Background: an optimization exercise with open tools, aiming at small area, a short achievable clock period and few clock cycles per item. Do not read the settings as production practice. At most, simulation tests tie the RTL to the original design; equivalence was not proved. The series may have gaps, and a smaller design here may also do less where the tests do not look. Function not checked in runs 2 to 11: the RTL went through the layout flow alone.

run_1/cell_classes.png
The bar under the picture is 50 µm long.
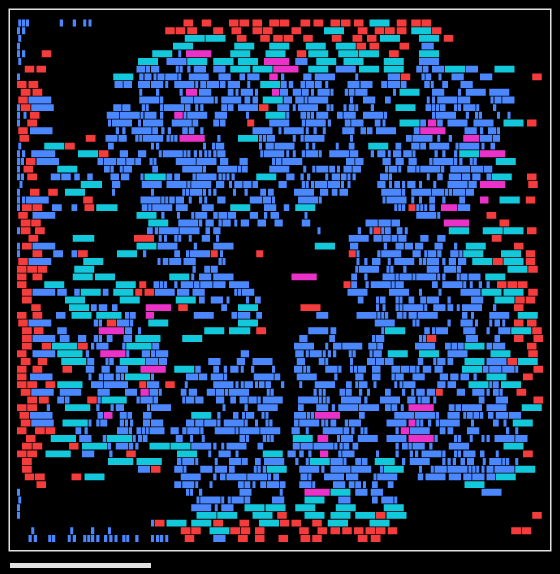
run_1/wire_density.png
The bar under the picture is 50 µm long. 38 x 38 tiles, from dark blue (low) to red (high), scaled to the fullest tile. Values are wire area over tile area, all layers added.
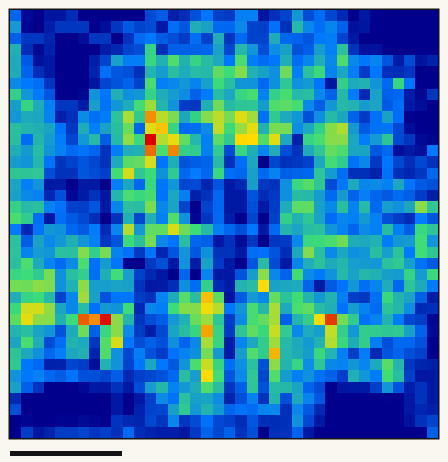
run_1/pdn.png
The bar under the picture is 50 µm long. Pins as bars on the die edge.
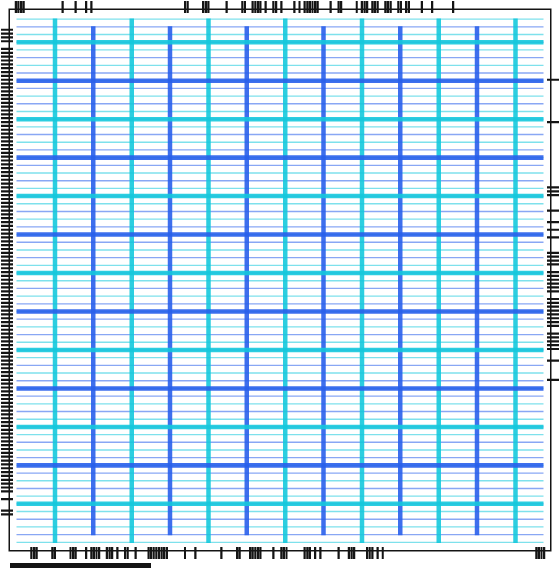
$ cat run.sh
#!/bin/bash
# synth_recipe.tcl (not shown) runs the flow's synth.tcl, then flattens the netlist and writes it again
# the make line also repeats each setting of config.mk as NAME=value (left out here)
make -C /OpenROAD-flow-scripts/flow DESIGN_CONFIG=/design/flow/config.mk WORK_HOME=/design/flow/orfs CLKGATE_MAP_FILE= SYNTH_SCRIPT=/design/flow/synth_recipe.tcl finish
$ cat design.v
`timescale 1ns / 1ns
module mat_ops_controller #(
	parameter DATA_LEN = 8,
	parameter N = 8,
	parameter ADDRESS_SIZE = 4
)
(
	input                         i_clk,
	input                         i_rstn,
	input   [DATA_LEN*N-1:0]      i_read_data_A,
	output  [ADDRESS_SIZE-1:0]    o_address_A,
	output                        o_wr_en_A,
	output  [DATA_LEN*N-1:0]      o_write_data_A,
	input   [DATA_LEN*N-1:0]      i_read_data_B,
	output  [ADDRESS_SIZE-1:0]    o_address_B,
	output                        o_wr_en_B,
	output  [DATA_LEN*N-1:0]      o_write_data_B,
	output                        o_done
);
	reg        run;
	reg  [2:0] r;
	reg  [3:0] s;
	reg  [1:0] tail;
	reg        run_n;
	reg  [2:0] r_n;
	reg  [3:0] s_n;
	reg  [1:0] tail_n;
	wire start = (i_read_data_A[7:0] == 8'd1);
	always @(*) begin
		run_n  = run;
		r_n    = r;
		s_n    = s;
		tail_n = 2'd0;
		if (run) begin
			if (s == 4'd8) begin
				s_n = 4'd0;
				if (r == 3'd7) begin
					run_n  = 1'b0;
					tail_n = 2'd1;
				end else begin
					r_n = r + 3'd1;
				end
			end else if (r == 3'd0 && s == 4'd1) begin
				s_n = 4'd3;
			end else begin
				s_n = s + 4'd1;
			end
		end else if (tail != 2'd0) begin
			tail_n = tail + 2'd1;
		end else if (start) begin
			run_n = 1'b1;
			r_n   = 3'd0;
			s_n   = 4'd0;
		end
	end
	wire       wr_n   = run_n && (s_n == 4'd2) && (r_n != 3'd0);
	wire [3:0] s_m1   = s_n - 4'd1;
	wire [2:0] k_n    = (s_n < 4'd2) ? s_n[2:0] : s_m1[2:0];
	wire       done_n = (tail_n == 2'd3);
	reg  [3:0] addr_a;
	reg  [3:0] addr_b;
	reg        wr_b;
	reg        done;
	reg        v0;
	reg  [2:0] k0;
	reg        f0;
	always @(posedge i_clk, negedge i_rstn) begin
		if (!i_rstn) begin
			run    <= 1'b0;
			r      <= 3'd0;
			s      <= 4'd0;
			tail   <= 2'd0;
			addr_a <= 4'd0;
			addr_b <= 4'd0;
			wr_b   <= 1'b0;
			done   <= 1'b0;
		end else begin
			run    <= run_n;
			r      <= r_n;
			s      <= s_n;
			tail   <= tail_n;
			addr_a <= run_n ? {1'b1, r_n} : 4'd0;
			addr_b <= done_n ? 4'd15 : (wr_n ? {1'b1, r_n - 3'd1} : {1'b0, k_n});
			wr_b   <= wr_n || done_n;
			done   <= done_n;
		end
	end
	always @(posedge i_clk) begin
		v0 <= run_n && !wr_n;
		k0 <= k_n;
		f0 <= run_n && (s_n == 4'd0);
	end
	reg                  v1;
	reg  [2:0]           k1;
	reg                  f1;
	reg                  f2;
	reg  [7:0]           a2;
	reg  [63:0]          b2;
	reg  [63:0]          acc;
	always @(posedge i_clk) begin
		v1 <= v0;
		k1 <= k0;
		f1 <= f0;
		f2 <= f1;
		a2 <= v1 ? i_read_data_A[8*k1 +: 8] : 8'd0;
		b2 <= i_read_data_B;
	end
	genvar j;
	generate
		for (j = 0; j < N; j = j + 1) begin : LANE
			always @(posedge i_clk)
				acc[8*j +: 8] <= (f2 ? 8'd0 : acc[8*j +: 8]) + a2 * b2[8*j +: 8];
		end
	endgenerate
	assign o_address_A    = addr_a;
	assign o_wr_en_A      = done;
	assign o_write_data_A = {(DATA_LEN*N){1'b0}};
	assign o_address_B    = addr_b;
	assign o_wr_en_B      = wr_b;
	assign o_write_data_B = acc;
	assign o_done         = done;
endmodule
$ cat constraint.sdc
create_clock -name core_clock -period 5.0 [get_ports {i_clk}]
set_input_delay 1.0000 -clock core_clock [delete_from_list [all_inputs] [get_ports {i_clk}]]
set_output_delay 1.0000 -clock core_clock [all_outputs]
set_load 0.01 [all_outputs]
$ cat config.mk
export PLATFORM = sky130hd
export DESIGN_NAME = mat_ops_controller
export DESIGN_NICKNAME = mat_ops_controller
export VERILOG_FILES = /design/flow/design.v
export SDC_FILE = /design/flow/constraint.sdc
export NUM_CORES = 4
export LEC_CHECK = 0
export CAP_MARGIN = 20
export CORE_MARGIN = 2
export CORE_UTILIZATION = 40
export PLACE_DENSITY = 0.6
export SLEW_MARGIN = 20
==> results.py, run 1 <==
metrics = {
    "timing": {
        "finalCritPeriodShare": 0.840,
        "setup_violations": 0,
        "max_clock_freq_ghz": 0.238,
        "worst_slew_pin_slew_ps": 1030,
    },
    "clock_tree": {
        "post-cts-setup-buffer-count": 0,
        "htree_levels": 4,
        "clockRootBuffer": "clkbuf_16",
        "cts_made_buffers": 17,
    },
    "worst_setup_path": {
        "crit_type": "reg2reg",
        "cp.required_ps": 5380,
        "slowest_stage": "dfxtp_1",
        "end_kind": "register",
        "crit_top_cell": "fa_1",
        "worstSetupStartpointType": "register",
    },
    "layout": {
        "seq_cells": 165,
        "clock_area_frac": 0.0341,
        "buffers_excl_clock": 217,
        "clkbuf_count": 17,
        "largestClassByArea": "multi-input combinational cells",
        "multi_input_area_share": 0.540,
    },
    "synthesis": {
        "synthMuxAreaShare": 0.0330,
        "synth_top_family_by_area": "adder cells",
        "async_flop_share": 0.109,
        "synth_cell_types": 47,
        "ys_seq_area_frac": 0.243,
        "netlist_area_mm2": 0.0140,
        "synth_xor_xnor_area_share": 0.0921,
        "netlist_top_cells_area": "dfxtp_1 21%, fa_1 21%, ha_1 13%",
    },
    "route": {
        "drtPass1Iterations": 4,
        "vias": 9618,
        "vias_per_cell": 4.53,
    },
    "grt": {
        "grt_overflow": 0,
        "use_met2": 0.338,
        "grt_use_met3": 0.0439,
    },
    "min_path": {
        "hold_path_class": "reg2reg",
    },
    "floorplanning": {
        "die_h_um": 191,
        "die_w_um": 191,
        "initial_core_util": 0.406,
        "taps": 455,
    },
    "status": {
        "outcome": "no timing/DRC/antenna violations",
    },
}
Testbench counts for the RTL of run 1, summed over its fixed seeds: cycles 28,800, jobs 384.
## Picture notes: cell_classes.png
- other buffers and delay cells: red (cells 217; share of their area 13%)
- clock drivers and dummy loads: magenta (cells 32; share of their area 3.5%)
- all other logic: blue (cells 1254; share of their area 62%)
- flip-flops: cyan (cells 165; share of their area 21%)

## Picture notes: wire_density.png
- nearly empty tiles: 10%
- fullest tile: 0.53
- mean over tiles: 0.14
- tiles over half the peak: 11%
GRT Resource Usage Total: 0.191
routed len/inst: 15.3 µm

## Picture notes: pdn.png
- VSS: cyan
- VDD: blue
- signal pins: 269
- met1 rails: 69
- rows: 68
- met5 straps: 13
- met4 straps: 13

## run 1: path summary, 6_finish.rpt
path	from	endpoint	slack, ps	cells after the start
min in group asynchronous	i_rstn	addr_b[0]$_DFF_PN0_	1020	1
max reg2reg	a2[4]$_SDFF_PN0_	acc[15]$_DFF_P_	800	14
min	k0[1]$_DFF_P_	k1[1]$_DFF_P_	330	0
min reg2reg	k0[1]$_DFF_P_	k1[1]$_DFF_P_	330	0
max in group asynchronous	i_rstn	s[1]$_DFF_PN0_	3460	1
max	a2[4]$_SDFF_PN0_	acc[15]$_DFF_P_	800	14
## run 1: worst max-delay path: cells and delay by family, from the launching register on
kind / cells / cell delay (ps)
buffers and inverters: 4 / 550
flip-flops: 1 / 700
AO/OA/AOI/OAI: 2 / 180
adder cells (fa/ha/maj): 5 / 2250
AND/OR/NAND/NOR: 1 / 110
XOR/XNOR: 2 / 330
## run 1: placed cells by master (no fill, tap or decap), drive strengths merged, types with 13 or more instances in the layout
cell and instances:
clkdlybuf4s50 204, buf 13, and2 93, nand2b 45, a21oi 22, nand2 206
conb 64, mux4 16, dfrtp 18, dfxtp 147, clkbuf 17, xor2 32
nor2b 28, fa 144, inv 287, a21o 18, ha 148, xnor2 115
--- run 2 (changed files replaced; the others as in run 1) ---
==> design.v <==
`timescale 1ns / 1ns
module mat_ops_controller #(
	parameter DATA_LEN = 8,
	parameter N = 8,
	parameter ADDRESS_SIZE = 4
)
(
	input                         i_clk,
	input                         i_rstn,
	input   [DATA_LEN*N-1:0]      i_read_data_A,
	output  [ADDRESS_SIZE-1:0]    o_address_A,
	output                        o_wr_en_A,
	output  [DATA_LEN*N-1:0]      o_write_data_A,
	input   [DATA_LEN*N-1:0]      i_read_data_B,
	output  [ADDRESS_SIZE-1:0]    o_address_B,
	output                        o_wr_en_B,
	output  [DATA_LEN*N-1:0]      o_write_data_B,
	output                        o_done
);
	reg        run;
	reg  [2:0] r;
	reg  [3:0] s;
	reg  [2:0] tail;
	reg        run_n;
	reg  [2:0] r_n;
	reg  [3:0] s_n;
	reg  [2:0] tail_n;
	wire start = (i_read_data_A[7:0] == 8'd1);
	always @(*) begin
		run_n  = run;
		r_n    = r;
		s_n    = s;
		tail_n = 3'd0;
		if (run) begin
			if (s == 4'd8) begin
				s_n = 4'd0;
				if (r == 3'd7) begin
					run_n  = 1'b0;
					tail_n = 3'd1;
				end else begin
					r_n = r + 3'd1;
				end
			end else if (r == 3'd0 && s == 4'd2) begin
				s_n = 4'd4;
			end else begin
				s_n = s + 4'd1;
			end
		end else if (tail != 3'd0) begin
			tail_n = (tail == 3'd4) ? 3'd0 : tail + 3'd1;
		end else if (start) begin
			run_n = 1'b1;
			r_n   = 3'd0;
			s_n   = 4'd0;
		end
	end
	wire       wr_n   = run_n && (s_n == 4'd3) && (r_n != 3'd0);
	wire [3:0] s_m1   = s_n - 4'd1;
	wire [2:0] k_n    = (s_n < 4'd3) ? s_n[2:0] : s_m1[2:0];
	wire       done_n = (tail_n == 3'd4);
	reg  [3:0] addr_a;
	reg  [3:0] addr_b;
	reg        wr_b;
	reg        done;
	reg        v0;
	reg  [2:0] k0;
	reg        f0;
	always @(posedge i_clk, negedge i_rstn) begin
		if (!i_rstn) begin
			run    <= 1'b0;
			r      <= 3'd0;
			s      <= 4'd0;
			tail   <= 3'd0;
			addr_a <= 4'd0;
			addr_b <= 4'd0;
			wr_b   <= 1'b0;
			done   <= 1'b0;
		end else begin
			run    <= run_n;
			r      <= r_n;
			s      <= s_n;
			tail   <= tail_n;
			addr_a <= run_n ? {1'b1, r_n} : 4'd0;
			addr_b <= done_n ? 4'd15 : (wr_n ? {1'b1, r_n - 3'd1} : {1'b0, k_n});
			wr_b   <= wr_n || done_n;
			done   <= done_n;
		end
	end
	always @(posedge i_clk) begin
		v0 <= run_n && !wr_n;
		k0 <= k_n;
		f0 <= run_n && (s_n == 4'd0);
	end
	reg                  v1;
	reg  [2:0]           k1;
	reg                  f1;
	reg                  f2;
	reg                  f3;
	reg  [7:0]           a2;
	reg  [63:0]          b2;
	wire [63:0]          acc;
	always @(posedge i_clk) begin
		v1 <= v0;
		k1 <= k0;
		f1 <= f0;
		f2 <= f1;
		f3 <= f2;
		a2 <= v1 ? i_read_data_A[8*k1 +: 8] : 8'd0;
		b2 <= i_read_data_B;
	end
	genvar j;
	generate
		for (j = 0; j < N; j = j + 1) begin : LANE
			mac_lane u_lane (
				.i_clk (i_clk),
				.a     (a2),
				.b     (b2[8*j +: 8]),
				.first (f3),
				.acc   (acc[8*j +: 8])
			);
		end
	endgenerate
	assign o_address_A    = addr_a;
	assign o_wr_en_A      = done;
	assign o_write_data_A = {(DATA_LEN*N){1'b0}};
	assign o_address_B    = addr_b;
	assign o_wr_en_B      = wr_b;
	assign o_write_data_B = acc;
	assign o_done         = done;
endmodule
module mac_lane (
	input            i_clk,
	input      [7:0] a,
	input      [7:0] b,
	input            first,
	output reg [7:0] acc
);
	wire [20:0] d;
	reg  [20:0] q;
	wire t1;
	wire t2;
	wire t3;
	wire t4;
	wire t5;
	wire t6;
	wire t7;
	wire t8;
	wire t9;
	wire t10;
	wire t11;
	wire t12;
	wire t13;
	wire t14;
	wire t15;
	wire t16;
	wire t17;
	wire t18;
	wire t19;
	wire t20;
	wire t21;
	wire t22;
	wire t23;
	wire t24;
	wire t25;
	assign t1 = (a[0] & b[6]) ^ (a[1] & b[5]);
	assign t2 = (a[0] & b[6]) & (a[1] & b[5]);
	assign t3 = (a[0] & b[7]) ^ (a[1] & b[6]) ^ (a[2] & b[5]);
	assign t4 = (a[3] & b[4]) ^ (a[4] & b[3]);
	assign t5 = (a[0] & b[4]) ^ (a[1] & b[3]);
	assign t6 = (a[0] & b[4]) & (a[1] & b[3]);
	assign t7 = (a[0] & b[5]) ^ (a[1] & b[4]) ^ (a[2] & b[3]);
	assign t8 = ((a[0] & b[5]) & (a[1] & b[4])) | ((a[0] & b[5]) & (a[2] & b[3])) | ((a[1] & b[4]) & (a[2] & b[3]));
	assign t9 = (a[3] & b[2]) ^ (a[4] & b[1]);
	assign t10 = (a[3] & b[2]) & (a[4] & b[1]);
	assign t11 = t1 ^ (a[2] & b[4]) ^ (a[3] & b[3]);
	assign t12 = (t1 & (a[2] & b[4])) | (t1 & (a[3] & b[3])) | ((a[2] & b[4]) & (a[3] & b[3]));
	assign t13 = (a[4] & b[2]) ^ (a[5] & b[1]) ^ (a[6] & b[0]);
	assign t14 = ((a[4] & b[2]) & (a[5] & b[1])) | ((a[4] & b[2]) & (a[6] & b[0])) | ((a[5] & b[1]) & (a[6] & b[0]));
	assign t15 = t2 ^ t3 ^ t4;
	assign t16 = (a[5] & b[2]) ^ (a[6] & b[1]) ^ (a[7] & b[0]);
	assign t17 = (a[0] & b[3]) ^ (a[1] & b[2]);
	assign t18 = (a[0] & b[3]) & (a[1] & b[2]);
	assign t19 = t5 ^ (a[2] & b[2]) ^ (a[3] & b[1]);
	assign t20 = (t5 & (a[2] & b[2])) | (t5 & (a[3] & b[1])) | ((a[2] & b[2]) & (a[3] & b[1]));
	assign t21 = t6 ^ t7 ^ t9;
	assign t22 = (t6 & t7) | (t6 & t9) | (t7 & t9);
	assign t23 = t8 ^ t10 ^ t11;
	assign t24 = (t8 & t10) | (t8 & t11) | (t10 & t11);
	assign t25 = t12 ^ t14 ^ t15;
	assign d[0] = (a[0] & b[0]);
	assign d[1] = (a[0] & b[1]);
	assign d[2] = (a[1] & b[0]);
	assign d[3] = (a[0] & b[2]);
	assign d[4] = (a[1] & b[1]);
	assign d[5] = (a[2] & b[0]);
	assign d[6] = t17;
	assign d[7] = (a[2] & b[1]);
	assign d[8] = (a[3] & b[0]);
	assign d[9] = t18;
	assign d[10] = t19;
	assign d[11] = (a[4] & b[0]);
	assign d[12] = t20;
	assign d[13] = t21;
	assign d[14] = (a[5] & b[0]);
	assign d[15] = t22;
	assign d[16] = t23;
	assign d[17] = t13;
	assign d[18] = t24;
	assign d[19] = t25;
	assign d[20] = t16;
	always @(posedge i_clk)
		q <= d;
	wire [7:0] g = first ? 8'd0 : acc;
	wire u1;
	wire u2;
	wire u3;
	wire u4;
	wire u5;
	wire u6;
	wire u7;
	wire u8;
	wire u9;
	wire u10;
	wire u11;
	wire u12;
	wire u13;
	wire u14;
	wire u15;
	wire u16;
	wire u17;
	wire u18;
	wire u19;
	wire u20;
	wire u21;
	wire u22;
	wire u23;
	wire u24;
	assign u1 = g[2] ^ q[3];
	assign u2 = g[2] & q[3];
	assign u3 = g[3] ^ q[6] ^ q[7];
	assign u4 = (g[3] & q[6]) | (g[3] & q[7]) | (q[6] & q[7]);
	assign u5 = g[4] ^ q[9] ^ q[10];
	assign u6 = (g[4] & q[9]) | (g[4] & q[10]) | (q[9] & q[10]);
	assign u7 = g[5] ^ q[12] ^ q[13];
	assign u8 = (g[5] & q[12]) | (g[5] & q[13]) | (q[12] & q[13]);
	assign u9 = g[6] ^ q[15] ^ q[16];
	assign u10 = (g[6] & q[15]) | (g[6] & q[16]) | (q[15] & q[16]);
	assign u11 = g[7] ^ q[18] ^ q[19];
	assign u12 = g[1] ^ q[1];
	assign u13 = g[1] & q[1];
	assign u14 = u1 ^ q[4] ^ q[5];
	assign u15 = (u1 & q[4]) | (u1 & q[5]) | (q[4] & q[5]);
	assign u16 = u2 ^ u3 ^ q[8];
	assign u17 = (u2 & u3) | (u2 & q[8]) | (u3 & q[8]);
	assign u18 = u4 ^ u5 ^ q[11];
	assign u19 = (u4 & u5) | (u4 & q[11]) | (u5 & q[11]);
	assign u20 = u6 ^ u7 ^ q[14];
	assign u21 = (u6 & u7) | (u6 & q[14]) | (u7 & q[14]);
	assign u22 = u8 ^ u9 ^ q[17];
	assign u23 = (u8 & u9) | (u8 & q[17]) | (u9 & q[17]);
	assign u24 = u10 ^ u11 ^ q[20];
	wire [7:0] s0 = {u23 , u21 , u19 , u17 , u15 , u13 , u12 , g[0]};
	wire [7:0] s1 = {u24 , u22 , u20 , u18 , u16 , u14 , q[2] , q[0]};
	always @(posedge i_clk)
		acc <= s0 + s1;
endmodule
run_2/cell_classes.png
The bar under the picture is 50 µm long.
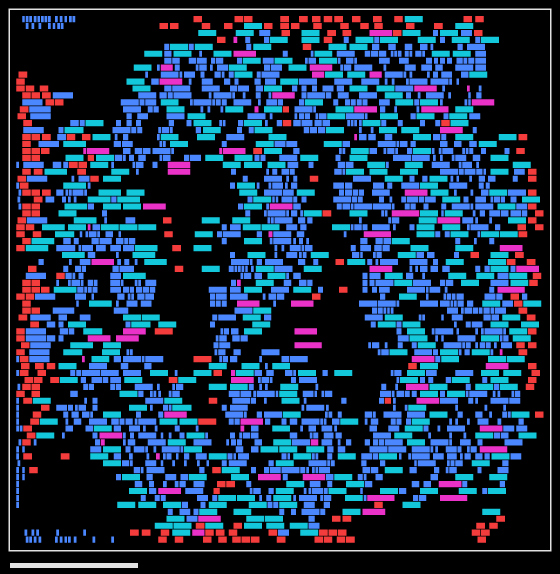
- all other logic: blue (cells 1224; share of their area 49%)
- clock drivers and dummy loads: magenta (cells 70; share of their area 7.0%)
- flip-flops: cyan (cells 335; share of their area 33%)
- other buffers and delay cells: red (cells 211; share of their area 10%)
# rows: 76
Finished Cell Area: 0.0211 mm²
sequential fraction of total cell area: 0.323

run_2/pdn.png
The bar under the picture is 50 µm long. Pins as bars on the die edge.
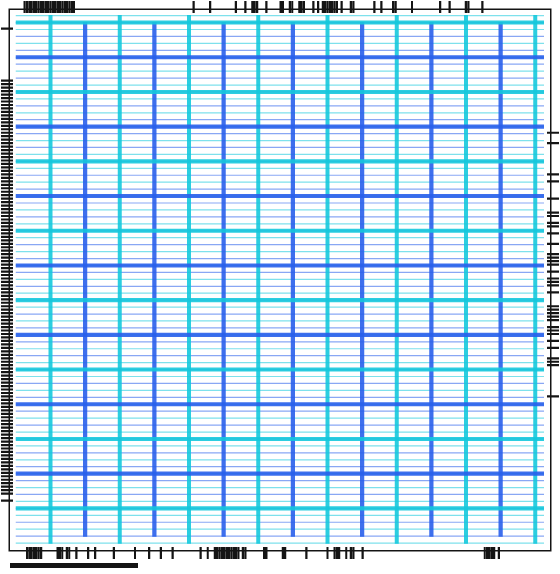
- VDD: blue
- VSS: cyan
- met5 straps: 15
- met4 straps: 15
- met1 rails: 77
Die Wd: 212 µm
core area: 0.0428 mm²

==> run 2 against run 1 <==
Compared with the run above: still clean; synthesized area grew 23%; wire length grew 11%; utilization grew 0.33 points.
==> results.py, run 2 <==
metrics = {
    "status": {
        "outcome": "no timing/DRC/antenna violations",
    },
    "worst_setup_path": {
        "rrSetupSlack_ps": 1760,
        "cp_num_buf_inv": 2,
        "crit_end": "addr_b[1]$_DFF_PN0_",
        "crit_type": "in2reg",
        "timing.rr.start": "f3$_DFF_P_",
        "worstSetupStartpointType": "input pin",
        "crit_family": "compound AO/OA/AOI/OAI gates",
        "slowest_stage": "clkdlybuf4s50_1",
        "rr_endpoint": "LANE[4].u_lane.acc[7]$_DFF_P_",
        "cp.arrival_ps": 3740,
        "cp-startpoint": "i_read_data_A[6]",
        "path_depth": 9,
        "cp.required_ps": 5430,
        "r2r_cells": 10,
        "end_kind": "register",
    },
    "route": {
        "drtPass1Iterations": 6,
        "drt-wirelength-per-cell_um": 15.1,
        "vias": 10600,
        "drtIter0Drc": 311,
        "vias_per_cell": 4.46,
    },
    "synthesis": {
        "netlist_top_cells_area": "dfxtp_1 37%, fa_1 15%, ha_1 8.4%",
        "ys_seq_area_frac": 0.394,
        "synth_xor_xnor_area_share": 0.0828,
        "syn_area_per_cell_um2": 10.7,
        "syn-instance-count": 1606,
        "synth_cell_types": 52,
        "synth_ff_type": "dfxtp_1",
        "synth_top_area_share": 0.367,
        "async_flop_share": 0.0567,
        "synthMuxAreaShare": 0.0276,
        "netlist_area_mm2": 0.0172,
        "synth_top_cell_by_area": "dfxtp_1",
        "synth_top_family_by_area": "adder cells",
    },
    "min_path": {
        "hold_end": "f1$_DFF_P_",
        "hold_path_class": "reg2reg",
        "holdCritStartpoint": "f0$_DFF_P_",
        "whs_path_depth": 0,
    },
    "timing": {
        "setup_slack_ps": 1690,
        "worst_slew_pin_slew_ps": 1040,
        "rsz0062_at_grt": "false",
        "setup_violations": 0,
        "finalCritPeriodShare": 0.661,
        "max_clock_freq_ghz": 0.303,
        "skew_ps": 14.9,
    },
    "clock_tree": {
        "post-cts-setup-buffer-count": 0,
        "htree_levels": 2,
        "cts_made_buffers": 39,
        "clockRootBuffer": "clkbuf_16",
    },
    "layout": {
        "layout_commonest_cell": "dfxtp_1",
        "final_cell_mix": "310 x dfxtp_1, 207 x inv_1, 204 x clkdlybuf4s50_1",
    },
    "placement": {
        "dpl_cell_area_mm2": 0.0196,
    },
    "grt": {
        "grt_use_met3": 0.0473,
        "grt_first_pass_wirelength_um": 58900,
        "grt_overflow": 0,
        "use_met2": 0.303,
        "globalRouteTotalUtil": 0.169,
    },
    "job": {
        "max-cap-violations": 0,
    },
    "floorplanning": {
        "initial_core_util": 0.403,
    },
}
run 2: changes by cell type after synthesis, sizes merged, moves of 7 or more:
cell and change:
nand2b -34, ha -32, inv -69, fa -16
xor2 +16, nor2b +43, and2 +109, nor3 +7
nor2 +27, dfxtp +169, nand2 -113, o21bai +9
o21a +8
run 2: kinds of logic after synthesis:
kind of cell               count (synthesis)
muxes                                     27
and+or+nand+nor                          433
AOI/OAI and AO/OA                         86
DFF                                      335
xor gates and xnor gates                 163
adders and majority gates                244
other                                      1
buffers and inverters                    317
run 2: per-layer routing:
metal / vias up / wire, µm
met1: 5099 / 15100
li1: 5218 / -
met3: 67 / 2120
met2: 242 / 18000
met5: - / 59
met4: 10 / 814
run 2: worst reg2reg max path, stage by stage (launching register included):
cell and delay [ps]:
dfxtp_2 450, buf_12 320, nand2b_1 210, fa_1 440, fa_1 510, inv_1 40
ha_1 330, nor2b_1 160, o21a_1 190, o41ai_1 350, xnor2_1 120
run 2: area by class of cell:
cell class / instances / share of cell area
clock inverter: 17 / 0.0137
multi-input combinational: 1017 / 0.439
inverter: 207 / 0.0369
sequential: 335 / 0.323
timing repair buffer: 211 / 0.101
tap: 546 / 0.0324
clock buffer: 53 / 0.0538
## Run 3: what changed since run 2
--- a/design.v
+++ b/design.v
@@ -26,34 +26,29 @@
 	reg  [3:0] s_n;
 	reg  [2:0] tail_n;
 	wire start = (i_read_data_A[7:0] == 8'd1);
+	wire last  = (s == 4'd8) && (r == 3'd7);
+	wire idle  = !run && (tail == 3'd0);
 	always @(*) begin
-		run_n  = run;
+		run_n  = run ? !last : (idle && start);
 		r_n    = r;
 		s_n    = s;
 		tail_n = 3'd0;
 		if (run) begin
 			if (s == 4'd8) begin
 				s_n = 4'd0;
-				if (r == 3'd7) begin
-					run_n  = 1'b0;
-					tail_n = 3'd1;
-				end else begin
-					r_n = r + 3'd1;
-				end
+				r_n = r + 3'd1;
 			end else if (r == 3'd0 && s == 4'd2) begin
 				s_n = 4'd4;
 			end else begin
 				s_n = s + 4'd1;
 			end
+			if (last)
+				tail_n = 3'd1;
 		end else if (tail != 3'd0) begin
 			tail_n = (tail == 3'd4) ? 3'd0 : tail + 3'd1;
-		end else if (start) begin
-			run_n = 1'b1;
-			r_n   = 3'd0;
-			s_n   = 4'd0;
 		end
 	end
-	wire       wr_n   = run_n && (s_n == 4'd3) && (r_n != 3'd0);
+	wire       wr_n   = run && (s_n == 4'd3) && (r_n != 3'd0);
 	wire [3:0] s_m1   = s_n - 4'd1;
 	wire [2:0] k_n    = (s_n < 4'd3) ? s_n[2:0] : s_m1[2:0];
 	wire       done_n = (tail_n == 3'd4);
@@ -79,7 +74,7 @@
 			r      <= r_n;
 			s      <= s_n;
 			tail   <= tail_n;
-			addr_a <= run_n ? {1'b1, r_n} : 4'd0;
+			addr_a <= {run_n, r_n};
 			addr_b <= done_n ? 4'd15 : (wr_n ? {1'b1, r_n - 3'd1} : {1'b0, k_n});
 			wr_b   <= wr_n || done_n;
 			done   <= done_n;
@@ -94,7 +89,6 @@
 	reg  [2:0]           k1;
 	reg                  f1;
 	reg                  f2;
-	reg                  f3;
 	reg  [7:0]           a2;
 	reg  [63:0]          b2;
 	wire [63:0]          acc;
@@ -103,7 +97,6 @@
 		k1 <= k0;
 		f1 <= f0;
 		f2 <= f1;
-		f3 <= f2;
 		a2 <= v1 ? i_read_data_A[8*k1 +: 8] : 8'd0;
 		b2 <= i_read_data_B;
 	end
@@ -114,7 +107,7 @@
 				.i_clk (i_clk),
 				.a     (a2),
 				.b     (b2[8*j +: 8]),
-				.first (f3),
+				.first (f2),
 				.acc   (acc[8*j +: 8])
 			);
 		end
@@ -134,6 +127,7 @@
 	input            first,
 	output reg [7:0] acc
 );
+	reg              first_q;
 	wire [20:0] d;
 	reg  [20:0] q;
 	wire t1;
@@ -207,9 +201,11 @@
 	assign d[18] = t24;
 	assign d[19] = t25;
 	assign d[20] = t16;
-	always @(posedge i_clk)
-		q <= d;
-	wire [7:0] g = first ? 8'd0 : acc;
+	always @(posedge i_clk) begin
+		q       <= d;
+		first_q <= first;
+	end
+	wire [7:0] g = first_q ? 8'd0 : acc;
 	wire u1;
 	wire u2;
 	wire u3;
--- a/config.mk
+++ b/config.mk
@@ -9,4 +9,5 @@
 export CORE_MARGIN = 2
 export CORE_UTILIZATION = 40
 export PLACE_DENSITY = 0.6
+export SETUP_SLACK_MARGIN = 3.0
 export SLEW_MARGIN = 20
run_3/cell_classes.png
The bar under the picture is 50 µm long.
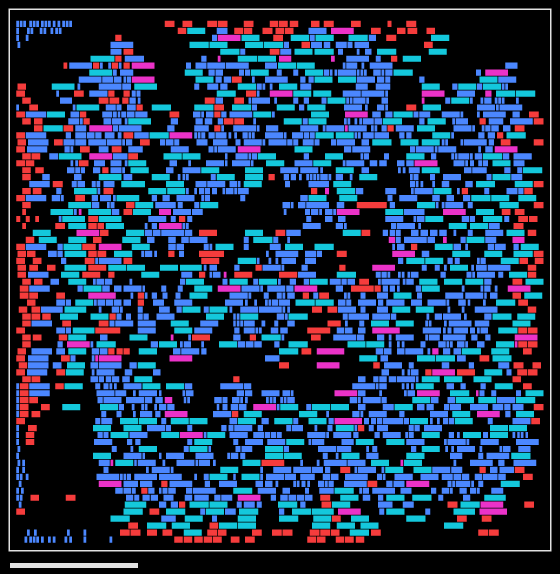
- all other logic: blue (cells 1221; share of their area 50%)
- other buffers and delay cells: red (cells 296; share of their area 14%)
- clock drivers and dummy loads: magenta (cells 67; share of their area 5.8%)
- flip-flops: cyan (cells 332; share of their area 31%)
core area: 0.0420 mm²
fin util: 0.548
# rows: 75
sequential fraction of total cell area: 0.297
Finished Cell Area: 0.0230 mm²

run_3/registers.png
Other sequential cells in the stronger gray, the rest of the logic in the fainter gray.
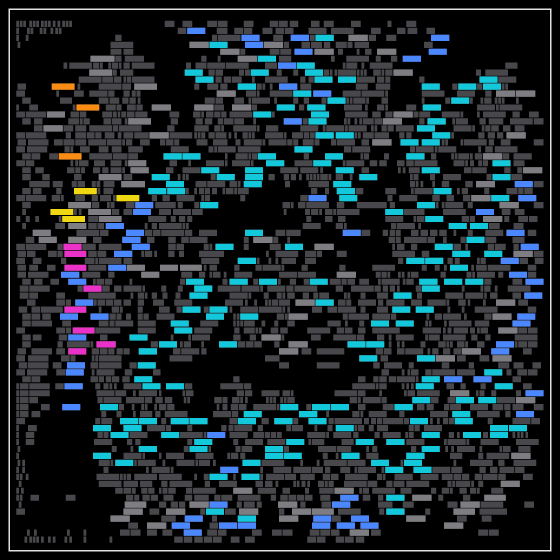
- `addr_a`: orange (sequential cells 3)
- `b2`: blue (sequential cells 64; where all over the die)
- `a2`: magenta (sequential cells 8; where middle left)
- `LANE.u_lane.q`: cyan (sequential cells 168)
- `addr_b`: yellow (sequential cells 4)
- not colored: 85

==> run 3 against run 2 <==
Compared with the run above: still clean on timing, DRC and antenna; register-to-register slack improved by 520 ps; maximum frequency rose by 21%; cell count is 3.0% higher; critical path type is now reg2reg.
==> results.py, run 3 <==
metrics = {
    "worst_setup_path": {
        "crit_type": "reg2reg",
        "r2r_cells": 11,
        "slowest_stage": "fa_1",
        "timing.rr.start": "LANE[7].u_lane.first_q$_DFF_P_",
        "cp_num_buf_inv": 3,
        "crit_end": "LANE[6].u_lane.acc[7]$_DFF_P_",
        "rrSetupSlack_ps": 2280,
        "rr_endpoint": "LANE[6].u_lane.acc[7]$_DFF_P_",
        "crit_family": "adder cells",
        "worstSetupStartpointType": "register",
        "cp-startpoint": "LANE[7].u_lane.first_q$_DFF_P_",
        "cp.required_ps": 5420,
        "cp.arrival_ps": 3140,
        "critPathMaxStageDelay_ps": 500,
        "path_depth": 11,
        "end_kind": "register",
    },
    "layout": {
        "clock_area_frac": 0.0566,
        "multi_input_area_share": 0.450,
        "inv_count": 194,
        "clkbuf_count": 55,
        "seq_cells": 332,
        "largest_reg_flops": 168,
        "buf_share": 0.136,
        "largestClassByArea": "multi-input combinational cells",
        "multi_input_cells": 1027,
        "final_cell_mix": "245 x dfxtp_1, 186 x and2_1, 163 x inv_1",
        "antennaDiodeCount": 2,
        "buffers_excl_clock": 296,
        "layout_commonest_cell": "dfxtp_1",
        "regArea_mm2": 0.00684,
        "fillers": 3639,
    },
    "synthesis": {
        "netlist_top_cells_area": "dfxtp_1 37%, fa_1 15%, ha_1 8.6%",
        "synth_cell_types": 53,
        "synth_top_family_by_area": "adder cells",
        "synth_top_area_share": 0.370,
        "netlist_area_mm2": 0.0171,
        "ys_seq_area_frac": 0.393,
        "synthMuxAreaShare": 0.0280,
        "synth_top_cell_by_area": "dfxtp_1",
        "synth_xor_xnor_area_share": 0.0845,
        "syn-instance-count": 1601,
        "synth_ff_type": "dfxtp_1",
        "syn_area_per_cell_um2": 10.7,
        "async_flop_share": 0.0482,
    },
    "floorplanning": {
        "initial_core_util": 0.407,
        "die_w_um": 211,
        "die_area_mm2": 0.0444,
        "taps": 539,
        "die_h_um": 211,
    },
    "clock_tree": {
        "post-cts-setup-buffer-count": 48,
        "htree_levels": 2,
        "clockRootBuffer": "clkbuf_16",
        "clock_latency_ps": 560,
        "cts_made_buffers": 39,
    },
    "route": {
        "drtIter0Drc": 408,
        "vias": 11200,
        "vias_per_cell": 4.54,
        "drtPass1Iterations": 5,
        "drc_errors": 0,
        "drt-wirelength-per-cell_um": 16.9,
    },
    "job": {
        "max-cap-violations": 0,
    },
    "grt": {
        "grt_first_pass_wirelength_um": 63400,
        "grt_overflow": 0,
        "globalRouteTotalUtil": 0.186,
    },
    "timing": {
        "max_clock_freq_ghz": 0.367,
        "rsz0062_at_grt": "true",
        "setup_violations": 0,
        "finalCritPeriodShare": 0.545,
        "setup_slack_ps": 2280,
        "skew_ps": 30.9,
        "worst_slew_pin_slew_ps": 870,
    },
    "status": {
        "outcome": "no timing/DRC/antenna violations",
    },
    "placement": {
        "routabilityCongestion": 0.804,
        "dpl_cell_area_mm2": 0.0202,
    },
    "min_path": {
        "holdCritStartpoint": "f2$_DFF_P_",
        "hold_path_class": "reg2reg",
    },
}
run 3: cell count changes in the layout (fill, tap and decap cells not counted), moves of 14 or more:
cell             previous run  this run
dfxtp_2                     6        62
a21oi_1                    27         9
and2_1                    202       186
inv_1                     207       163
and2_4                      0        17
ha_4                        0        43
nor2b_1                    71        44
clkdlybuf4s50_1           204       129
dfxtp_1                   310       245
inv_2                       0        31
buf_4                       4        47
ha_1                      116        74
nand2_2                     0        14
buf_6                       0        97
run 3: worst min-delay path by stage:
stage | to | cells past startpoint
global route | f2$_DFF_P_ | 0
detailed placement | LANE[7].u_lane.first_q$_DFF_P_ | 0
floorplan | LANE[7].u_lane.first_q$_DFF_P_ | 0
finish | LANE[7].u_lane.first_q$_DFF_P_ | 0
CTS | LANE[7].u_lane.first_q$_DFF_P_ | 0
global placement | LANE[7].u_lane.first_q$_DFF_P_ | 0
run 3: per-layer routing:
| layer | vias up | wire (µm) | GRT usage |
|---|---|---|---|
| met1 | 5428 | 17900 | 0.236 |
| met5 | - | 0 | 0 |
| met2 | 286 | 20300 | 0.317 |
| li1 | 5390 | - | - |
| met4 | 0 | 792 | 0.0515 |
| met3 | 51 | 2590 | 0.0425 |
## Run 4: what changed since run 3
--- a/design.v
+++ b/design.v
@@ -128,8 +128,8 @@
 	output reg [7:0] acc
 );
 	reg              first_q;
-	wire [20:0] d;
-	reg  [20:0] q;
+	wire [14:0] d;
+	reg  [14:0] q;
 	wire t1;
 	wire t2;
 	wire t3;
@@ -155,6 +155,17 @@
 	wire t23;
 	wire t24;
 	wire t25;
+	wire t26;
+	wire t27;
+	wire t28;
+	wire t29;
+	wire t30;
+	wire t31;
+	wire t32;
+	wire t33;
+	wire t34;
+	wire t35;
+	wire t36;
 	assign t1 = (a[0] & b[6]) ^ (a[1] & b[5]);
 	assign t2 = (a[0] & b[6]) & (a[1] & b[5]);
 	assign t3 = (a[0] & b[7]) ^ (a[1] & b[6]) ^ (a[2] & b[5]);
@@ -180,27 +191,32 @@
 	assign t23 = t8 ^ t10 ^ t11;
 	assign t24 = (t8 & t10) | (t8 & t11) | (t10 & t11);
 	assign t25 = t12 ^ t14 ^ t15;
+	assign t26 = (a[0] & b[2]) ^ (a[1] & b[1]);
+	assign t27 = (a[0] & b[2]) & (a[1] & b[1]);
+	assign t28 = t17 ^ (a[2] & b[1]) ^ (a[3] & b[0]);
+	assign t29 = (t17 & (a[2] & b[1])) | (t17 & (a[3] & b[0])) | ((a[2] & b[1]) & (a[3] & b[0]));
+	assign t30 = t18 ^ t19 ^ (a[4] & b[0]);
+	assign t31 = (t18 & t19) | (t18 & (a[4] & b[0])) | (t19 & (a[4] & b[0]));
+	assign t32 = t20 ^ t21 ^ (a[5] & b[0]);
+	assign t33 = (t20 & t21) | (t20 & (a[5] & b[0])) | (t21 & (a[5] & b[0]));
+	assign t34 = t22 ^ t23 ^ t13;
+	assign t35 = (t22 & t23) | (t22 & t13) | (t23 & t13);
+	assign t36 = t24 ^ t25 ^ t16;
 	assign d[0] = (a[0] & b[0]);
 	assign d[1] = (a[0] & b[1]);
 	assign d[2] = (a[1] & b[0]);
-	assign d[3] = (a[0] & b[2]);
-	assign d[4] = (a[1] & b[1]);
-	assign d[5] = (a[2] & b[0]);
-	assign d[6] = t17;
-	assign d[7] = (a[2] & b[1]);
-	assign d[8] = (a[3] & b[0]);
-	assign d[9] = t18;
-	assign d[10] = t19;
-	assign d[11] = (a[4] & b[0]);
-	assign d[12] = t20;
-	assign d[13] = t21;
-	assign d[14] = (a[5] & b[0]);
-	assign d[15] = t22;
-	assign d[16] = t23;
-	assign d[17] = t13;
-	assign d[18] = t24;
-	assign d[19] = t25;
-	assign d[20] = t16;
+	assign d[3] = t26;
+	assign d[4] = (a[2] & b[0]);
+	assign d[5] = t27;
+	assign d[6] = t28;
+	assign d[7] = t29;
+	assign d[8] = t30;
+	assign d[9] = t31;
+	assign d[10] = t32;
+	assign d[11] = t33;
+	assign d[12] = t34;
+	assign d[13] = t35;
+	assign d[14] = t36;
 	always @(posedge i_clk) begin
 		q       <= d;
 		first_q <= first;
@@ -219,43 +235,21 @@
 	wire u11;
 	wire u12;
 	wire u13;
-	wire u14;
-	wire u15;
-	wire u16;
-	wire u17;
-	wire u18;
-	wire u19;
-	wire u20;
-	wire u21;
-	wire u22;
-	wire u23;
-	wire u24;
-	assign u1 = g[2] ^ q[3];
-	assign u2 = g[2] & q[3];
-	assign u3 = g[3] ^ q[6] ^ q[7];
-	assign u4 = (g[3] & q[6]) | (g[3] & q[7]) | (q[6] & q[7]);
-	assign u5 = g[4] ^ q[9] ^ q[10];
-	assign u6 = (g[4] & q[9]) | (g[4] & q[10]) | (q[9] & q[10]);
-	assign u7 = g[5] ^ q[12] ^ q[13];
-	assign u8 = (g[5] & q[12]) | (g[5] & q[13]) | (q[12] & q[13]);
-	assign u9 = g[6] ^ q[15] ^ q[16];
-	assign u10 = (g[6] & q[15]) | (g[6] & q[16]) | (q[15] & q[16]);
-	assign u11 = g[7] ^ q[18] ^ q[19];
-	assign u12 = g[1] ^ q[1];
-	assign u13 = g[1] & q[1];
-	assign u14 = u1 ^ q[4] ^ q[5];
-	assign u15 = (u1 & q[4]) | (u1 & q[5]) | (q[4] & q[5]);
-	assign u16 = u2 ^ u3 ^ q[8];
-	assign u17 = (u2 & u3) | (u2 & q[8]) | (u3 & q[8]);
-	assign u18 = u4 ^ u5 ^ q[11];
-	assign u19 = (u4 & u5) | (u4 & q[11]) | (u5 & q[11]);
-	assign u20 = u6 ^ u7 ^ q[14];
-	assign u21 = (u6 & u7) | (u6 & q[14]) | (u7 & q[14]);
-	assign u22 = u8 ^ u9 ^ q[17];
-	assign u23 = (u8 & u9) | (u8 & q[17]) | (u9 & q[17]);
-	assign u24 = u10 ^ u11 ^ q[20];
-	wire [7:0] s0 = {u23 , u21 , u19 , u17 , u15 , u13 , u12 , g[0]};
-	wire [7:0] s1 = {u24 , u22 , u20 , u18 , u16 , u14 , q[2] , q[0]};
+	assign u1 = g[1] ^ q[1];
+	assign u2 = g[1] & q[1];
+	assign u3 = g[2] ^ q[3] ^ q[4];
+	assign u4 = (g[2] & q[3]) | (g[2] & q[4]) | (q[3] & q[4]);
+	assign u5 = g[3] ^ q[5] ^ q[6];
+	assign u6 = (g[3] & q[5]) | (g[3] & q[6]) | (q[5] & q[6]);
+	assign u7 = g[4] ^ q[7] ^ q[8];
+	assign u8 = (g[4] & q[7]) | (g[4] & q[8]) | (q[7] & q[8]);
+	assign u9 = g[5] ^ q[9] ^ q[10];
+	assign u10 = (g[5] & q[9]) | (g[5] & q[10]) | (q[9] & q[10]);
+	assign u11 = g[6] ^ q[11] ^ q[12];
+	assign u12 = (g[6] & q[11]) | (g[6] & q[12]) | (q[11] & q[12]);
+	assign u13 = g[7] ^ q[13] ^ q[14];
+	wire [7:0] s0 = {u12 , u10 , u8 , u6 , u4 , u2 , u1 , g[0]};
+	wire [7:0] s1 = {u13 , u11 , u9 , u7 , u5 , u3 , q[2] , q[0]};
 	always @(posedge i_clk)
 		acc <= s0 + s1;
 endmodule
run_4/pdn.png
The bar under the picture is 50 µm long. Pins as bars on the die edge.
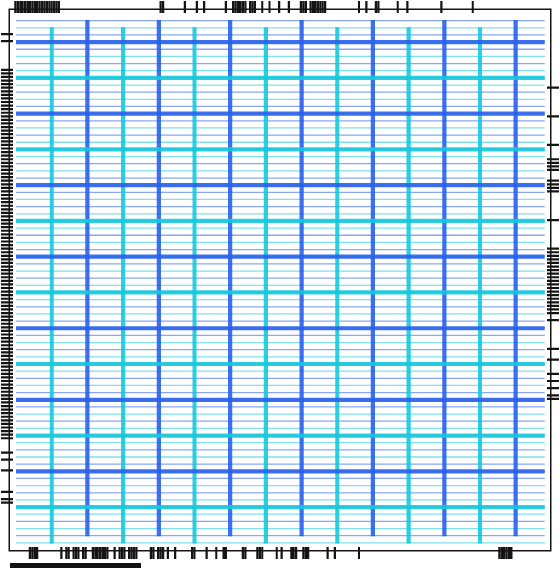
- VSS: cyan
- VDD: blue
- rows: 73
- met5 straps: 14
core area: 0.0399 mm²

run_4/cell_classes.png
The bar under the picture is 50 µm long.
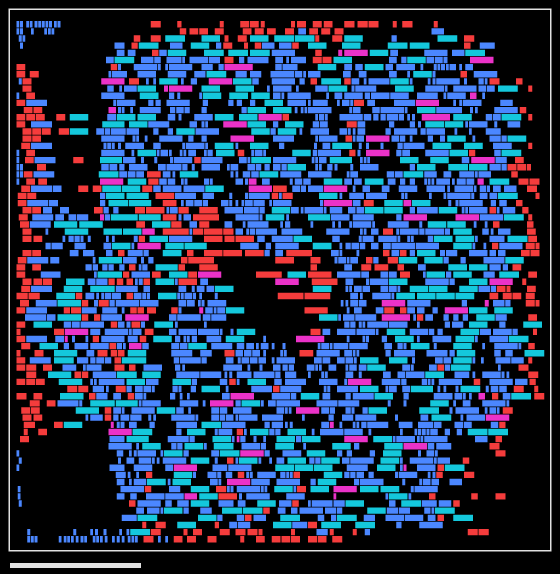
- clock drivers and dummy loads: magenta (cells 62; share of their area 5.4%)
- other buffers and delay cells: red (cells 354; share of their area 16%)
- all other logic: blue (cells 1253; share of their area 53%)
- flip-flops: cyan (cells 284; share of their area 26%)

==> run 4 against run 3 <==
Compared with the run above: setup slack gained 180 ps; cell count is 0.85% higher; largest cell class unchanged; critical endpoint is now LANE[4].u_lane.q[12]$_DFF_P_; non-clock buffer count increased by 58; still clean on timing, DRC and antenna; maximum frequency rose by 7.1%; via count up 2.3%.
==> results.py, run 4 <==
metrics = {
    "min_path": {
        "holdCritStartpoint": "f2$_DFF_P_",
        "whs_path_depth": 0,
        "hold_end": "LANE[7].u_lane.first_q$_DFF_P_",
        "hold_path_class": "reg2reg",
    },
    "worst_setup_path": {
        "slowest_stage": "fa_2",
        "crit_type": "reg2reg",
        "critPathMaxStageDelay_ps": 530,
        "path_depth": 8,
        "cp-startpoint": "a2[0]$_SDFF_PN0_",
        "cp.arrival_ps": 2940,
        "rr_endpoint": "LANE[4].u_lane.q[12]$_DFF_P_",
        "crit_family": "adder cells",
        "crit_end": "LANE[4].u_lane.q[12]$_DFF_P_",
        "worstSetupStartpointType": "register",
        "r2r_cells": 8,
        "end_kind": "register",
        "cp.required_ps": 5390,
        "rrSetupSlack_ps": 2460,
        "timing.rr.start": "a2[0]$_SDFF_PN0_",
        "cp_num_buf_inv": 3,
    },
    "layout": {
        "stdcell_area_mm2": 0.0232,
        "final_cell_mix": "201 x dfxtp_1, 175 x inv_1, 139 x nand2_1",
        "final_util": 0.582,
        "antennaDiodeCount": 0,
        "fin_cells": 2478,
        "largest_reg_flops": 120,
        "largest-register": "LANE.u_lane.q",
        "layout_commonest_cell": "dfxtp_1",
        "area_delta_synth_final_pct": 43.3,
    },
    "floorplanning": {
        "die_w_um": 205,
        "die_area_mm2": 0.0422,
        "die_h_um": 205,
        "initial_core_util": 0.406,
        "rows": 73,
    },
    "timing": {
        "finalCritPeriodShare": 0.509,
        "final-hold-violation-count": 0,
        "worst_slew_pin_slew_ps": 827,
        "setup_violations": 0,
        "setup_slack_ps": 2460,
        "max_clock_freq_ghz": 0.393,
        "skew_ps": 11.8,
        "rsz0062_at_grt": "true",
        "slew_headroom": 0.448,
        "post-route-min-period_ps": 2540,
    },
    "synthesis": {
        "netlist_top_cells_area": "dfxtp_1 33%, fa_1 16%, ha_1 9.0%",
        "syn-instance-count": 1586,
        "yosys.cell_count.top_type": "dfxtp_1",
        "netlist_area_mm2": 0.0162,
        "synth_cell_types": 52,
        "synth_ff_type": "dfxtp_1",
        "synth_top_area_share": 0.331,
        "syn_area_per_cell_um2": 10.2,
        "ys_seq_area_frac": 0.356,
        "yosys_warnings": 2,
        "async_flop_share": 0.0563,
        "synth_top_cell_by_area": "dfxtp_1",
    },
    "route": {
        "vias_per_cell": 4.61,
        "drtIter0Drc": 418,
        "vias": 11400,
        "top_layer_used": "met5",
        "drc_errors": 0,
        "wl_met2_um": 21400,
        "dr_wl_met3_um": 2800,
        "drt-wirelength-per-cell_um": 17.4,
        "drtPass1Iterations": 4,
        "wl_met1_um": 17400,
        "wirelength_um": 43000,
    },
    "clock_tree": {
        "htree_levels": 2,
        "clk_path_buf_depth": 3,
        "clock_sinks": 284,
        "holdBufCountCts": 0,
        "clock_latency_ps": 520,
        "cts_made_buffers": 34,
        "clockRootBuffer": "clkbuf_16",
        "path_clk_slew_ps": 60,
    },
    "grt": {
        "grt_use_met3": 0.0519,
        "top_usage_layer": "met2",
        "grt_first_pass_wirelength_um": 64900,
        "globalRouteTotalUtil": 0.202,
        "grt_overflow": 0,
        "use_met2": 0.355,
        "grt_max_degree": 41,
        "globalRouteMet1Util": 0.237,
    },
    "placement": {
        "dp.cells": 2272,
        "preCtsSetupSlack_ps": 1990,
        "routabilityCongestion": 0.777,
        "dpl_cell_area_mm2": 0.0194,
    },
    "job": {
        "max-cap-violations": 0,
    },
    "status": {
        "outcome": "no timing/DRC/antenna violations",
    },
}
==> run 4: cell types whose count changed after synthesis, moves of 29 or more <==
cell and delta:
dfxtp_1 -48, nand2_1 +38, and2_1 -35, nand2b_1 +31
inv_1 +30, nor2b_1 -29
==> run 4: layout make-up <==
class | instances | area (µm²)
Multi-Input combinational cell | 1030 | 11100
Fill cell | 3317 | 16700
Tap cell | 525 | 657
Clock inverter | 17 | 229
Clock buffer | 45 | 986
Timing Repair Buffer | 354 | 3560
Sequential cell | 284 | 5890
Inverter | 223 | 840
==> run 4: cell families (layout without fill, tap and decap cells) <==
family	count (synthesis)	after routing	share of synthesized area
flops	284	284	0.356
compound gates	88	88	0.0368
xor+xnor	164	164	0.0886
simple gates	441	441	0.146
fa+ha+maj	245	245	0.248
mux	28	28	0.0299
buf+inv	335	639	0.0942
other cells	1	64	0.000231
==> run 4: timing repair <==
action / CTS / global route
pin swaps: 105 / 91
endpoints found under the hold margin: 0 / 0
cloned: 6 / 2
resized for setup: 509 / 171
setup buffers: 102 / 34
endpoints found under the setup margin: 207 / 169
## Run 5: what changed since run 4
--- a/config.mk
+++ b/config.mk
@@ -9,5 +9,5 @@
 export CORE_MARGIN = 2
 export CORE_UTILIZATION = 40
 export PLACE_DENSITY = 0.6
-export SETUP_SLACK_MARGIN = 3.0
+export SETUP_SLACK_MARGIN = 2.5
 export SLEW_MARGIN = 20
run_5/registers.png
Other sequential cells in the stronger gray, the rest of the logic in the fainter gray.
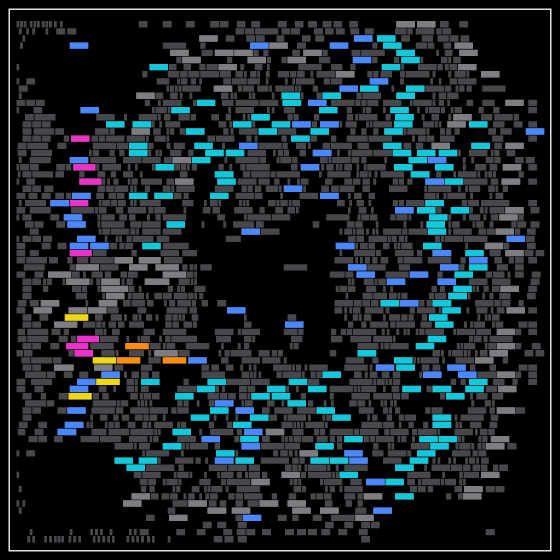
- `b2`: blue (sequential cells 64; where all over the die)
- `addr_a`: orange (sequential cells 3)
- `LANE.u_lane.q`: cyan (sequential cells 120)
- `a2`: magenta (sequential cells 8)
- `addr_b`: yellow (sequential cells 4)
fin util: 0.521
Register Area: 0.00579 mm²

run_5/wire_density.png
The bar under the picture is 50 µm long. 21 x 21 tiles, from dark blue (low) to red (high), scaled to the fullest tile. Values are wire area over tile area, all layers added.
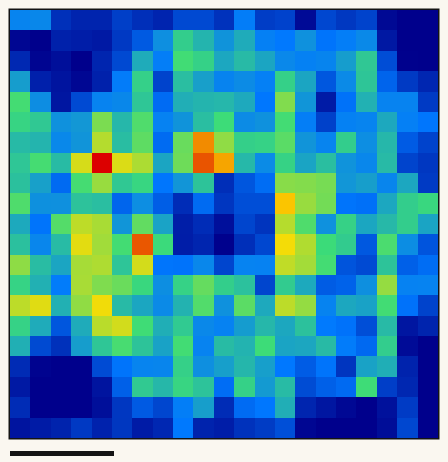
- tiles over half the peak: 16%
- densest ninth of the die: middle left
- emptiest ninth of the die: lower right
- fullest tile: 0.46
- nearly empty tiles: 7.5%
total wire length: 37700 µm
GRT Resource Usage Total: 0.182

==> run 5 against run 4 <==
Compared with the run above: utilization is 6.1 points lower; critical path depth is 1 higher; via count is 5.8% lower; clock skew is 2.6 ps higher; register-to-register slack worse by 110 ps; cell area is 10% lower; wire length is 12% lower; die area stayed put; maximum frequency is 4.3% lower; first-iteration DRC count is 11% lower; critical endpoint is now LANE[3].u_lane.q[12]$_DFF_P_.
==> results.py, run 5 <==
metrics = {
    "status": {
        "outcome": "no timing/DRC/antenna violations",
    },
    "floorplanning": {
        "taps": 525,
        "die_h_um": 205,
        "die_area_mm2": 0.0422,
        "initial_core_util": 0.406,
        "core_mm2": 0.0399,
        "die_w_um": 205,
        "rows": 73,
    },
    "grt": {
        "grt_first_pass_wirelength_um": 58900,
        "grt_pass1_vias": 11100,
        "grt_max_degree": 28,
        "grt_overflow": 0,
        "top_usage_layer": "met2",
        "use_met2": 0.315,
        "globalRouteMet1Util": 0.229,
    },
    "layout": {
        "area_delta_synth_final_pct": 28.3,
        "clkbuf_count": 53,
        "final_cell_mix": "261 x dfxtp_1, 208 x inv_1, 196 x clkdlybuf4s50_1",
        "seq-cell-share": 0.278,
        "multi_input_area_mm2": 0.00964,
        "buffers_excl_clock": 260,
        "largest-register": "LANE.u_lane.q",
        "layout_commonest_cell": "dfxtp_1",
        "buf_share": 0.129,
        "seq_cells": 284,
        "fin_cells": 2387,
        "multi_input_cells": 1030,
        "fillers": 3613,
        "clock_area_frac": 0.0567,
        "multi_input_area_share": 0.463,
        "inv_count": 223,
        "antennaDiodeCount": 3,
        "largestClassByArea": "multi-input combinational cells",
        "nets": 2208,
    },
    "synthesis": {
        "syn-instance-count": 1586,
        "syn_area_per_cell_um2": 10.2,
        "netlist_top_cells_area": "dfxtp_1 33%, fa_1 16%, ha_1 9.0%",
        "synth_cell_types": 52,
        "yosys_warnings": 2,
        "yosys.cell_count.top_type": "dfxtp_1",
        "synth_top_area_share": 0.331,
        "async_flop_share": 0.0563,
        "netlist_area_mm2": 0.0162,
        "ys_seq_area_frac": 0.356,
        "synth_ff_type": "dfxtp_1",
    },
    "timing": {
        "slew_headroom": 0.339,
        "max_clock_freq_ghz": 0.376,
        "skew_ps": 14.4,
        "post-route-min-period_ps": 2660,
        "final-hold-violation-count": 0,
        "setup_violations": 0,
        "rsz0062_at_grt": "true",
        "worst_slew_pin_slew_ps": 990,
    },
    "min_path": {
        "whs_path_depth": 0,
        "hold_path_class": "reg2reg",
        "holdCritStartpoint": "f2$_DFF_P_",
        "hold_end": "LANE[7].u_lane.first_q$_DFF_P_",
    },
    "route": {
        "dr_wl_met3_um": 2180,
        "vias": 10800,
        "vias_per_cell": 4.50,
        "drt-wirelength-per-cell_um": 15.8,
        "top_layer_used": "met4",
        "drtIter0Drc": 372,
        "wl_met1_um": 16100,
        "wl_met2_um": 18700,
        "drc_errors": 0,
    },
    "worst_setup_path": {
        "crit_type": "reg2reg",
        "worstSetupStartpointType": "register",
        "cp.required_ps": 5390,
        "crit_family": "adder cells",
        "cp.arrival_ps": 3050,
        "path_depth": 9,
        "crit_end": "LANE[3].u_lane.q[12]$_DFF_P_",
        "rr_endpoint": "LANE[3].u_lane.q[12]$_DFF_P_",
        "rrSetupSlack_ps": 2340,
        "r2r_cells": 9,
        "cp-startpoint": "a2[0]$_SDFF_PN0_",
        "end_kind": "register",
        "cp_num_buf_inv": 4,
        "crit_top_cell": "fa_2",
    },
    "clock_tree": {
        "clk_path_buf_depth": 3,
        "clockRootBuffer": "clkbuf_16",
        "htree_levels": 2,
        "cts_made_buffers": 34,
        "path_clk_slew_ps": 60,
        "clock_latency_ps": 520,
        "holdBufCountCts": 0,
    },
    "job": {
        "max-cap-violations": 0,
    },
    "placement": {
        "routabilityCongestion": 0.781,
    },
}
run 5: cell count changes in the layout (fill, tap and decap cells not counted), moves of 54 or more:
cell             delta
ha_1               +59
buf_6              -62
dfxtp_1            +60
buf_4              -63
ha_4               -56
dfxtp_2            -54
clkdlybuf4s50_1    +70
run 5: repair_timing:
item,4_1_cts,5_1_grt
pin swaps,54,54
resized for setup,62,59
setup buffers,31,12
endpoints found under the setup margin,100,52
run 5: kinds of logic (layout without fill, tap and decap cells):
kind of cell	after synthesis	count (layout)	synth area share
AND/OR/NAND/NOR	441	441	0.146
buffers and inverters	335	545	0.0942
flip-flops	284	284	0.356
adder cells (fa/ha/maj)	245	245	0.248
XOR/XNOR	164	164	0.0886
AO/OA/AOI/OAI	88	88	0.0368
multiplexers	28	28	0.0299
other	1	67	0.000231
run 5: per-stage QoR:
stage	util	hold slack (ps)	area [µm²]	setup slack (ps)
4_1_cts	0.513	324	20500	2360
3_5_place_dp	0.468	312	18700	1840
5_1_grt	0.521	323	20800	2270
6_report	0.521	323	20800	2340
2_1_floorplan	-	310	16700	2310
3_3_place_gp	0.468	311	18700	1890
## Run 6: what changed since run 5
--- a/config.mk
+++ b/config.mk
@@ -8,6 +8,7 @@
 export CAP_MARGIN = 20
 export CORE_MARGIN = 2
 export CORE_UTILIZATION = 40
+export CTS_BUF_LIST = sky130_fd_sc_hd__clkbuf_4 sky130_fd_sc_hd__clkbuf_8
 export PLACE_DENSITY = 0.6
 export SETUP_SLACK_MARGIN = 2.5
 export SLEW_MARGIN = 20
run_6/cell_classes.png
The bar under the picture is 50 µm long.
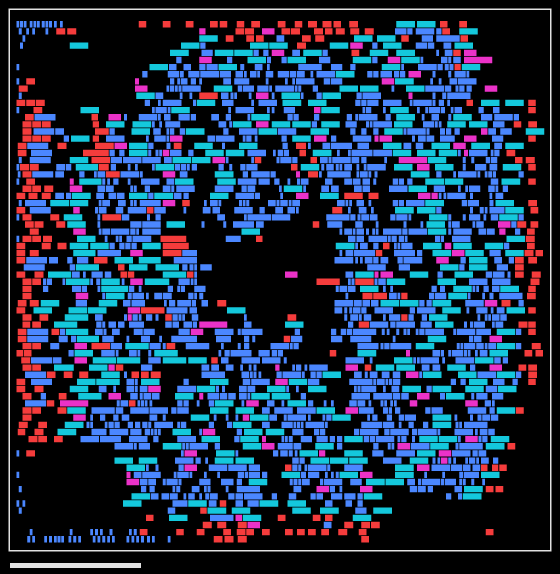
- other buffers and delay cells: red (cells 260; share of their area 13%)
- flip-flops: cyan (cells 284; share of their area 29%)
- all other logic: blue (cells 1253; share of their area 52%)
- clock drivers and dummy loads: magenta (cells 96; share of their area 5.9%)
Finished Cell Area: 0.0207 mm²
fin util: 0.520
sequential fraction of total cell area: 0.279

run_6/final_congestion.png
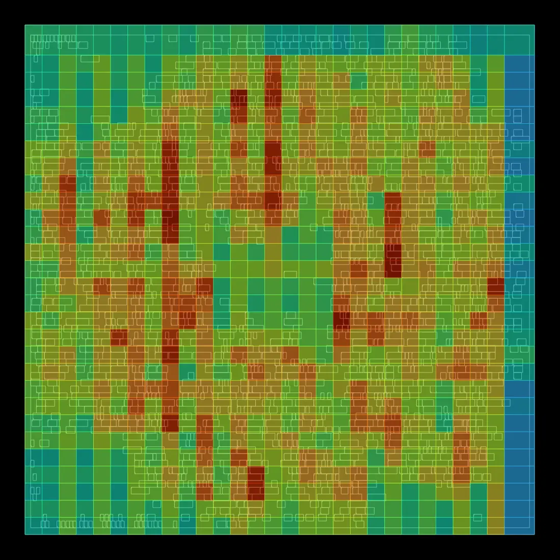
routed len/inst: 16.0 µm
GRT Resource Usage Total: 0.183
M2 GR Usage: 0.318
M3 GR Usage: 0.0405

==> run 6 against run 5 <==
Compared with the run above: wire length is 2.4% higher; cell area fell by 0.30%; synthesized area is the same; utilization decreased by 0.16 points; count of clock-buffer cells in the layout increased by 24; critical path depth stayed put; hold slack improved by 2.7 ps; die area unchanged; sequential share of layout area is 0.084 points higher; via count rose by 1.1%; setup slack worse by 31 ps; critical endpoint unchanged; largest cell class unchanged.
==> results.py, run 6 <==
metrics = {
    "worst_setup_path": {
        "r2r_cells": 9,
        "slowest_stage": "fa_2",
        "timing.rr.start": "a2[0]$_SDFF_PN0_",
        "worstSetupStartpointType": "register",
        "rr_endpoint": "LANE[3].u_lane.q[12]$_DFF_P_",
        "crit_family": "adder cells",
        "cp-startpoint": "a2[0]$_SDFF_PN0_",
        "critPathMaxStageDelay_ps": 520,
        "crit_end": "LANE[3].u_lane.q[12]$_DFF_P_",
        "rrSetupSlack_ps": 2310,
        "cp_num_buf_inv": 4,
        "cp.required_ps": 5470,
        "end_kind": "register",
        "cp.arrival_ps": 3160,
        "crit_type": "reg2reg",
        "path_depth": 9,
    },
    "placement": {
        "dp.cells": 2279,
        "portBuffers": 204,
        "dpl_cell_area_mm2": 0.0187,
        "preCtsSetupSlack_ps": 1840,
        "routabilityCongestion": 0.781,
    },
    "synthesis": {
        "syn-instance-count": 1586,
        "yosys.cell_count.top_type": "dfxtp_1",
        "synth_ff_type": "dfxtp_1",
        "yosys_warnings": 2,
        "syn_area_per_cell_um2": 10.2,
        "netlist_area_mm2": 0.0162,
        "netlist_top_cells_area": "dfxtp_1 33%, fa_1 16%, ha_1 9.0%",
        "ys_seq_area_frac": 0.356,
        "async_flop_share": 0.0563,
        "ys_seq_elements": 284,
        "synth_top_cell_by_area": "dfxtp_1",
        "synth_cell_types": 52,
        "synth_top_area_share": 0.331,
        "synth_common_cells": "268 x dfxtp_1, 223 x inv_1, 168 x and2_1",
    },
    "clock_tree": {
        "clockRootBuffer": "clkbuf_8",
        "clock_latency_ps": 620,
        "cts_made_buffers": 52,
        "htree_levels": 2,
        "clk_path_buf_depth": 3,
        "holdBufCountCts": 0,
        "clock_sinks": 284,
        "path_clk_slew_ps": 60,
    },
    "grt": {
        "grt_first_pass_wirelength_um": 58900,
        "grt_pass1_vias": 11300,
        "grt_overflow": 0,
        "grt_max_degree": 28,
        "antenna_found_initial": 1,
        "top_usage_layer": "met2",
        "globalRouteMet1Util": 0.225,
    },
    "timing": {
        "final_max_slew_viol_count": 0,
        "skew_ps": 29.7,
        "rsz0062_at_grt": "true",
        "post-route-min-period_ps": 2690,
        "finalCritPeriodShare": 0.538,
        "max_clock_freq_ghz": 0.372,
        "worst_slew_pin_slew_ps": 993,
        "whs_ps": 326,
        "final-hold-violation-count": 0,
        "slew_headroom": 0.337,
        "setup_violations": 0,
        "setup_slack_ps": 2310,
    },
    "route": {
        "wirelength_um": 38600,
        "vias_per_cell": 4.49,
        "drtIter0Drc": 441,
        "drtPass1Iterations": 4,
        "drc_errors": 0,
        "wl_met1_um": 16100,
        "vias": 10900,
        "dr_wl_met3_um": 2540,
        "top_layer_used": "met4",
        "wl_met2_um": 19200,
    },
    "layout": {
        "area_delta_synth_final_pct": 28.0,
        "largest_reg_flops": 120,
        "final_cell_mix": "261 x dfxtp_1, 210 x inv_1, 152 x and2_1",
        "largest-register": "LANE.u_lane.q",
        "fin_cells": 2420,
        "layout_commonest_cell": "dfxtp_1",
        "nets": 2226,
    },
    "min_path": {
        "whs_path_depth": 0,
        "hold_path_class": "reg2reg",
        "hold_end": "LANE[7].u_lane.first_q$_DFF_P_",
        "holdCritStartpoint": "f2$_DFF_P_",
    },
    "floorplanning": {
        "core_mm2": 0.0399,
        "rows": 73,
        "die_h_um": 205,
        "die_w_um": 205,
        "initial_core_util": 0.406,
        "die_area_mm2": 0.0422,
    },
    "status": {
        "outcome": "no timing/DRC/antenna violations",
    },
    "job": {
        "max-cap-violations": 0,
    },
}
## run 6: cell counts after synthesis
Identical to the previous run, type by type.
## run 6: repair_timing
action / 4_1_cts / 5_1_grt
endpoints found under the setup margin: 168 / 53
cloned: 0 / 2
pin swaps: 28 / 61
buffers inserted: 26 / 15
resized for setup: 113 / 71
## run 6: area by class of cell
type                    instances  area [µm²]
multi-input cells            1030        9640
well taps                     525         657
diodes                          2        5.00
clock inverters                19         201
fillers                      3661       19200
repair buffers                260        2620
inverters                     223         837
clock buffers                  77         985
flip-flops and latches        284        5790
## run 6: cells by family (layout without fill, tap and decap cells)
family	count (synthesis)	in the layout	share of synthesized area
and+or+nand+nor	441	441	0.146
buffers and inverters	335	579	0.0942
DFF	284	284	0.356
adders and majority gates	245	245	0.248
xor gates and xnor gates	164	164	0.0886
AOI/OAI and AO/OA	88	88	0.0368
muxes	28	28	0.0299
other	1	66	0.000231
## Run 7: what changed since run 6
==> flow/run.sh (new file) <==
#!/bin/bash
# The standard layout (standard.sh, standard synthesis unchanged) with
# the port buffers made from the smallest buffer cell instead of the
# clock-delay buffer that buffer_ports picks by default.
set -euo pipefail
bash standard.sh BUFFER_PORTS_ARGS="-buffer_cell sky130_fd_sc_hd__buf_1" finish > make_finish.log 2>&1
==> standard.sh (new file) <==
#!/bin/bash
# synth_recipe.tcl (not shown) runs the flow's synth.tcl, then flattens the netlist and writes it again
# the make line also repeats each setting of config.mk as NAME=value (left out here)
make -C /OpenROAD-flow-scripts/flow DESIGN_CONFIG=/design/flow/config.mk WORK_HOME=/design/flow/orfs CLKGATE_MAP_FILE= SYNTH_SCRIPT=/design/flow/synth_recipe.tcl "${@:-finish}"
--- a/config.mk
+++ b/config.mk
@@ -8,7 +8,6 @@
 export CAP_MARGIN = 20
 export CORE_MARGIN = 2
 export CORE_UTILIZATION = 40
-export CTS_BUF_LIST = sky130_fd_sc_hd__clkbuf_4 sky130_fd_sc_hd__clkbuf_8
 export PLACE_DENSITY = 0.6
 export SETUP_SLACK_MARGIN = 2.5
 export SLEW_MARGIN = 20
removed: run.sh
run_7/wire_density.png
The bar under the picture is 50 µm long. 21 x 21 tiles, from dark blue (low) to red (high), scaled to the fullest tile. Values are wire area over tile area, all layers added.
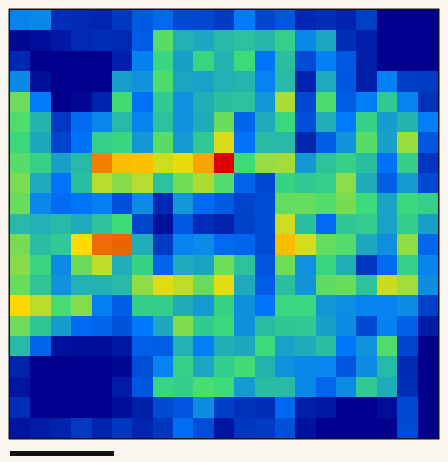
- emptiest ninth of the die: lower left
- fullest tile: 0.46
- nearly empty tiles: 9.8%
- densest ninth of the die: middle left
- mean over tiles: 0.14
- tiles over half the peak: 16%

run_7/registers.png
Other sequential cells in the stronger gray, the rest of the logic in the fainter gray.
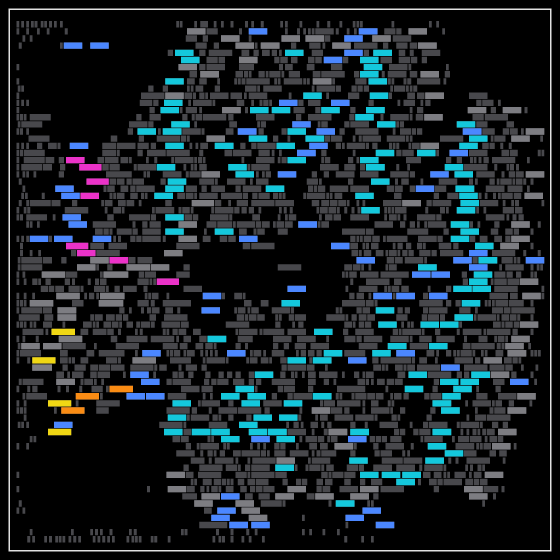
- `addr_a`: orange (sequential cells 3)
- `a2`: magenta (sequential cells 8; where middle left)
- `addr_b`: yellow (sequential cells 4)
- `b2`: blue (sequential cells 64; where all over the die)
- `LANE.u_lane.q`: cyan (sequential cells 120)

==> run 7 against run 6 <==
Compared with the run above: non-clock buffer count is 16 lower; still clean; largest cell class unchanged.
==> results.py, run 7 <==
metrics = {
    "synthesis": {
        "yosys_warnings": 2,
        "syn_area_per_cell_um2": 10.2,
        "netlist_area_mm2": 0.0162,
        "synth_common_cells": "268 x dfxtp_1, 223 x inv_1, 168 x and2_1",
        "ys_seq_elements": 284,
        "ys_seq_area_frac": 0.356,
        "synth_top_area_share": 0.331,
    },
    "worst_setup_path": {
        "cp.required_ps": 5400,
        "path_depth": 8,
        "critPathMaxStageDelay_ps": 530,
        "crit_end": "LANE[5].u_lane.q[12]$_DFF_P_",
        "crit_type": "reg2reg",
        "rr_endpoint": "LANE[5].u_lane.q[12]$_DFF_P_",
        "slowest_stage": "fa_2",
    },
    "layout": {
        "fin_cells": 2365,
        "final_cell_mix": "262 x dfxtp_1, 216 x inv_1, 204 x buf_1",
        "multi_input_area_share": 0.496,
        "stdcell_area_mm2": 0.0193,
        "inv_count": 223,
        "regArea_mm2": 0.00579,
        "area_delta_synth_final_pct": 19.3,
        "seq-cell-share": 0.299,
    },
    "timing": {
        "slew_headroom": 0.376,
        "setup_violations": 0,
        "skew_ps": 16.7,
        "whs_ps": 325,
        "finalCritPeriodShare": 0.518,
        "post-route-min-period_ps": 2590,
    },
    "grt": {
        "grt_first_pass_wirelength_um": 59000,
        "globalRouteTotalUtil": 0.181,
        "globalRouteMet1Util": 0.222,
        "grt_overflow": 0,
        "grt_max_degree": 33,
        "grt_pass1_vias": 11400,
        "antenna_found_initial": 2,
    },
    "clock_tree": {
        "htree_levels": 2,
        "cts-resized-gates": 35,
        "holdBufCountCts": 0,
        "clockRootBuffer": "clkbuf_16",
        "cts_made_buffers": 34,
        "clock_sinks": 284,
        "post-cts-setup-buffer-count": 18,
    },
    "route": {
        "vias": 10700,
        "vias_per_cell": 4.52,
        "wl_met1_um": 15400,
        "drc_errors": 0,
        "dr_wl_met3_um": 2230,
        "wirelength_um": 37200,
    },
    "min_path": {
        "hold_path_class": "reg2reg",
    },
    "floorplanning": {
        "die_h_um": 205,
    },
    "placement": {
        "routabilityCongestion": 0.775,
        "portBuffers": 204,
        "dpl_cell_area_mm2": 0.0174,
    },
    "status": {
        "outcome": "no timing/DRC/antenna violations",
    },
}
-- run 7: cell count changes in the layout (fill, tap and decap cells not counted), moves of 5 or more --
cell | before | now
dlygate4sd2_1 | 73 | 0
clkbuf_16 | 2 | 37
clkinv_2 | 13 | 2
clkbuf_1 | 0 | 5
buf_1 | 0 | 204
clkdlybuf4s50_1 | 129 | 0
buf_4 | 32 | 24
inv_2 | 13 | 6
clkbuf_8 | 65 | 11
inv_1 | 210 | 216
and2_1 | 152 | 161
and2_4 | 16 | 7
clkbuf_4 | 12 | 0
-- run 7: cell families after synthesis --
family	after synthesis	synth area share
AND/OR/NAND/NOR	441	0.146
buffers and inverters	335	0.0942
flip-flops	284	0.356
adder cells (fa/ha/maj)	245	0.248
XOR/XNOR	164	0.0886
AO/OA/AOI/OAI	88	0.0368
multiplexers	28	0.0299
other	1	0.000231
## Run 8: what changed since run 7
--- a/design.v
+++ b/design.v
@@ -26,29 +26,34 @@
 	reg  [3:0] s_n;
 	reg  [2:0] tail_n;
 	wire start = (i_read_data_A[7:0] == 8'd1);
-	wire last  = (s == 4'd8) && (r == 3'd7);
-	wire idle  = !run && (tail == 3'd0);
 	always @(*) begin
-		run_n  = run ? !last : (idle && start);
+		run_n  = run;
 		r_n    = r;
 		s_n    = s;
 		tail_n = 3'd0;
 		if (run) begin
 			if (s == 4'd8) begin
 				s_n = 4'd0;
-				r_n = r + 3'd1;
+				if (r == 3'd7) begin
+					run_n  = 1'b0;
+					tail_n = 3'd1;
+				end else begin
+					r_n = r + 3'd1;
+				end
 			end else if (r == 3'd0 && s == 4'd2) begin
 				s_n = 4'd4;
 			end else begin
 				s_n = s + 4'd1;
 			end
-			if (last)
-				tail_n = 3'd1;
 		end else if (tail != 3'd0) begin
 			tail_n = (tail == 3'd4) ? 3'd0 : tail + 3'd1;
+		end else if (start) begin
+			run_n = 1'b1;
+			r_n   = 3'd0;
+			s_n   = 4'd0;
 		end
 	end
-	wire       wr_n   = run && (s_n == 4'd3) && (r_n != 3'd0);
+	wire       wr_n   = run_n && (s_n == 4'd3) && (r_n != 3'd0);
 	wire [3:0] s_m1   = s_n - 4'd1;
 	wire [2:0] k_n    = (s_n < 4'd3) ? s_n[2:0] : s_m1[2:0];
 	wire       done_n = (tail_n == 3'd4);
@@ -74,7 +79,7 @@
 			r      <= r_n;
 			s      <= s_n;
 			tail   <= tail_n;
-			addr_a <= {run_n, r_n};
+			addr_a <= run_n ? {1'b1, r_n} : 4'd0;
 			addr_b <= done_n ? 4'd15 : (wr_n ? {1'b1, r_n - 3'd1} : {1'b0, k_n});
 			wr_b   <= wr_n || done_n;
 			done   <= done_n;
@@ -89,6 +94,7 @@
 	reg  [2:0]           k1;
 	reg                  f1;
 	reg                  f2;
+	reg                  f3;
 	reg  [7:0]           a2;
 	reg  [63:0]          b2;
 	wire [63:0]          acc;
@@ -97,6 +103,7 @@
 		k1 <= k0;
 		f1 <= f0;
 		f2 <= f1;
+		f3 <= f2;
 		a2 <= v1 ? i_read_data_A[8*k1 +: 8] : 8'd0;
 		b2 <= i_read_data_B;
 	end
@@ -107,7 +114,7 @@
 				.i_clk (i_clk),
 				.a     (a2),
 				.b     (b2[8*j +: 8]),
-				.first (f2),
+				.first (f3),
 				.acc   (acc[8*j +: 8])
 			);
 		end
@@ -127,7 +134,6 @@
 	input            first,
 	output reg [7:0] acc
 );
-	reg              first_q;
 	wire [14:0] d;
 	reg  [14:0] q;
 	wire t1;
@@ -217,11 +223,9 @@
 	assign d[12] = t34;
 	assign d[13] = t35;
 	assign d[14] = t36;
-	always @(posedge i_clk) begin
-		q       <= d;
-		first_q <= first;
-	end
-	wire [7:0] g = first_q ? 8'd0 : acc;
+	always @(posedge i_clk)
+		q <= d;
+	wire [7:0] g = first ? 8'd0 : acc;
 	wire u1;
 	wire u2;
 	wire u3;
==> run.sh (new file) <==
#!/bin/bash
# synth_recipe.tcl (not shown) runs the flow's synth.tcl, then flattens the netlist and writes it again
# the make line also repeats each setting of config.mk as NAME=value (left out here)
make -C /OpenROAD-flow-scripts/flow DESIGN_CONFIG=/design/flow/config.mk WORK_HOME=/design/flow/orfs CLKGATE_MAP_FILE= SYNTH_SCRIPT=/design/flow/synth_recipe.tcl finish
--- a/config.mk
+++ b/config.mk
@@ -9,5 +9,4 @@
 export CORE_MARGIN = 2
 export CORE_UTILIZATION = 40
 export PLACE_DENSITY = 0.6
-export SETUP_SLACK_MARGIN = 2.5
 export SLEW_MARGIN = 20
removed: flow/run.sh
removed: standard.sh
run_8/pdn.png
The bar under the picture is 50 µm long. Pins as bars on the die edge.
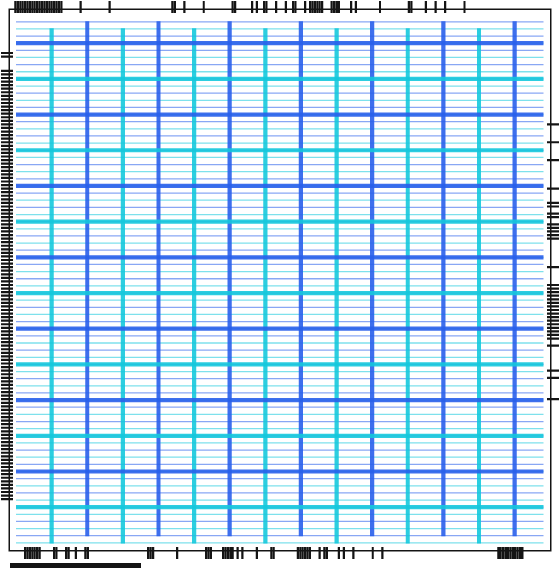
- VDD: blue
- VSS: cyan
- met5 straps: 14
- met4 straps: 14
- met1 rails: 74
- signal pins: 269

run_8/final_congestion.png
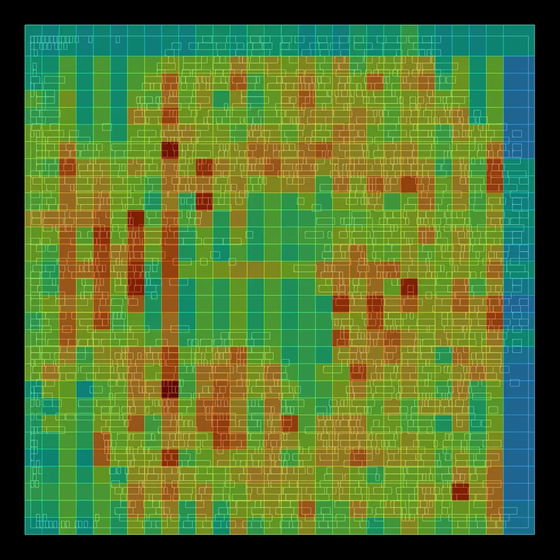
M2 GR Usage: 0.294
GRT Resource Usage Total: 0.168
routed len/inst: 14.6 µm

==> run 8 against run 7 <==
Compared with the run above: still clean on timing, DRC and antenna; synthesized cell count barely moved; highest routed layer unchanged; critical path depth rose by 1; global-route usage fell by 1.3 points; sequential share of layout area fell by 0.45 points.
==> results.py, run 8 <==
metrics = {
    "status": {
        "outcome": "no timing/DRC/antenna violations",
    },
    "layout": {
        "fillers": 3623,
        "multi_input_area_mm2": 0.00915,
        "largest-register": "LANE.u_lane.q",
        "largest_reg_flops": 120,
        "fin_cells": 2340,
        "area_delta_synth_final_pct": 21.8,
        "regArea_mm2": 0.00585,
    },
    "placement": {
        "routabilityCongestion": 0.854,
        "dp.cells": 2278,
        "portBuffers": 204,
    },
    "floorplanning": {
        "die_w_um": 206,
        "core_mm2": 0.0399,
    },
    "timing": {
        "final-hold-violation-count": 0,
        "rsz0062_at_grt": "false",
        "worst_slew_pin_slew_ps": 1050,
    },
    "synthesis": {
        "synth_common_cells": "268 x dfxtp_1, 230 x inv_1, 170 x and2_1",
        "synthAdderAreaFrac": 0.246,
        "synth_ff_type": "dfxtp_1",
        "synth_top_family_by_area": "adder cells",
        "yosys.cell_count.top_type": "dfxtp_1",
        "synthMuxAreaShare": 0.0290,
        "synth_xor_xnor_area_share": 0.0887,
        "ys_seq_area_frac": 0.359,
    },
    "min_path": {
        "hold_path_class": "reg2reg",
        "holdCritStartpoint": "f1$_DFF_P_",
    },
    "worst_setup_path": {
        "slowest_stage": "a22oi_1",
        "cp-startpoint": "i_read_data_A[3]",
        "cp.required_ps": 5400,
        "cp_num_buf_inv": 2,
        "rrSetupSlack_ps": 1640,
        "critPathMaxStageDelay_ps": 480,
        "worstSetupStartpointType": "input pin",
        "crit_family": "compound AO/OA/AOI/OAI gates",
    },
    "route": {
        "dr_wl_met3_um": 2010,
        "wl_met1_um": 14800,
        "drc_errors": 0,
        "drtPass1Iterations": 4,
        "wl_met2_um": 16800,
    },
    "grt": {
        "grt_max_degree": 46,
        "antenna_found_initial": 1,
        "grt_use_met3": 0.0388,
        "top_usage_layer": "met2",
    },
    "clock_tree": {
        "clk_path_buf_depth": 3,
        "htree_levels": 2,
        "path_clk_slew_ps": 60,
        "cts_made_buffers": 34,
    },
}
-- run 8: cell types whose count changed in the layout (fill, tap and decap cells not counted), sizes merged, moves of 3 or more --
| cell | delta |
|---|---|
| a211o | -3 |
| a22oi | +4 |
| buf | -233 |
| clkbuf | -3 |
| clkdlybuf4s50 | +204 |
| clkinv | +4 |
| dfrtp | +3 |
| inv | +10 |
| nand2 | -19 |
| nor2b | +7 |
| o21a | +7 |
| o21ai | -7 |
| o22ai | -3 |
-- run 8: final cells by class --
class / count / share of cell area
inverters: 231 / 0.0437
flip-flops and latches: 287 / 0.295
repair buffers: 214 / 0.107
clock inverters: 12 / 0.00719
clock buffers: 50 / 0.0527
well taps: 525 / 0.0331
multi-input cells: 1021 / 0.462
-- run 8: worst paths after layout --
check                                                 to  cells past startpoint
setup / recovery                     addr_b[0]$_DFF_PN0_                      9
hold / removal                                f2$_DFF_P_                      0
setup reg to reg           LANE[2].u_lane.acc[7]$_DFF_P_                     10
hold reg to reg                               f2$_DFF_P_                      0
max in group asynchronous                 s[3]$_DFF_PN0_                      1
min in group asynchronous            addr_b[0]$_DFF_PN0_                      1
## Run 9: what changed since run 8
--- a/config.mk
+++ b/config.mk
@@ -9,4 +9,5 @@
 export CORE_MARGIN = 2
 export CORE_UTILIZATION = 40
 export PLACE_DENSITY = 0.6
+export SETUP_SLACK_MARGIN = 2.0
 export SLEW_MARGIN = 20
run_9/cell_classes.png
The bar under the picture is 50 µm long.
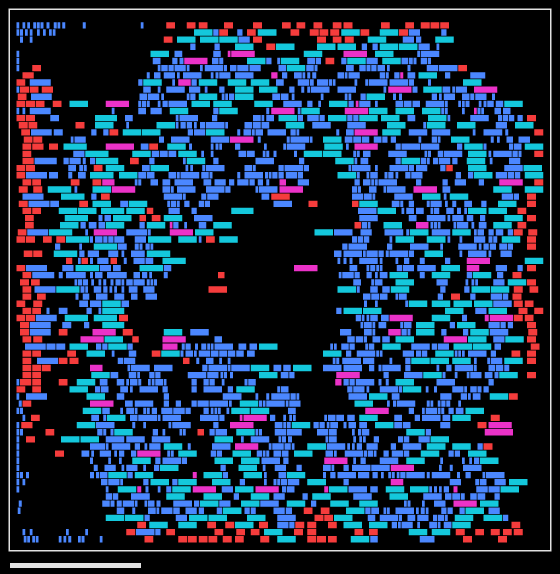
- clock drivers and dummy loads: magenta (cells 62; share of their area 6.2%)
- all other logic: blue (cells 1252; share of their area 52%)
- flip-flops: cyan (cells 287; share of their area 30%)
- other buffers and delay cells: red (cells 219; share of their area 11%)
# rows: 73
fin util: 0.501
sequential fraction of total cell area: 0.293
Finished Cell Area: 0.0200 mm²

run_9/wire_density.png
The bar under the picture is 50 µm long. 21 x 21 tiles, from dark blue (low) to red (high), scaled to the fullest tile. Values are wire area over tile area, all layers added.
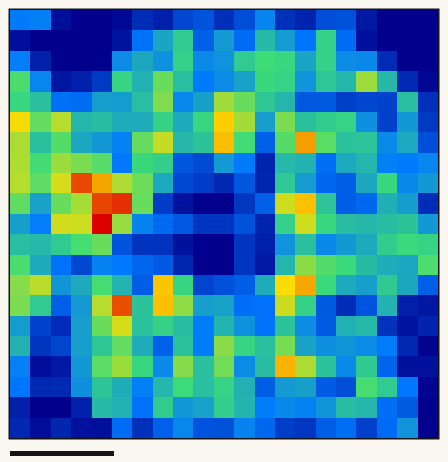
- fullest tile: 0.40
- nearly empty tiles: 7.0%
- emptiest ninth of the die: center
- tiles over half the peak: 18%
- mean over tiles: 0.13
- densest ninth of the die: middle left
total wire length: 34600 µm
routed vias: 10500
routed len/inst: 14.7 µm
GRT Resource Usage Total: 0.169

==> run 9 against run 8 <==
Compared with the run above: setup slack better by 570 ps; synthesized area stayed put; synthesized cell count is the same; via count rose by 1.0%; first-iteration DRC count is 3.3% lower; global-route usage up 0.084 points; maximum frequency increased by 20%; cell count is 0.30% higher; die area unchanged; clock skew is 10 ps higher.
==> results.py, run 9 <==
metrics = {
    "timing": {
        "post-route-min-period_ps": 2880,
        "final-hold-violation-count": 0,
        "finalCritPeriodShare": 0.576,
        "slew_headroom": 0.322,
        "skew_ps": 21.8,
        "setup_violations": 0,
        "worst_slew_pin_slew_ps": 1020,
        "final_max_slew_viol_count": 0,
    },
    "grt": {
        "grt_first_pass_wirelength_um": 56200,
        "use_met2": 0.294,
        "grt_overflow": 0,
        "grt_use_met3": 0.0442,
        "top_usage_layer": "met2",
        "globalRouteMet1Util": 0.207,
        "antenna_found_initial": 1,
        "grt_pass1_vias": 11200,
        "grt_max_degree": 46,
    },
    "layout": {
        "final_cell_mix": "263 x dfxtp_1, 230 x inv_1, 198 x clkdlybuf4s50_1",
        "buf_share": 0.110,
        "antennaDiodeCount": 2,
        "seq_cells": 287,
        "fillers": 3626,
        "largest_reg_flops": 120,
        "multi_input_cells": 1021,
        "area_delta_synth_final_pct": 22.8,
        "inv_count": 231,
        "clkbuf_count": 51,
        "largestClassByArea": "multi-input combinational cells",
        "multi_input_area_share": 0.461,
        "largest-register": "LANE.u_lane.q",
        "layout_commonest_cell": "dfxtp_1",
    },
    "clock_tree": {
        "cts-resized-gates": 4,
        "holdBufCountCts": 0,
        "htree_levels": 2,
        "cts_made_buffers": 35,
        "path_clk_slew_ps": 60,
        "clock_sinks": 287,
        "clk_path_buf_depth": 3,
        "clock_latency_ps": 520,
        "post-cts-setup-buffer-count": 3,
        "clockRootBuffer": "clkbuf_16",
    },
    "placement": {
        "routabilityCongestion": 0.817,
        "dpl_cell_area_mm2": 0.0187,
    },
    "route": {
        "vias_per_cell": 4.46,
        "wl_met1_um": 14700,
        "top_layer_used": "met5",
        "drtIter0Drc": 320,
        "dr_wl_met3_um": 2320,
        "drc_errors": 0,
        "wl_met2_um": 16800,
        "drtPass1Iterations": 4,
    },
    "worst_setup_path": {
        "cp_num_buf_inv": 2,
        "crit_type": "in2reg",
        "slowest_stage": "clkdlybuf4s50_1",
        "cp.arrival_ps": 3280,
        "critPathMaxStageDelay_ps": 430,
        "crit_family": "simple AND/OR/NAND/NOR gates",
        "worstSetupStartpointType": "input pin",
        "cp.required_ps": 5410,
        "end_kind": "register",
    },
    "min_path": {
        "hold_path_class": "reg2reg",
    },
    "synthesis": {
        "synth_cell_types": 50,
        "yosys_warnings": 2,
        "synth_compound_area_frac": 0.0383,
        "synth_top_area_share": 0.329,
        "synthMuxAreaShare": 0.0290,
        "synth_top_cell_by_area": "dfxtp_1",
        "synthAdderAreaFrac": 0.246,
        "yosys.cell_count.top_type": "dfxtp_1",
        "syn-instance-count": 1585,
        "synth_xor_xnor_area_share": 0.0887,
        "async_flop_share": 0.0662,
        "synth_ff_type": "dfxtp_1",
        "netlist_top_cells_area": "dfxtp_1 33%, fa_1 16%, ha_1 8.9%",
        "ys_seq_elements": 287,
    },
    "floorplanning": {
        "die_h_um": 206,
        "die_w_um": 206,
        "core_mm2": 0.0399,
        "initial_core_util": 0.408,
        "taps": 525,
    },
    "status": {
        "outcome": "no timing/DRC/antenna violations",
    },
}
==> run 9: worst paths after layout <==
path | end | depth (start not counted) | slack (ps) | start
setup / recovery | addr_b[0]$_DFF_PN0_ | 9 | 2120 | i_read_data_A[5]
hold / removal | f3$_DFF_P_ | 0 | 320 | f2$_DFF_P_
setup reg to reg | addr_b[2]$_DFF_PN0_ | 10 | 2200 | s[0]$_DFF_PN0_
hold reg to reg | f3$_DFF_P_ | 0 | 320 | f2$_DFF_P_
max in group asynchronous | r[0]$_DFF_PN0_ | 1 | 3420 | i_rstn
min in group asynchronous | tail[1]$_DFF_PN0_ | 1 | 1000 | i_rstn
==> run 9: stage by stage <==
step | cells | hold slack [ps] | setup slack, ps | util
2_1_floorplan | 1648 | 310 | 2010 | -
3_3_place_gp | 2277 | 319 | 1300 | 0.468
3_5_place_dp | 2277 | 314 | 1240 | 0.468
4_1_cts | 2342 | 324 | 1990 | 0.499
5_1_grt | 2345 | 329 | 1970 | 0.501
6_report | 2347 | 318 | 2120 | 0.501
## Run 10: what changed since run 9
--- a/config.mk
+++ b/config.mk
@@ -9,5 +9,5 @@
 export CORE_MARGIN = 2
 export CORE_UTILIZATION = 40
 export PLACE_DENSITY = 0.6
-export SETUP_SLACK_MARGIN = 2.0
+export SETUP_SLACK_MARGIN = 3.0
 export SLEW_MARGIN = 20
run_10/wire_density.png
The bar under the picture is 50 µm long. 21 x 21 tiles, from dark blue (low) to red (high), scaled to the fullest tile. Values are wire area over tile area, all layers added.
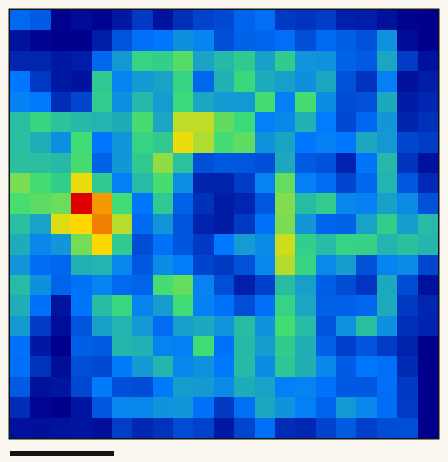
- fullest tile: 0.58
- tiles over half the peak: 9.1%
- nearly empty tiles: 3.6%
- densest ninth of the die: middle left
- mean over tiles: 0.16

run_10/registers.png
Other sequential cells in the stronger gray, the rest of the logic in the fainter gray.
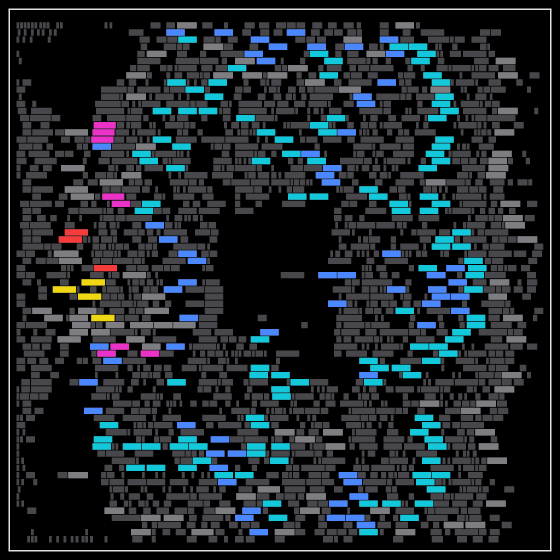
- `r`: red (sequential cells 3)
- `a2`: magenta (sequential cells 8)
- `b2`: blue (sequential cells 64)
- `LANE.u_lane.q`: cyan (sequential cells 120)
- `addr_b`: yellow (sequential cells 4; where middle left)
- not colored: 88
fin util: 0.563
Register Area: 0.00594 mm²

==> run 10 against run 9 <==
Compared with the run above: still clean on timing, DRC and antenna; synthesized cell count stayed put; hold slack better by 5.7 ps; via count is 6.6% higher; cell count is 4.6% higher; register-to-register slack better by 240 ps; wire length is 19% higher; utilization is 6.2 points higher; critical path type is now reg2reg; critical endpoint is now LANE[0].u_lane.q[12]$_DFF_P_; largest cell class unchanged; highest routed layer unchanged.
==> results.py, run 10 <==
metrics = {
    "synthesis": {
        "syn_area_per_cell_um2": 10.3,
        "synth_compound_area_frac": 0.0383,
        "syn-instance-count": 1585,
        "ys_seq_area_frac": 0.359,
        "synth_xor_xnor_area_share": 0.0887,
        "yosys.cell_count.top_type": "dfxtp_1",
        "synth_top_family_by_area": "adder cells",
        "synth_top_cell_by_area": "dfxtp_1",
        "synth_top_area_share": 0.329,
        "yosys.area_share.simple": 0.145,
        "synth_cell_types": 50,
        "netlist_top_cells_area": "dfxtp_1 33%, fa_1 16%, ha_1 8.9%",
        "synth_common_cells": "268 x dfxtp_1, 230 x inv_1, 170 x and2_1",
        "synthAdderAreaFrac": 0.246,
        "synth_ff_type": "dfxtp_1",
        "async_flop_share": 0.0662,
        "ys_seq_elements": 287,
    },
    "grt": {
        "top_usage_layer": "met2",
        "globalRouteMet1Util": 0.232,
        "use_met2": 0.338,
        "grt_overflow": 0,
        "grt_first_pass_wirelength_um": 62400,
        "grt_max_degree": 33,
        "grt_use_met3": 0.0442,
    },
    "clock_tree": {
        "clockRootBuffer": "clkbuf_16",
        "holdBufCountCts": 0,
        "clk_path_buf_depth": 3,
        "cts-resized-gates": 503,
        "clock_latency_ps": 520,
        "htree_levels": 2,
        "path_clk_slew_ps": 60,
        "cts_made_buffers": 34,
    },
    "layout": {
        "seq_cells": 287,
        "clock_area_frac": 0.0557,
        "stdcell_area_mm2": 0.0225,
        "multi_input_cells": 1021,
        "inv_count": 231,
        "largest_reg_flops": 120,
        "fin_cells": 2455,
        "clkbuf_count": 48,
        "seq-cell-share": 0.264,
        "final_cell_mix": "203 x dfxtp_1, 194 x inv_1, 134 x and2_1",
        "layout_commonest_cell": "dfxtp_1",
        "largestClassByArea": "multi-input combinational cells",
        "antennaDiodeCount": 0,
        "largest-register": "LANE.u_lane.q",
        "buf_share": 0.149,
    },
    "route": {
        "top_layer_used": "met5",
        "vias_per_cell": 4.55,
        "wirelength_um": 41300,
        "wl_met2_um": 20300,
        "drtIter0Drc": 436,
        "drc_errors": 0,
        "wl_met1_um": 17100,
        "dr_wl_met3_um": 2480,
    },
    "timing": {
        "final_max_slew_viol_count": 0,
        "whs_ps": 324,
        "final-hold-violation-count": 0,
        "skew_ps": 12.4,
        "setup_violations": 0,
        "slew_headroom": 0.369,
        "rsz0062_at_grt": "true",
        "finalCritPeriodShare": 0.512,
        "setup_slack_ps": 2440,
    },
    "min_path": {
        "hold_path_class": "reg2reg",
    },
    "floorplanning": {
        "die_area_mm2": 0.0423,
        "die_h_um": 206,
        "die_w_um": 206,
        "initial_core_util": 0.408,
        "rows": 73,
        "taps": 525,
    },
    "placement": {
        "portBuffers": 204,
        "dpl_cell_area_mm2": 0.0194,
        "preCtsSetupSlack_ps": 1390,
        "dp.cells": 2279,
        "routabilityCongestion": 0.794,
    },
    "worst_setup_path": {
        "cp.required_ps": 5390,
        "slowest_stage": "fa_2",
        "worstSetupStartpointType": "register",
        "r2r_cells": 8,
        "end_kind": "register",
        "crit_family": "adder cells",
    },
    "status": {
        "outcome": "no timing/DRC/antenna violations",
    },
    "job": {
        "max-cap-violations": 0,
    },
}
run 10: cells by family (layout without fill, tap and decap cells):
| family | count (synthesis) | in the layout |
|---|---|---|
| XOR/XNOR | 165 | 165 |
| flip-flops | 287 | 287 |
| adder cells (fa/ha/maj) | 244 | 244 |
| AND/OR/NAND/NOR | 433 | 433 |
| other | 1 | 64 |
| buffers and inverters | 340 | 622 |
| AO/OA/AOI/OAI | 89 | 89 |
| multiplexers | 26 | 26 |
run 10: path summary, 6_finish.rpt:
path / from / end
max: a2[1]$_SDFF_PN0_ / LANE[0].u_lane.q[12]$_DFF_P_
min: f2$_DFF_P_ / f3$_DFF_P_
max reg2reg: a2[1]$_SDFF_PN0_ / LANE[0].u_lane.q[12]$_DFF_P_
min reg2reg: f2$_DFF_P_ / f3$_DFF_P_
max in group asynchronous: i_rstn / s[0]$_DFF_PN0_
min in group asynchronous: i_rstn / addr_a[1]$_DFF_PN0_
## Run 11: what changed since run 10
--- a/design.v
+++ b/design.v
@@ -26,34 +26,29 @@
 	reg  [3:0] s_n;
 	reg  [2:0] tail_n;
 	wire start = (i_read_data_A[7:0] == 8'd1);
+	wire last  = (s == 4'd8) && (r == 3'd7);
+	wire idle  = !run && (tail == 3'd0);
 	always @(*) begin
-		run_n  = run;
+		run_n  = run ? !last : (idle && start);
 		r_n    = r;
 		s_n    = s;
 		tail_n = 3'd0;
 		if (run) begin
 			if (s == 4'd8) begin
 				s_n = 4'd0;
-				if (r == 3'd7) begin
-					run_n  = 1'b0;
-					tail_n = 3'd1;
-				end else begin
-					r_n = r + 3'd1;
-				end
+				r_n = r + 3'd1;
 			end else if (r == 3'd0 && s == 4'd2) begin
 				s_n = 4'd4;
 			end else begin
 				s_n = s + 4'd1;
 			end
+			if (last)
+				tail_n = 3'd1;
 		end else if (tail != 3'd0) begin
 			tail_n = (tail == 3'd4) ? 3'd0 : tail + 3'd1;
-		end else if (start) begin
-			run_n = 1'b1;
-			r_n   = 3'd0;
-			s_n   = 4'd0;
 		end
 	end
-	wire       wr_n   = run_n && (s_n == 4'd3) && (r_n != 3'd0);
+	wire       wr_n   = run && (s_n == 4'd3) && (r_n != 3'd0);
 	wire [3:0] s_m1   = s_n - 4'd1;
 	wire [2:0] k_n    = (s_n < 4'd3) ? s_n[2:0] : s_m1[2:0];
 	wire       done_n = (tail_n == 3'd4);
@@ -79,7 +74,7 @@
 			r      <= r_n;
 			s      <= s_n;
 			tail   <= tail_n;
-			addr_a <= run_n ? {1'b1, r_n} : 4'd0;
+			addr_a <= {run_n, r_n};
 			addr_b <= done_n ? 4'd15 : (wr_n ? {1'b1, r_n - 3'd1} : {1'b0, k_n});
 			wr_b   <= wr_n || done_n;
 			done   <= done_n;
@@ -94,7 +89,6 @@
 	reg  [2:0]           k1;
 	reg                  f1;
 	reg                  f2;
-	reg                  f3;
 	reg  [7:0]           a2;
 	reg  [63:0]          b2;
 	wire [63:0]          acc;
@@ -103,7 +97,6 @@
 		k1 <= k0;
 		f1 <= f0;
 		f2 <= f1;
-		f3 <= f2;
 		a2 <= v1 ? i_read_data_A[8*k1 +: 8] : 8'd0;
 		b2 <= i_read_data_B;
 	end
@@ -114,7 +107,7 @@
 				.i_clk (i_clk),
 				.a     (a2),
 				.b     (b2[8*j +: 8]),
-				.first (f3),
+				.first (f2),
 				.acc   (acc[8*j +: 8])
 			);
 		end
@@ -134,6 +127,7 @@
 	input            first,
 	output reg [7:0] acc
 );
+	reg              first_q;
 	wire [14:0] d;
 	reg  [14:0] q;
 	wire t1;
@@ -223,37 +217,11 @@
 	assign d[12] = t34;
 	assign d[13] = t35;
 	assign d[14] = t36;
+	always @(posedge i_clk) begin
+		q       <= d;
+		first_q <= first;
+	end
+	wire [7:0] g = first_q ? 8'd0 : acc;
 	always @(posedge i_clk)
-		q <= d;
-	wire [7:0] g = first ? 8'd0 : acc;
-	wire u1;
-	wire u2;
-	wire u3;
-	wire u4;
-	wire u5;
-	wire u6;
-	wire u7;
-	wire u8;
-	wire u9;
-	wire u10;
-	wire u11;
-	wire u12;
-	wire u13;
-	assign u1 = g[1] ^ q[1];
-	assign u2 = g[1] & q[1];
-	assign u3 = g[2] ^ q[3] ^ q[4];
-	assign u4 = (g[2] & q[3]) | (g[2] & q[4]) | (q[3] & q[4]);
-	assign u5 = g[3] ^ q[5] ^ q[6];
-	assign u6 = (g[3] & q[5]) | (g[3] & q[6]) | (q[5] & q[6]);
-	assign u7 = g[4] ^ q[7] ^ q[8];
-	assign u8 = (g[4] & q[7]) | (g[4] & q[8]) | (q[7] & q[8]);
-	assign u9 = g[5] ^ q[9] ^ q[10];
-	assign u10 = (g[5] & q[9]) | (g[5] & q[10]) | (q[9] & q[10]);
-	assign u11 = g[6] ^ q[11] ^ q[12];
-	assign u12 = (g[6] & q[11]) | (g[6] & q[12]) | (q[11] & q[12]);
-	assign u13 = g[7] ^ q[13] ^ q[14];
-	wire [7:0] s0 = {u12 , u10 , u8 , u6 , u4 , u2 , u1 , g[0]};
-	wire [7:0] s1 = {u13 , u11 , u9 , u7 , u5 , u3 , q[2] , q[0]};
-	always @(posedge i_clk)
-		acc <= s0 + s1;
+		acc <= g + {q[13] , q[11] , q[9] , q[7] , q[5] , q[3] , q[1] , q[0]} + {q[14] , q[12] , q[10] , q[8] , q[6] , q[4] , q[2] , 1'b0};
 endmodule
==> flow/run.sh (new file) <==
#!/bin/bash
# The standard layout (standard.sh, standard synthesis unchanged) with
# the port buffers made from the smallest buffer cell instead of the
# clock-delay buffer that buffer_ports picks by default.
set -euo pipefail
bash standard.sh BUFFER_PORTS_ARGS="-buffer_cell sky130_fd_sc_hd__buf_1" finish > make_finish.log 2>&1
==> standard.sh (new file) <==
#!/bin/bash
# synth_recipe.tcl (not shown) runs the flow's synth.tcl, then flattens the netlist and writes it again
# the make line also repeats each setting of config.mk as NAME=value (left out here)
make -C /OpenROAD-flow-scripts/flow DESIGN_CONFIG=/design/flow/config.mk WORK_HOME=/design/flow/orfs CLKGATE_MAP_FILE= SYNTH_SCRIPT=/design/flow/synth_recipe.tcl "${@:-finish}"
--- a/config.mk
+++ b/config.mk
@@ -9,5 +9,5 @@
 export CORE_MARGIN = 2
 export CORE_UTILIZATION = 40
 export PLACE_DENSITY = 0.6
-export SETUP_SLACK_MARGIN = 3.0
+export SETUP_SLACK_MARGIN = 2.5
 export SLEW_MARGIN = 20
removed: run.sh
run_11/final_congestion.png
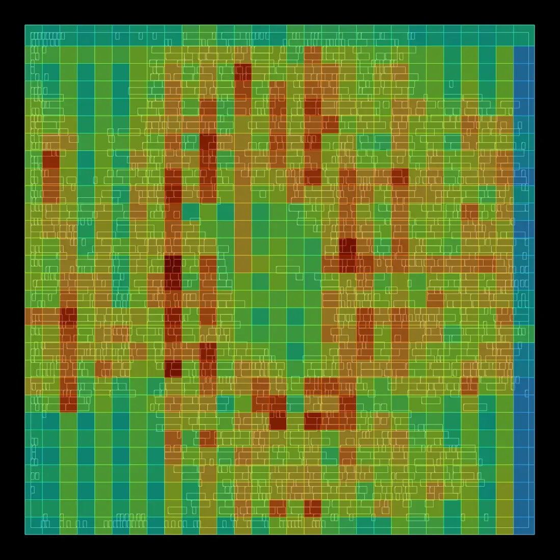
M3 GR Usage: 0.0373
M2 GR Usage: 0.301
GRT Resource Usage Total: 0.174
fin util: 0.483

run_11/registers.png
Other sequential cells in the stronger gray, the rest of the logic in the fainter gray.
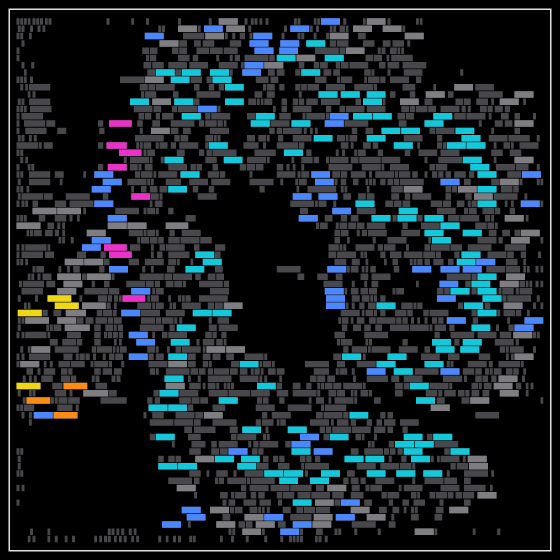
- `a2`: magenta (sequential cells 8)
- `addr_b`: yellow (sequential cells 4; where middle left)
- `addr_a`: orange (sequential cells 3)
- `b2`: blue (sequential cells 64; where all over the die)
- `LANE.u_lane.q`: cyan (sequential cells 120)
- not colored: 85
sequential fraction of total cell area: 0.311
Register Area: 0.00579 mm²

==> run 11 against run 10 <==
Compared with the run above: still clean on timing, DRC and antenna; count of clock-buffer cells in the layout fell by 3; flip-flop and latch count is 3 lower; via count down 9.9%; synthesized area decreased by 4.2%; utilization decreased by 8.0 points; clock skew rose by 12 ps; highest routed layer is now met4.
==> results.py, run 11 <==
metrics = {
    "timing": {
        "skew_ps": 24.9,
        "finalCritPeriodShare": 0.513,
        "final_max_slew_viol_count": 0,
        "post-route-min-period_ps": 2560,
        "setup_violations": 0,
        "whs_ps": 326,
        "final-hold-violation-count": 0,
        "rsz0062_at_grt": "true",
    },
    "layout": {
        "multi_input_area_share": 0.498,
        "fillers": 3615,
        "multi_input_area_mm2": 0.00926,
        "final_cell_mix": "260 x dfxtp_1, 204 x buf_1, 163 x and2_1",
        "area_delta_synth_final_pct": 19.3,
        "seq_cells": 284,
    },
    "route": {
        "vias": 10100,
        "top_layer_used": "met4",
        "vias_per_cell": 4.54,
        "wirelength_um": 35600,
        "drt-wirelength-per-cell_um": 16.0,
    },
    "synthesis": {
        "synth_ff_type": "dfxtp_1",
        "synth_common_cells": "268 x dfxtp_1, 169 x and2_1, 136 x fa_1",
        "async_flop_share": 0.0563,
        "netlist_top_cells_area": "dfxtp_1 34%, fa_1 17%, ha_1 8.5%",
        "yosys_warnings": 2,
        "synth_top_cell_by_area": "dfxtp_1",
        "syn_area_per_cell_um2": 10.9,
    },
    "worst_setup_path": {
        "crit_type": "reg2reg",
        "slowest_stage": "fa_2",
        "cp.arrival_ps": 2970,
    },
    "floorplanning": {
        "die_h_um": 202,
    },
    "grt": {
        "globalRouteMet1Util": 0.216,
        "grt_max_degree": 28,
        "grt_first_pass_wirelength_um": 55300,
    },
    "clock_tree": {
        "path_clk_slew_ps": 60,
        "clock_sinks": 284,
        "holdBufCountCts": 0,
        "cts_made_buffers": 34,
    },
    "status": {
        "outcome": "no timing/DRC/antenna violations",
    },
    "placement": {
        "portBuffers": 204,
        "dpl_cell_area_mm2": 0.0168,
        "dp.cells": 2118,
    },
}
-- run 11: changes by cell type in the layout (fill, tap and decap cells not counted), sizes merged, moves of 8 or more --
cell	change
nor2b	+17
clkdlybuf4s50	-121
ha	-10
nand2b	-28
nor2	-11
inv	-114
buf	+50
o21a	-8
fa	+8
o21bai	+8
-- run 11: worst max-delay path: cells and delay by family (launching register included) --
family / cells / cell delay [ps]
fa+ha+maj: 4 / 1680
buf+inv: 3 / 230
flops: 1 / 390
simple gates: 1 / 160
-- run 11: worst paths after layout --
| kind | startpoint | endpoint | slack, ps |
|---|---|---|---|
| setup / recovery | a2[1]$_SDFF_PN0_ | LANE[0].u_lane.q[12]$_DFF_P_ | 2440 |
| hold / removal | v0$_DFF_P_ | v1$_DFF_P_ | 330 |
| setup reg to reg | a2[1]$_SDFF_PN0_ | LANE[0].u_lane.q[12]$_DFF_P_ | 2440 |
| hold reg to reg | v0$_DFF_P_ | v1$_DFF_P_ | 330 |
| max in group asynchronous | i_rstn | tail[0]$_DFF_PN0_ | 4190 |
| min in group asynchronous | i_rstn | addr_a[1]$_DFF_PN0_ | 360 |
## Run 12: what changed since run 11
--- a/design.v
+++ b/design.v
@@ -17,73 +17,64 @@
 	output  [DATA_LEN*N-1:0]      o_write_data_B,
 	output                        o_done
 );
-	reg        run;
+	reg        idle;
+	reg  [8:0] S;
+	reg  [3:0] T;
 	reg  [2:0] r;
-	reg  [3:0] s;
-	reg  [2:0] tail;
-	reg        run_n;
-	reg  [2:0] r_n;
-	reg  [3:0] s_n;
-	reg  [2:0] tail_n;
+	reg  [2:0] wrow;      
 	wire start = (i_read_data_A[7:0] == 8'd1);
-	wire last  = (s == 4'd8) && (r == 3'd7);
-	wire idle  = !run && (tail == 3'd0);
-	always @(*) begin
-		run_n  = run ? !last : (idle && start);
-		r_n    = r;
-		s_n    = s;
-		tail_n = 3'd0;
-		if (run) begin
-			if (s == 4'd8) begin
-				s_n = 4'd0;
-				r_n = r + 3'd1;
-			end else if (r == 3'd0 && s == 4'd2) begin
-				s_n = 4'd4;
-			end else begin
-				s_n = s + 4'd1;
-			end
-			if (last)
-				tail_n = 3'd1;
-		end else if (tail != 3'd0) begin
-			tail_n = (tail == 3'd4) ? 3'd0 : tail + 3'd1;
-		end
-	end
-	wire       wr_n   = run && (s_n == 4'd3) && (r_n != 3'd0);
-	wire [3:0] s_m1   = s_n - 4'd1;
-	wire [2:0] k_n    = (s_n < 4'd3) ? s_n[2:0] : s_m1[2:0];
-	wire       done_n = (tail_n == 3'd4);
+	wire go    = idle && start;
+	wire r0    = (r == 3'd0);
+	wire r7    = (r == 3'd7);
+	wire [8:0] S_n;
+	assign S_n[0] = go || (S[8] && !r7);
+	assign S_n[1] = S[0];
+	assign S_n[2] = S[1];
+	assign S_n[3] = S[2] && !r0;
+	assign S_n[4] = (S[2] && r0) || S[3];
+	assign S_n[8:5] = S[7:4];
+	wire [3:0] T_n = {T[2:0], S[8] && r7};
+	wire       idle_n = (idle && !start) || T[3];
+	wire [2:0] r_n    = S[8] ? r + 3'd1 : r;
+	wire [2:0] wrow_n = S[8] ? r : wrow;
+	wire       run_n  = |S_n;
+	wire       wb_n   = S_n[3] || T_n[3];
+	wire [2:0] k_n    = {S_n[5] | S_n[6] | S_n[7] | S_n[8],
+	                     S_n[2] | S_n[4] | S_n[7] | S_n[8],
+	                     S_n[1] | S_n[4] | S_n[6] | S_n[8]};
 	reg  [3:0] addr_a;
 	reg  [3:0] addr_b;
 	reg        wr_b;
 	reg        done;
 	reg        v0;
-	reg  [2:0] k0;
 	reg        f0;
 	always @(posedge i_clk, negedge i_rstn) begin
 		if (!i_rstn) begin
-			run    <= 1'b0;
+			idle   <= 1'b1;
+			S      <= 9'd0;
+			T      <= 4'd0;
 			r      <= 3'd0;
-			s      <= 4'd0;
-			tail   <= 3'd0;
+			wrow   <= 3'd0;
 			addr_a <= 4'd0;
 			addr_b <= 4'd0;
 			wr_b   <= 1'b0;
 			done   <= 1'b0;
 		end else begin
-			run    <= run_n;
+			idle   <= idle_n;
+			S      <= S_n;
+			T      <= T_n;
 			r      <= r_n;
-			s      <= s_n;
-			tail   <= tail_n;
+			wrow   <= wrow_n;
 			addr_a <= {run_n, r_n};
-			addr_b <= done_n ? 4'd15 : (wr_n ? {1'b1, r_n - 3'd1} : {1'b0, k_n});
-			wr_b   <= wr_n || done_n;
-			done   <= done_n;
+			addr_b <= wb_n ? {1'b1, wrow_n} : {1'b0, k_n};
+			wr_b   <= wb_n;
+			done   <= T_n[3];
 		end
 	end
+	wire [2:0] k0 = addr_b[2:0];
 	always @(posedge i_clk) begin
-		v0 <= run_n && !wr_n;
-		k0 <= k_n;
-		f0 <= run_n && (s_n == 4'd0);
+		v0 <= run_n && !S_n[3];
+		f0 <= S_n[0];
 	end
 	reg                  v1;
 	reg  [2:0]           k1;
--- a/config.mk
+++ b/config.mk
@@ -9,5 +9,5 @@
 export CORE_MARGIN = 2
 export CORE_UTILIZATION = 40
 export PLACE_DENSITY = 0.6
-export SETUP_SLACK_MARGIN = 2.5
+export SETUP_SLACK_MARGIN = 3.0
 export SLEW_MARGIN = 20
run_12/cell_classes.png
The bar under the picture is 50 µm long.
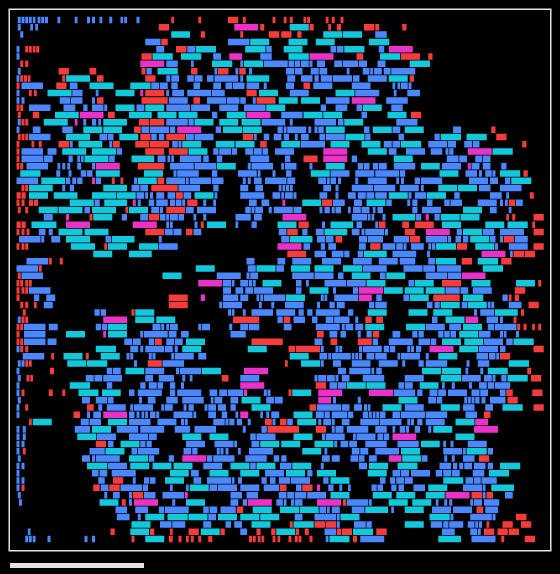
- clock drivers and dummy loads: magenta (cells 55; share of their area 5.2%)
- all other logic: blue (cells 1076; share of their area 52%)
- flip-flops: cyan (cells 290; share of their area 31%)
- other buffers and delay cells: red (cells 299; share of their area 12%)
sequential fraction of total cell area: 0.300
core area: 0.0385 mm²

run_12/wire_density.png
The bar under the picture is 50 µm long. 20 x 20 tiles, from dark blue (low) to red (high), scaled to the fullest tile. Values are wire area over tile area, all layers added.
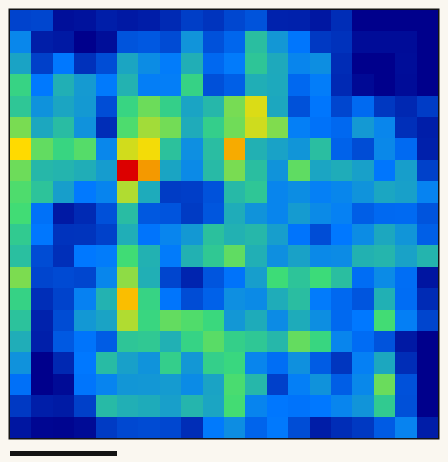
- tiles over half the peak: 9.8%
- mean over tiles: 0.15
- emptiest ninth of the die: upper right
- fullest tile: 0.54
- nearly empty tiles: 5.0%

==> run 12 against run 11 <==
Compared with the run above: register-to-register slack worse by 30 ps; flip-flop and latch count is 6 higher; synthesized area is 0.60% lower; wire length rose by 9.0%; setup slack lost 27 ps.
==> results.py, run 12 <==
metrics = {
    "status": {
        "outcome": "no timing/DRC/antenna violations",
    },
    "timing": {
        "whs_ps": 324,
        "setup_violations": 0,
        "final_max_slew_viol_count": 0,
        "worst_slew_pin_slew_ps": 855,
        "skew_ps": 25.3,
        "post-route-min-period_ps": 2590,
        "finalCritPeriodShare": 0.518,
        "final-hold-violation-count": 0,
        "rsz0062_at_grt": "true",
        "max_clock_freq_ghz": 0.386,
    },
    "placement": {
        "routabilityCongestion": 0.813,
        "dp.cells": 2097,
        "dpl_cell_area_mm2": 0.0169,
        "portBuffers": 204,
    },
    "route": {
        "vias_per_cell": 4.50,
        "wirelength_um": 38800,
        "vias": 10100,
        "wl_met1_um": 16300,
        "dr_wl_met3_um": 1870,
        "drt-wirelength-per-cell_um": 17.3,
        "wl_met2_um": 19200,
        "drtIter0Drc": 239,
        "drc_errors": 0,
    },
    "synthesis": {
        "synth_ff_type": "dfxtp_1",
        "async_flop_share": 0.0862,
        "yosys.area_share.simple": 0.136,
        "synthMuxAreaShare": 0.0306,
        "syn-instance-count": 1411,
        "yosys_warnings": 2,
        "netlist_area_mm2": 0.0155,
        "synth_common_cells": "265 x dfxtp_1, 169 x and2_1, 136 x fa_1, 136 x inv_1",
        "synth_top_area_share": 0.342,
        "ys_seq_elements": 290,
        "netlist_top_cells_area": "dfxtp_1 34%, fa_1 18%, ha_1 8.0%",
        "synth_compound_area_frac": 0.0278,
        "yosys.cell_count.top_type": "dfxtp_1",
        "synth_top_family_by_area": "adder cells",
        "synth_xor_xnor_area_share": 0.0893,
        "synthAdderAreaFrac": 0.255,
        "synth_top_cell_by_area": "dfxtp_1",
        "syn_area_per_cell_um2": 11.0,
        "ys_seq_area_frac": 0.382,
    },
    "grt": {
        "grt_overflow": 0,
        "antenna_found_initial": 2,
        "grt_pass1_vias": 10800,
        "grt_max_degree": 28,
        "grt_first_pass_wirelength_um": 60300,
        "globalRouteTotalUtil": 0.195,
    },
    "worst_setup_path": {
        "crit_family": "adder cells",
        "rr_endpoint": "LANE[6].u_lane.q[10]$_DFF_P_",
        "slowest_stage": "fa_2",
        "crit_chain": "buf_12 -> buf_4 -> buf_6 -> buf_6 -> and2_4 -> fa_1 -> fa_2 -> fa_2",
        "worstSetupStartpointType": "register",
        "cp.required_ps": 5390,
        "r2r_cells": 8,
        "timing.rr.start": "a2[0]$_SDFF_PN0_",
        "critPathMaxStageDelay_ps": 550,
        "cp.arrival_ps": 2990,
    },
    "layout": {
        "layout_commonest_cell": "dfxtp_1",
        "final_util": 0.523,
        "area_delta_synth_final_pct": 29.7,
        "stdcell_area_mm2": 0.0201,
        "final_cell_mix": "204 x dfxtp_1, 135 x and2_1, 131 x buf_1",
        "fin_cells": 2238,
        "nets": 2066,
        "largest-register": "LANE.u_lane.q",
        "antennaDiodeCount": 0,
        "largest_reg_flops": 120,
    },
    "floorplanning": {
        "die_w_um": 201,
        "die_h_um": 201,
        "initial_core_util": 0.403,
    },
    "min_path": {
        "hold_end": "v1$_DFF_P_",
        "hold_path_class": "reg2reg",
        "whs_path_depth": 0,
        "holdCritStartpoint": "v0$_DFF_P_",
    },
    "clock_tree": {
        "clock_sinks": 290,
        "path_clk_slew_ps": 60,
        "htree_levels": 2,
        "clock_latency_ps": 520,
        "clk_path_buf_depth": 3,
    },
    "job": {
        "max-cap-violations": 0,
    },
}
Testbench counts for the RTL of run 12, summed over its fixed seeds: cycles 29,184, jobs 384.
run 12: cell count changes in the layout (fill, tap and decap cells not counted), sizes merged, moves of 5 or more:
cell,change
o21ai,+6
and2b,+10
o21bai,-8
nor2b,-5
inv,+20
nor2,-13
a21o,+5
clkbuf,+16
ha,-7
dfrtp,+8
buf,+32
run 12: final cells by class:
class,instances,area [µm²]
inverters,136,510
well taps,518,648
clock buffers,53,1000
flip-flops and latches,290,6050
repair buffers,299,2290
fillers,3425,18300
clock inverters,2,13.8
multi-input cells,940,9610
run 12: metal layers:
layer  vias up  track usage
met3        69       0.0360
met2       264        0.343
li1       4792            -
met1      4949        0.240
met5         -            0
met4         4       0.0648
run 12: through the flow:
stage	setup WS [ps]
finish	2410
global route	2340
CTS	2420
detailed placement	1970
global placement	2030
floorplan	2330
run 12: repair_timing:
action	4_1_cts	5_1_grt
setup endpoints to repair	202	162
resized for setup	256	122
pin swaps	80	71
gates cloned	4	1
hold buffers	0	0
buffers inserted	63	18

==> notes/layouts.md <==
Pictures saved along the way, in no particular order.

Routing congestion.
image #1
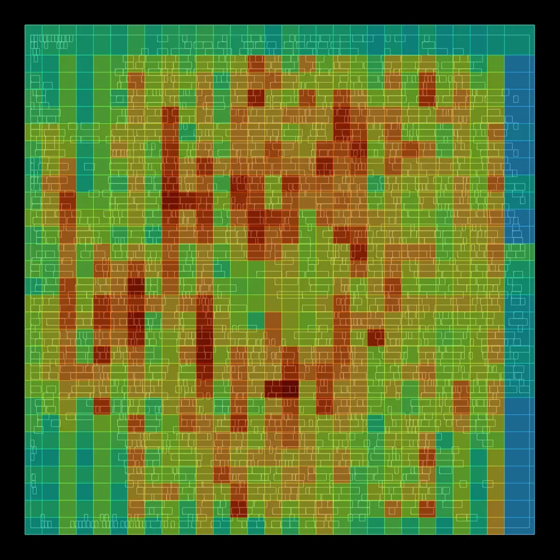
image #2
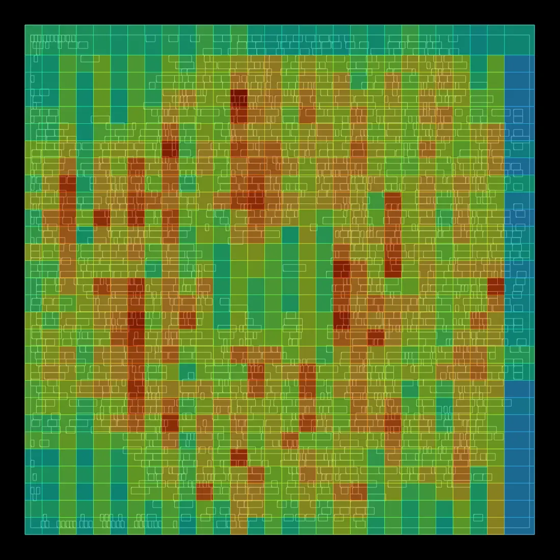
image #3
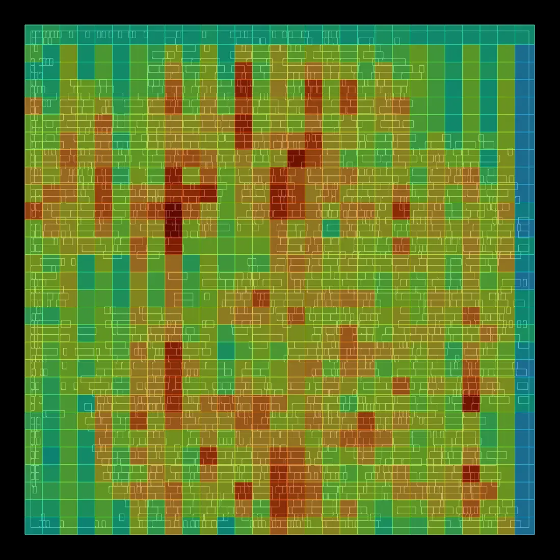
image #4
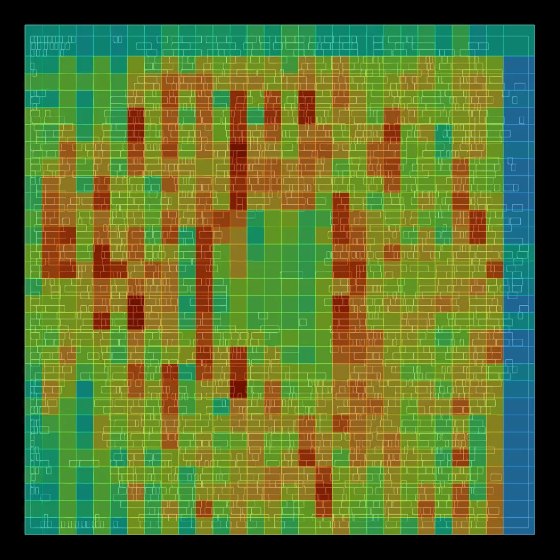
image #5
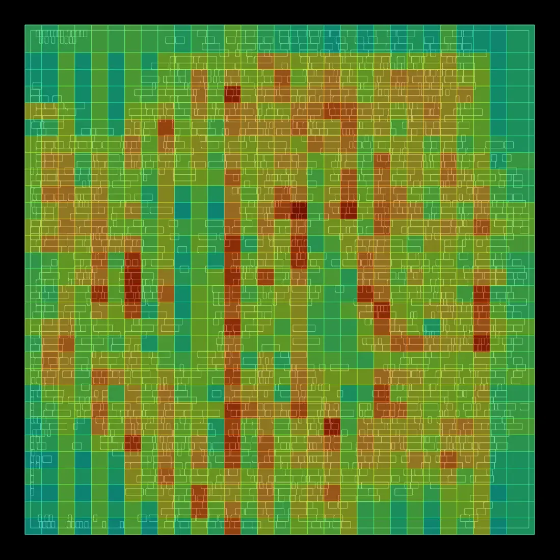
image #6
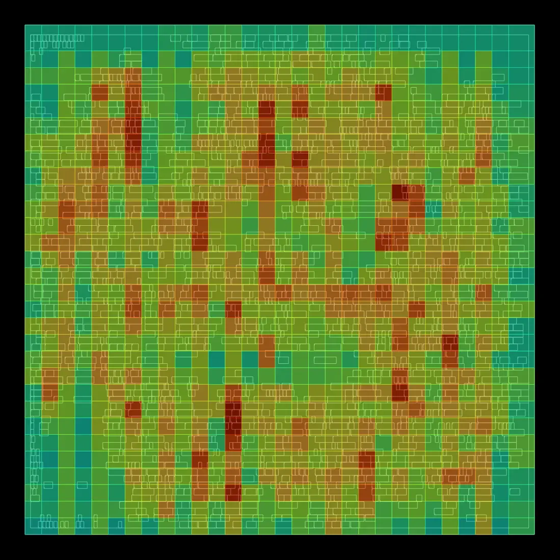
Run 3 is image #6.
Run 10 is image #4.
Run 2 is image #5.
Run 12 is image #3.
Run 4 is image #1.
Run 5 is image #2.

## afterwards: timing with drivers on the ports
The results above use ideal ports. As a check the final layouts listed here were re-extracted and re-timed, cells and wires unchanged.
Step 1 (the two cells are an assumption about what drives the block):
set clk [get_ports {i_clk}]
set_driving_cell -lib_cell sky130_fd_sc_hd__clkbuf_16 $clk
set_driving_cell -lib_cell sky130_fd_sc_hd__buf_2 [delete_from_list [all_inputs] $clk]
Step 2 moves the port delays by t, midway between the first and last clock arrival at a register: inputs arrive t later, outputs are due t later. That takes back most of the time a late clock gives input paths.
Three values: no drivers, after step 1, after step 2; two values: the first two.
| run | t, ns | setup slack, ns | worst hold slack (ns) | worst slew at a driven data input, ns |
|---|---|---|---|---|
| run 1 | 0.504 | 0.799 / 0.799 / 0.799 | 0.328 / 0.328 / 0.328 | 0.07 |
| run 2 | 0.600 | 1.694 / 1.727 / 1.127 | 0.326 / 0.326 / 0.326 | 0.08 |
| run 3 | 0.597 | 2.275 / 2.275 / 2.275 | 0.324 / 0.324 / 0.324 | 0.07 |
| run 4 | 0.570 | 2.455 / 2.455 / 2.455 | 0.315 / 0.315 / 0.315 | 0.08 |
| run 5 | 0.560 | 2.340 / 2.340 / 2.340 | 0.323 / 0.323 / 0.323 | 0.11 |
| run 6 | 0.657 | 2.310 / 2.310 / 2.310 | 0.326 / 0.326 / 0.326 | 0.11 |
| run 7 | 0.575 | 2.408 / 2.408 / 2.142 | 0.325 / 0.325 / 0.325 | 0.08 |
| run 8 | 0.568 | 1.551 / 1.584 / 1.016 | 0.322 / 0.322 / 0.322 | 0.09 |
| run 9 | 0.562 | 2.121 / 2.152 / 1.590 | 0.318 / 0.318 / 0.318 | 0.08 |
| run 10 | 0.567 | 2.441 / 2.441 / 1.911 | 0.324 / 0.324 / 0.324 | 0.11 |
| run 11 | 0.570 | 2.436 / 2.436 / 2.436 | 0.326 / 0.326 / 0.326 | 0.05 |
| run 12 | 0.562 | 2.409 / 2.409 / 2.409 | 0.324 / 0.324 / 0.324 | 0.07 |
After both steps setup and hold are still met in every run listed. The setup slack of run 2, which loses most, moves by +0.033 ns with the drivers and by -0.567 ns with both steps.
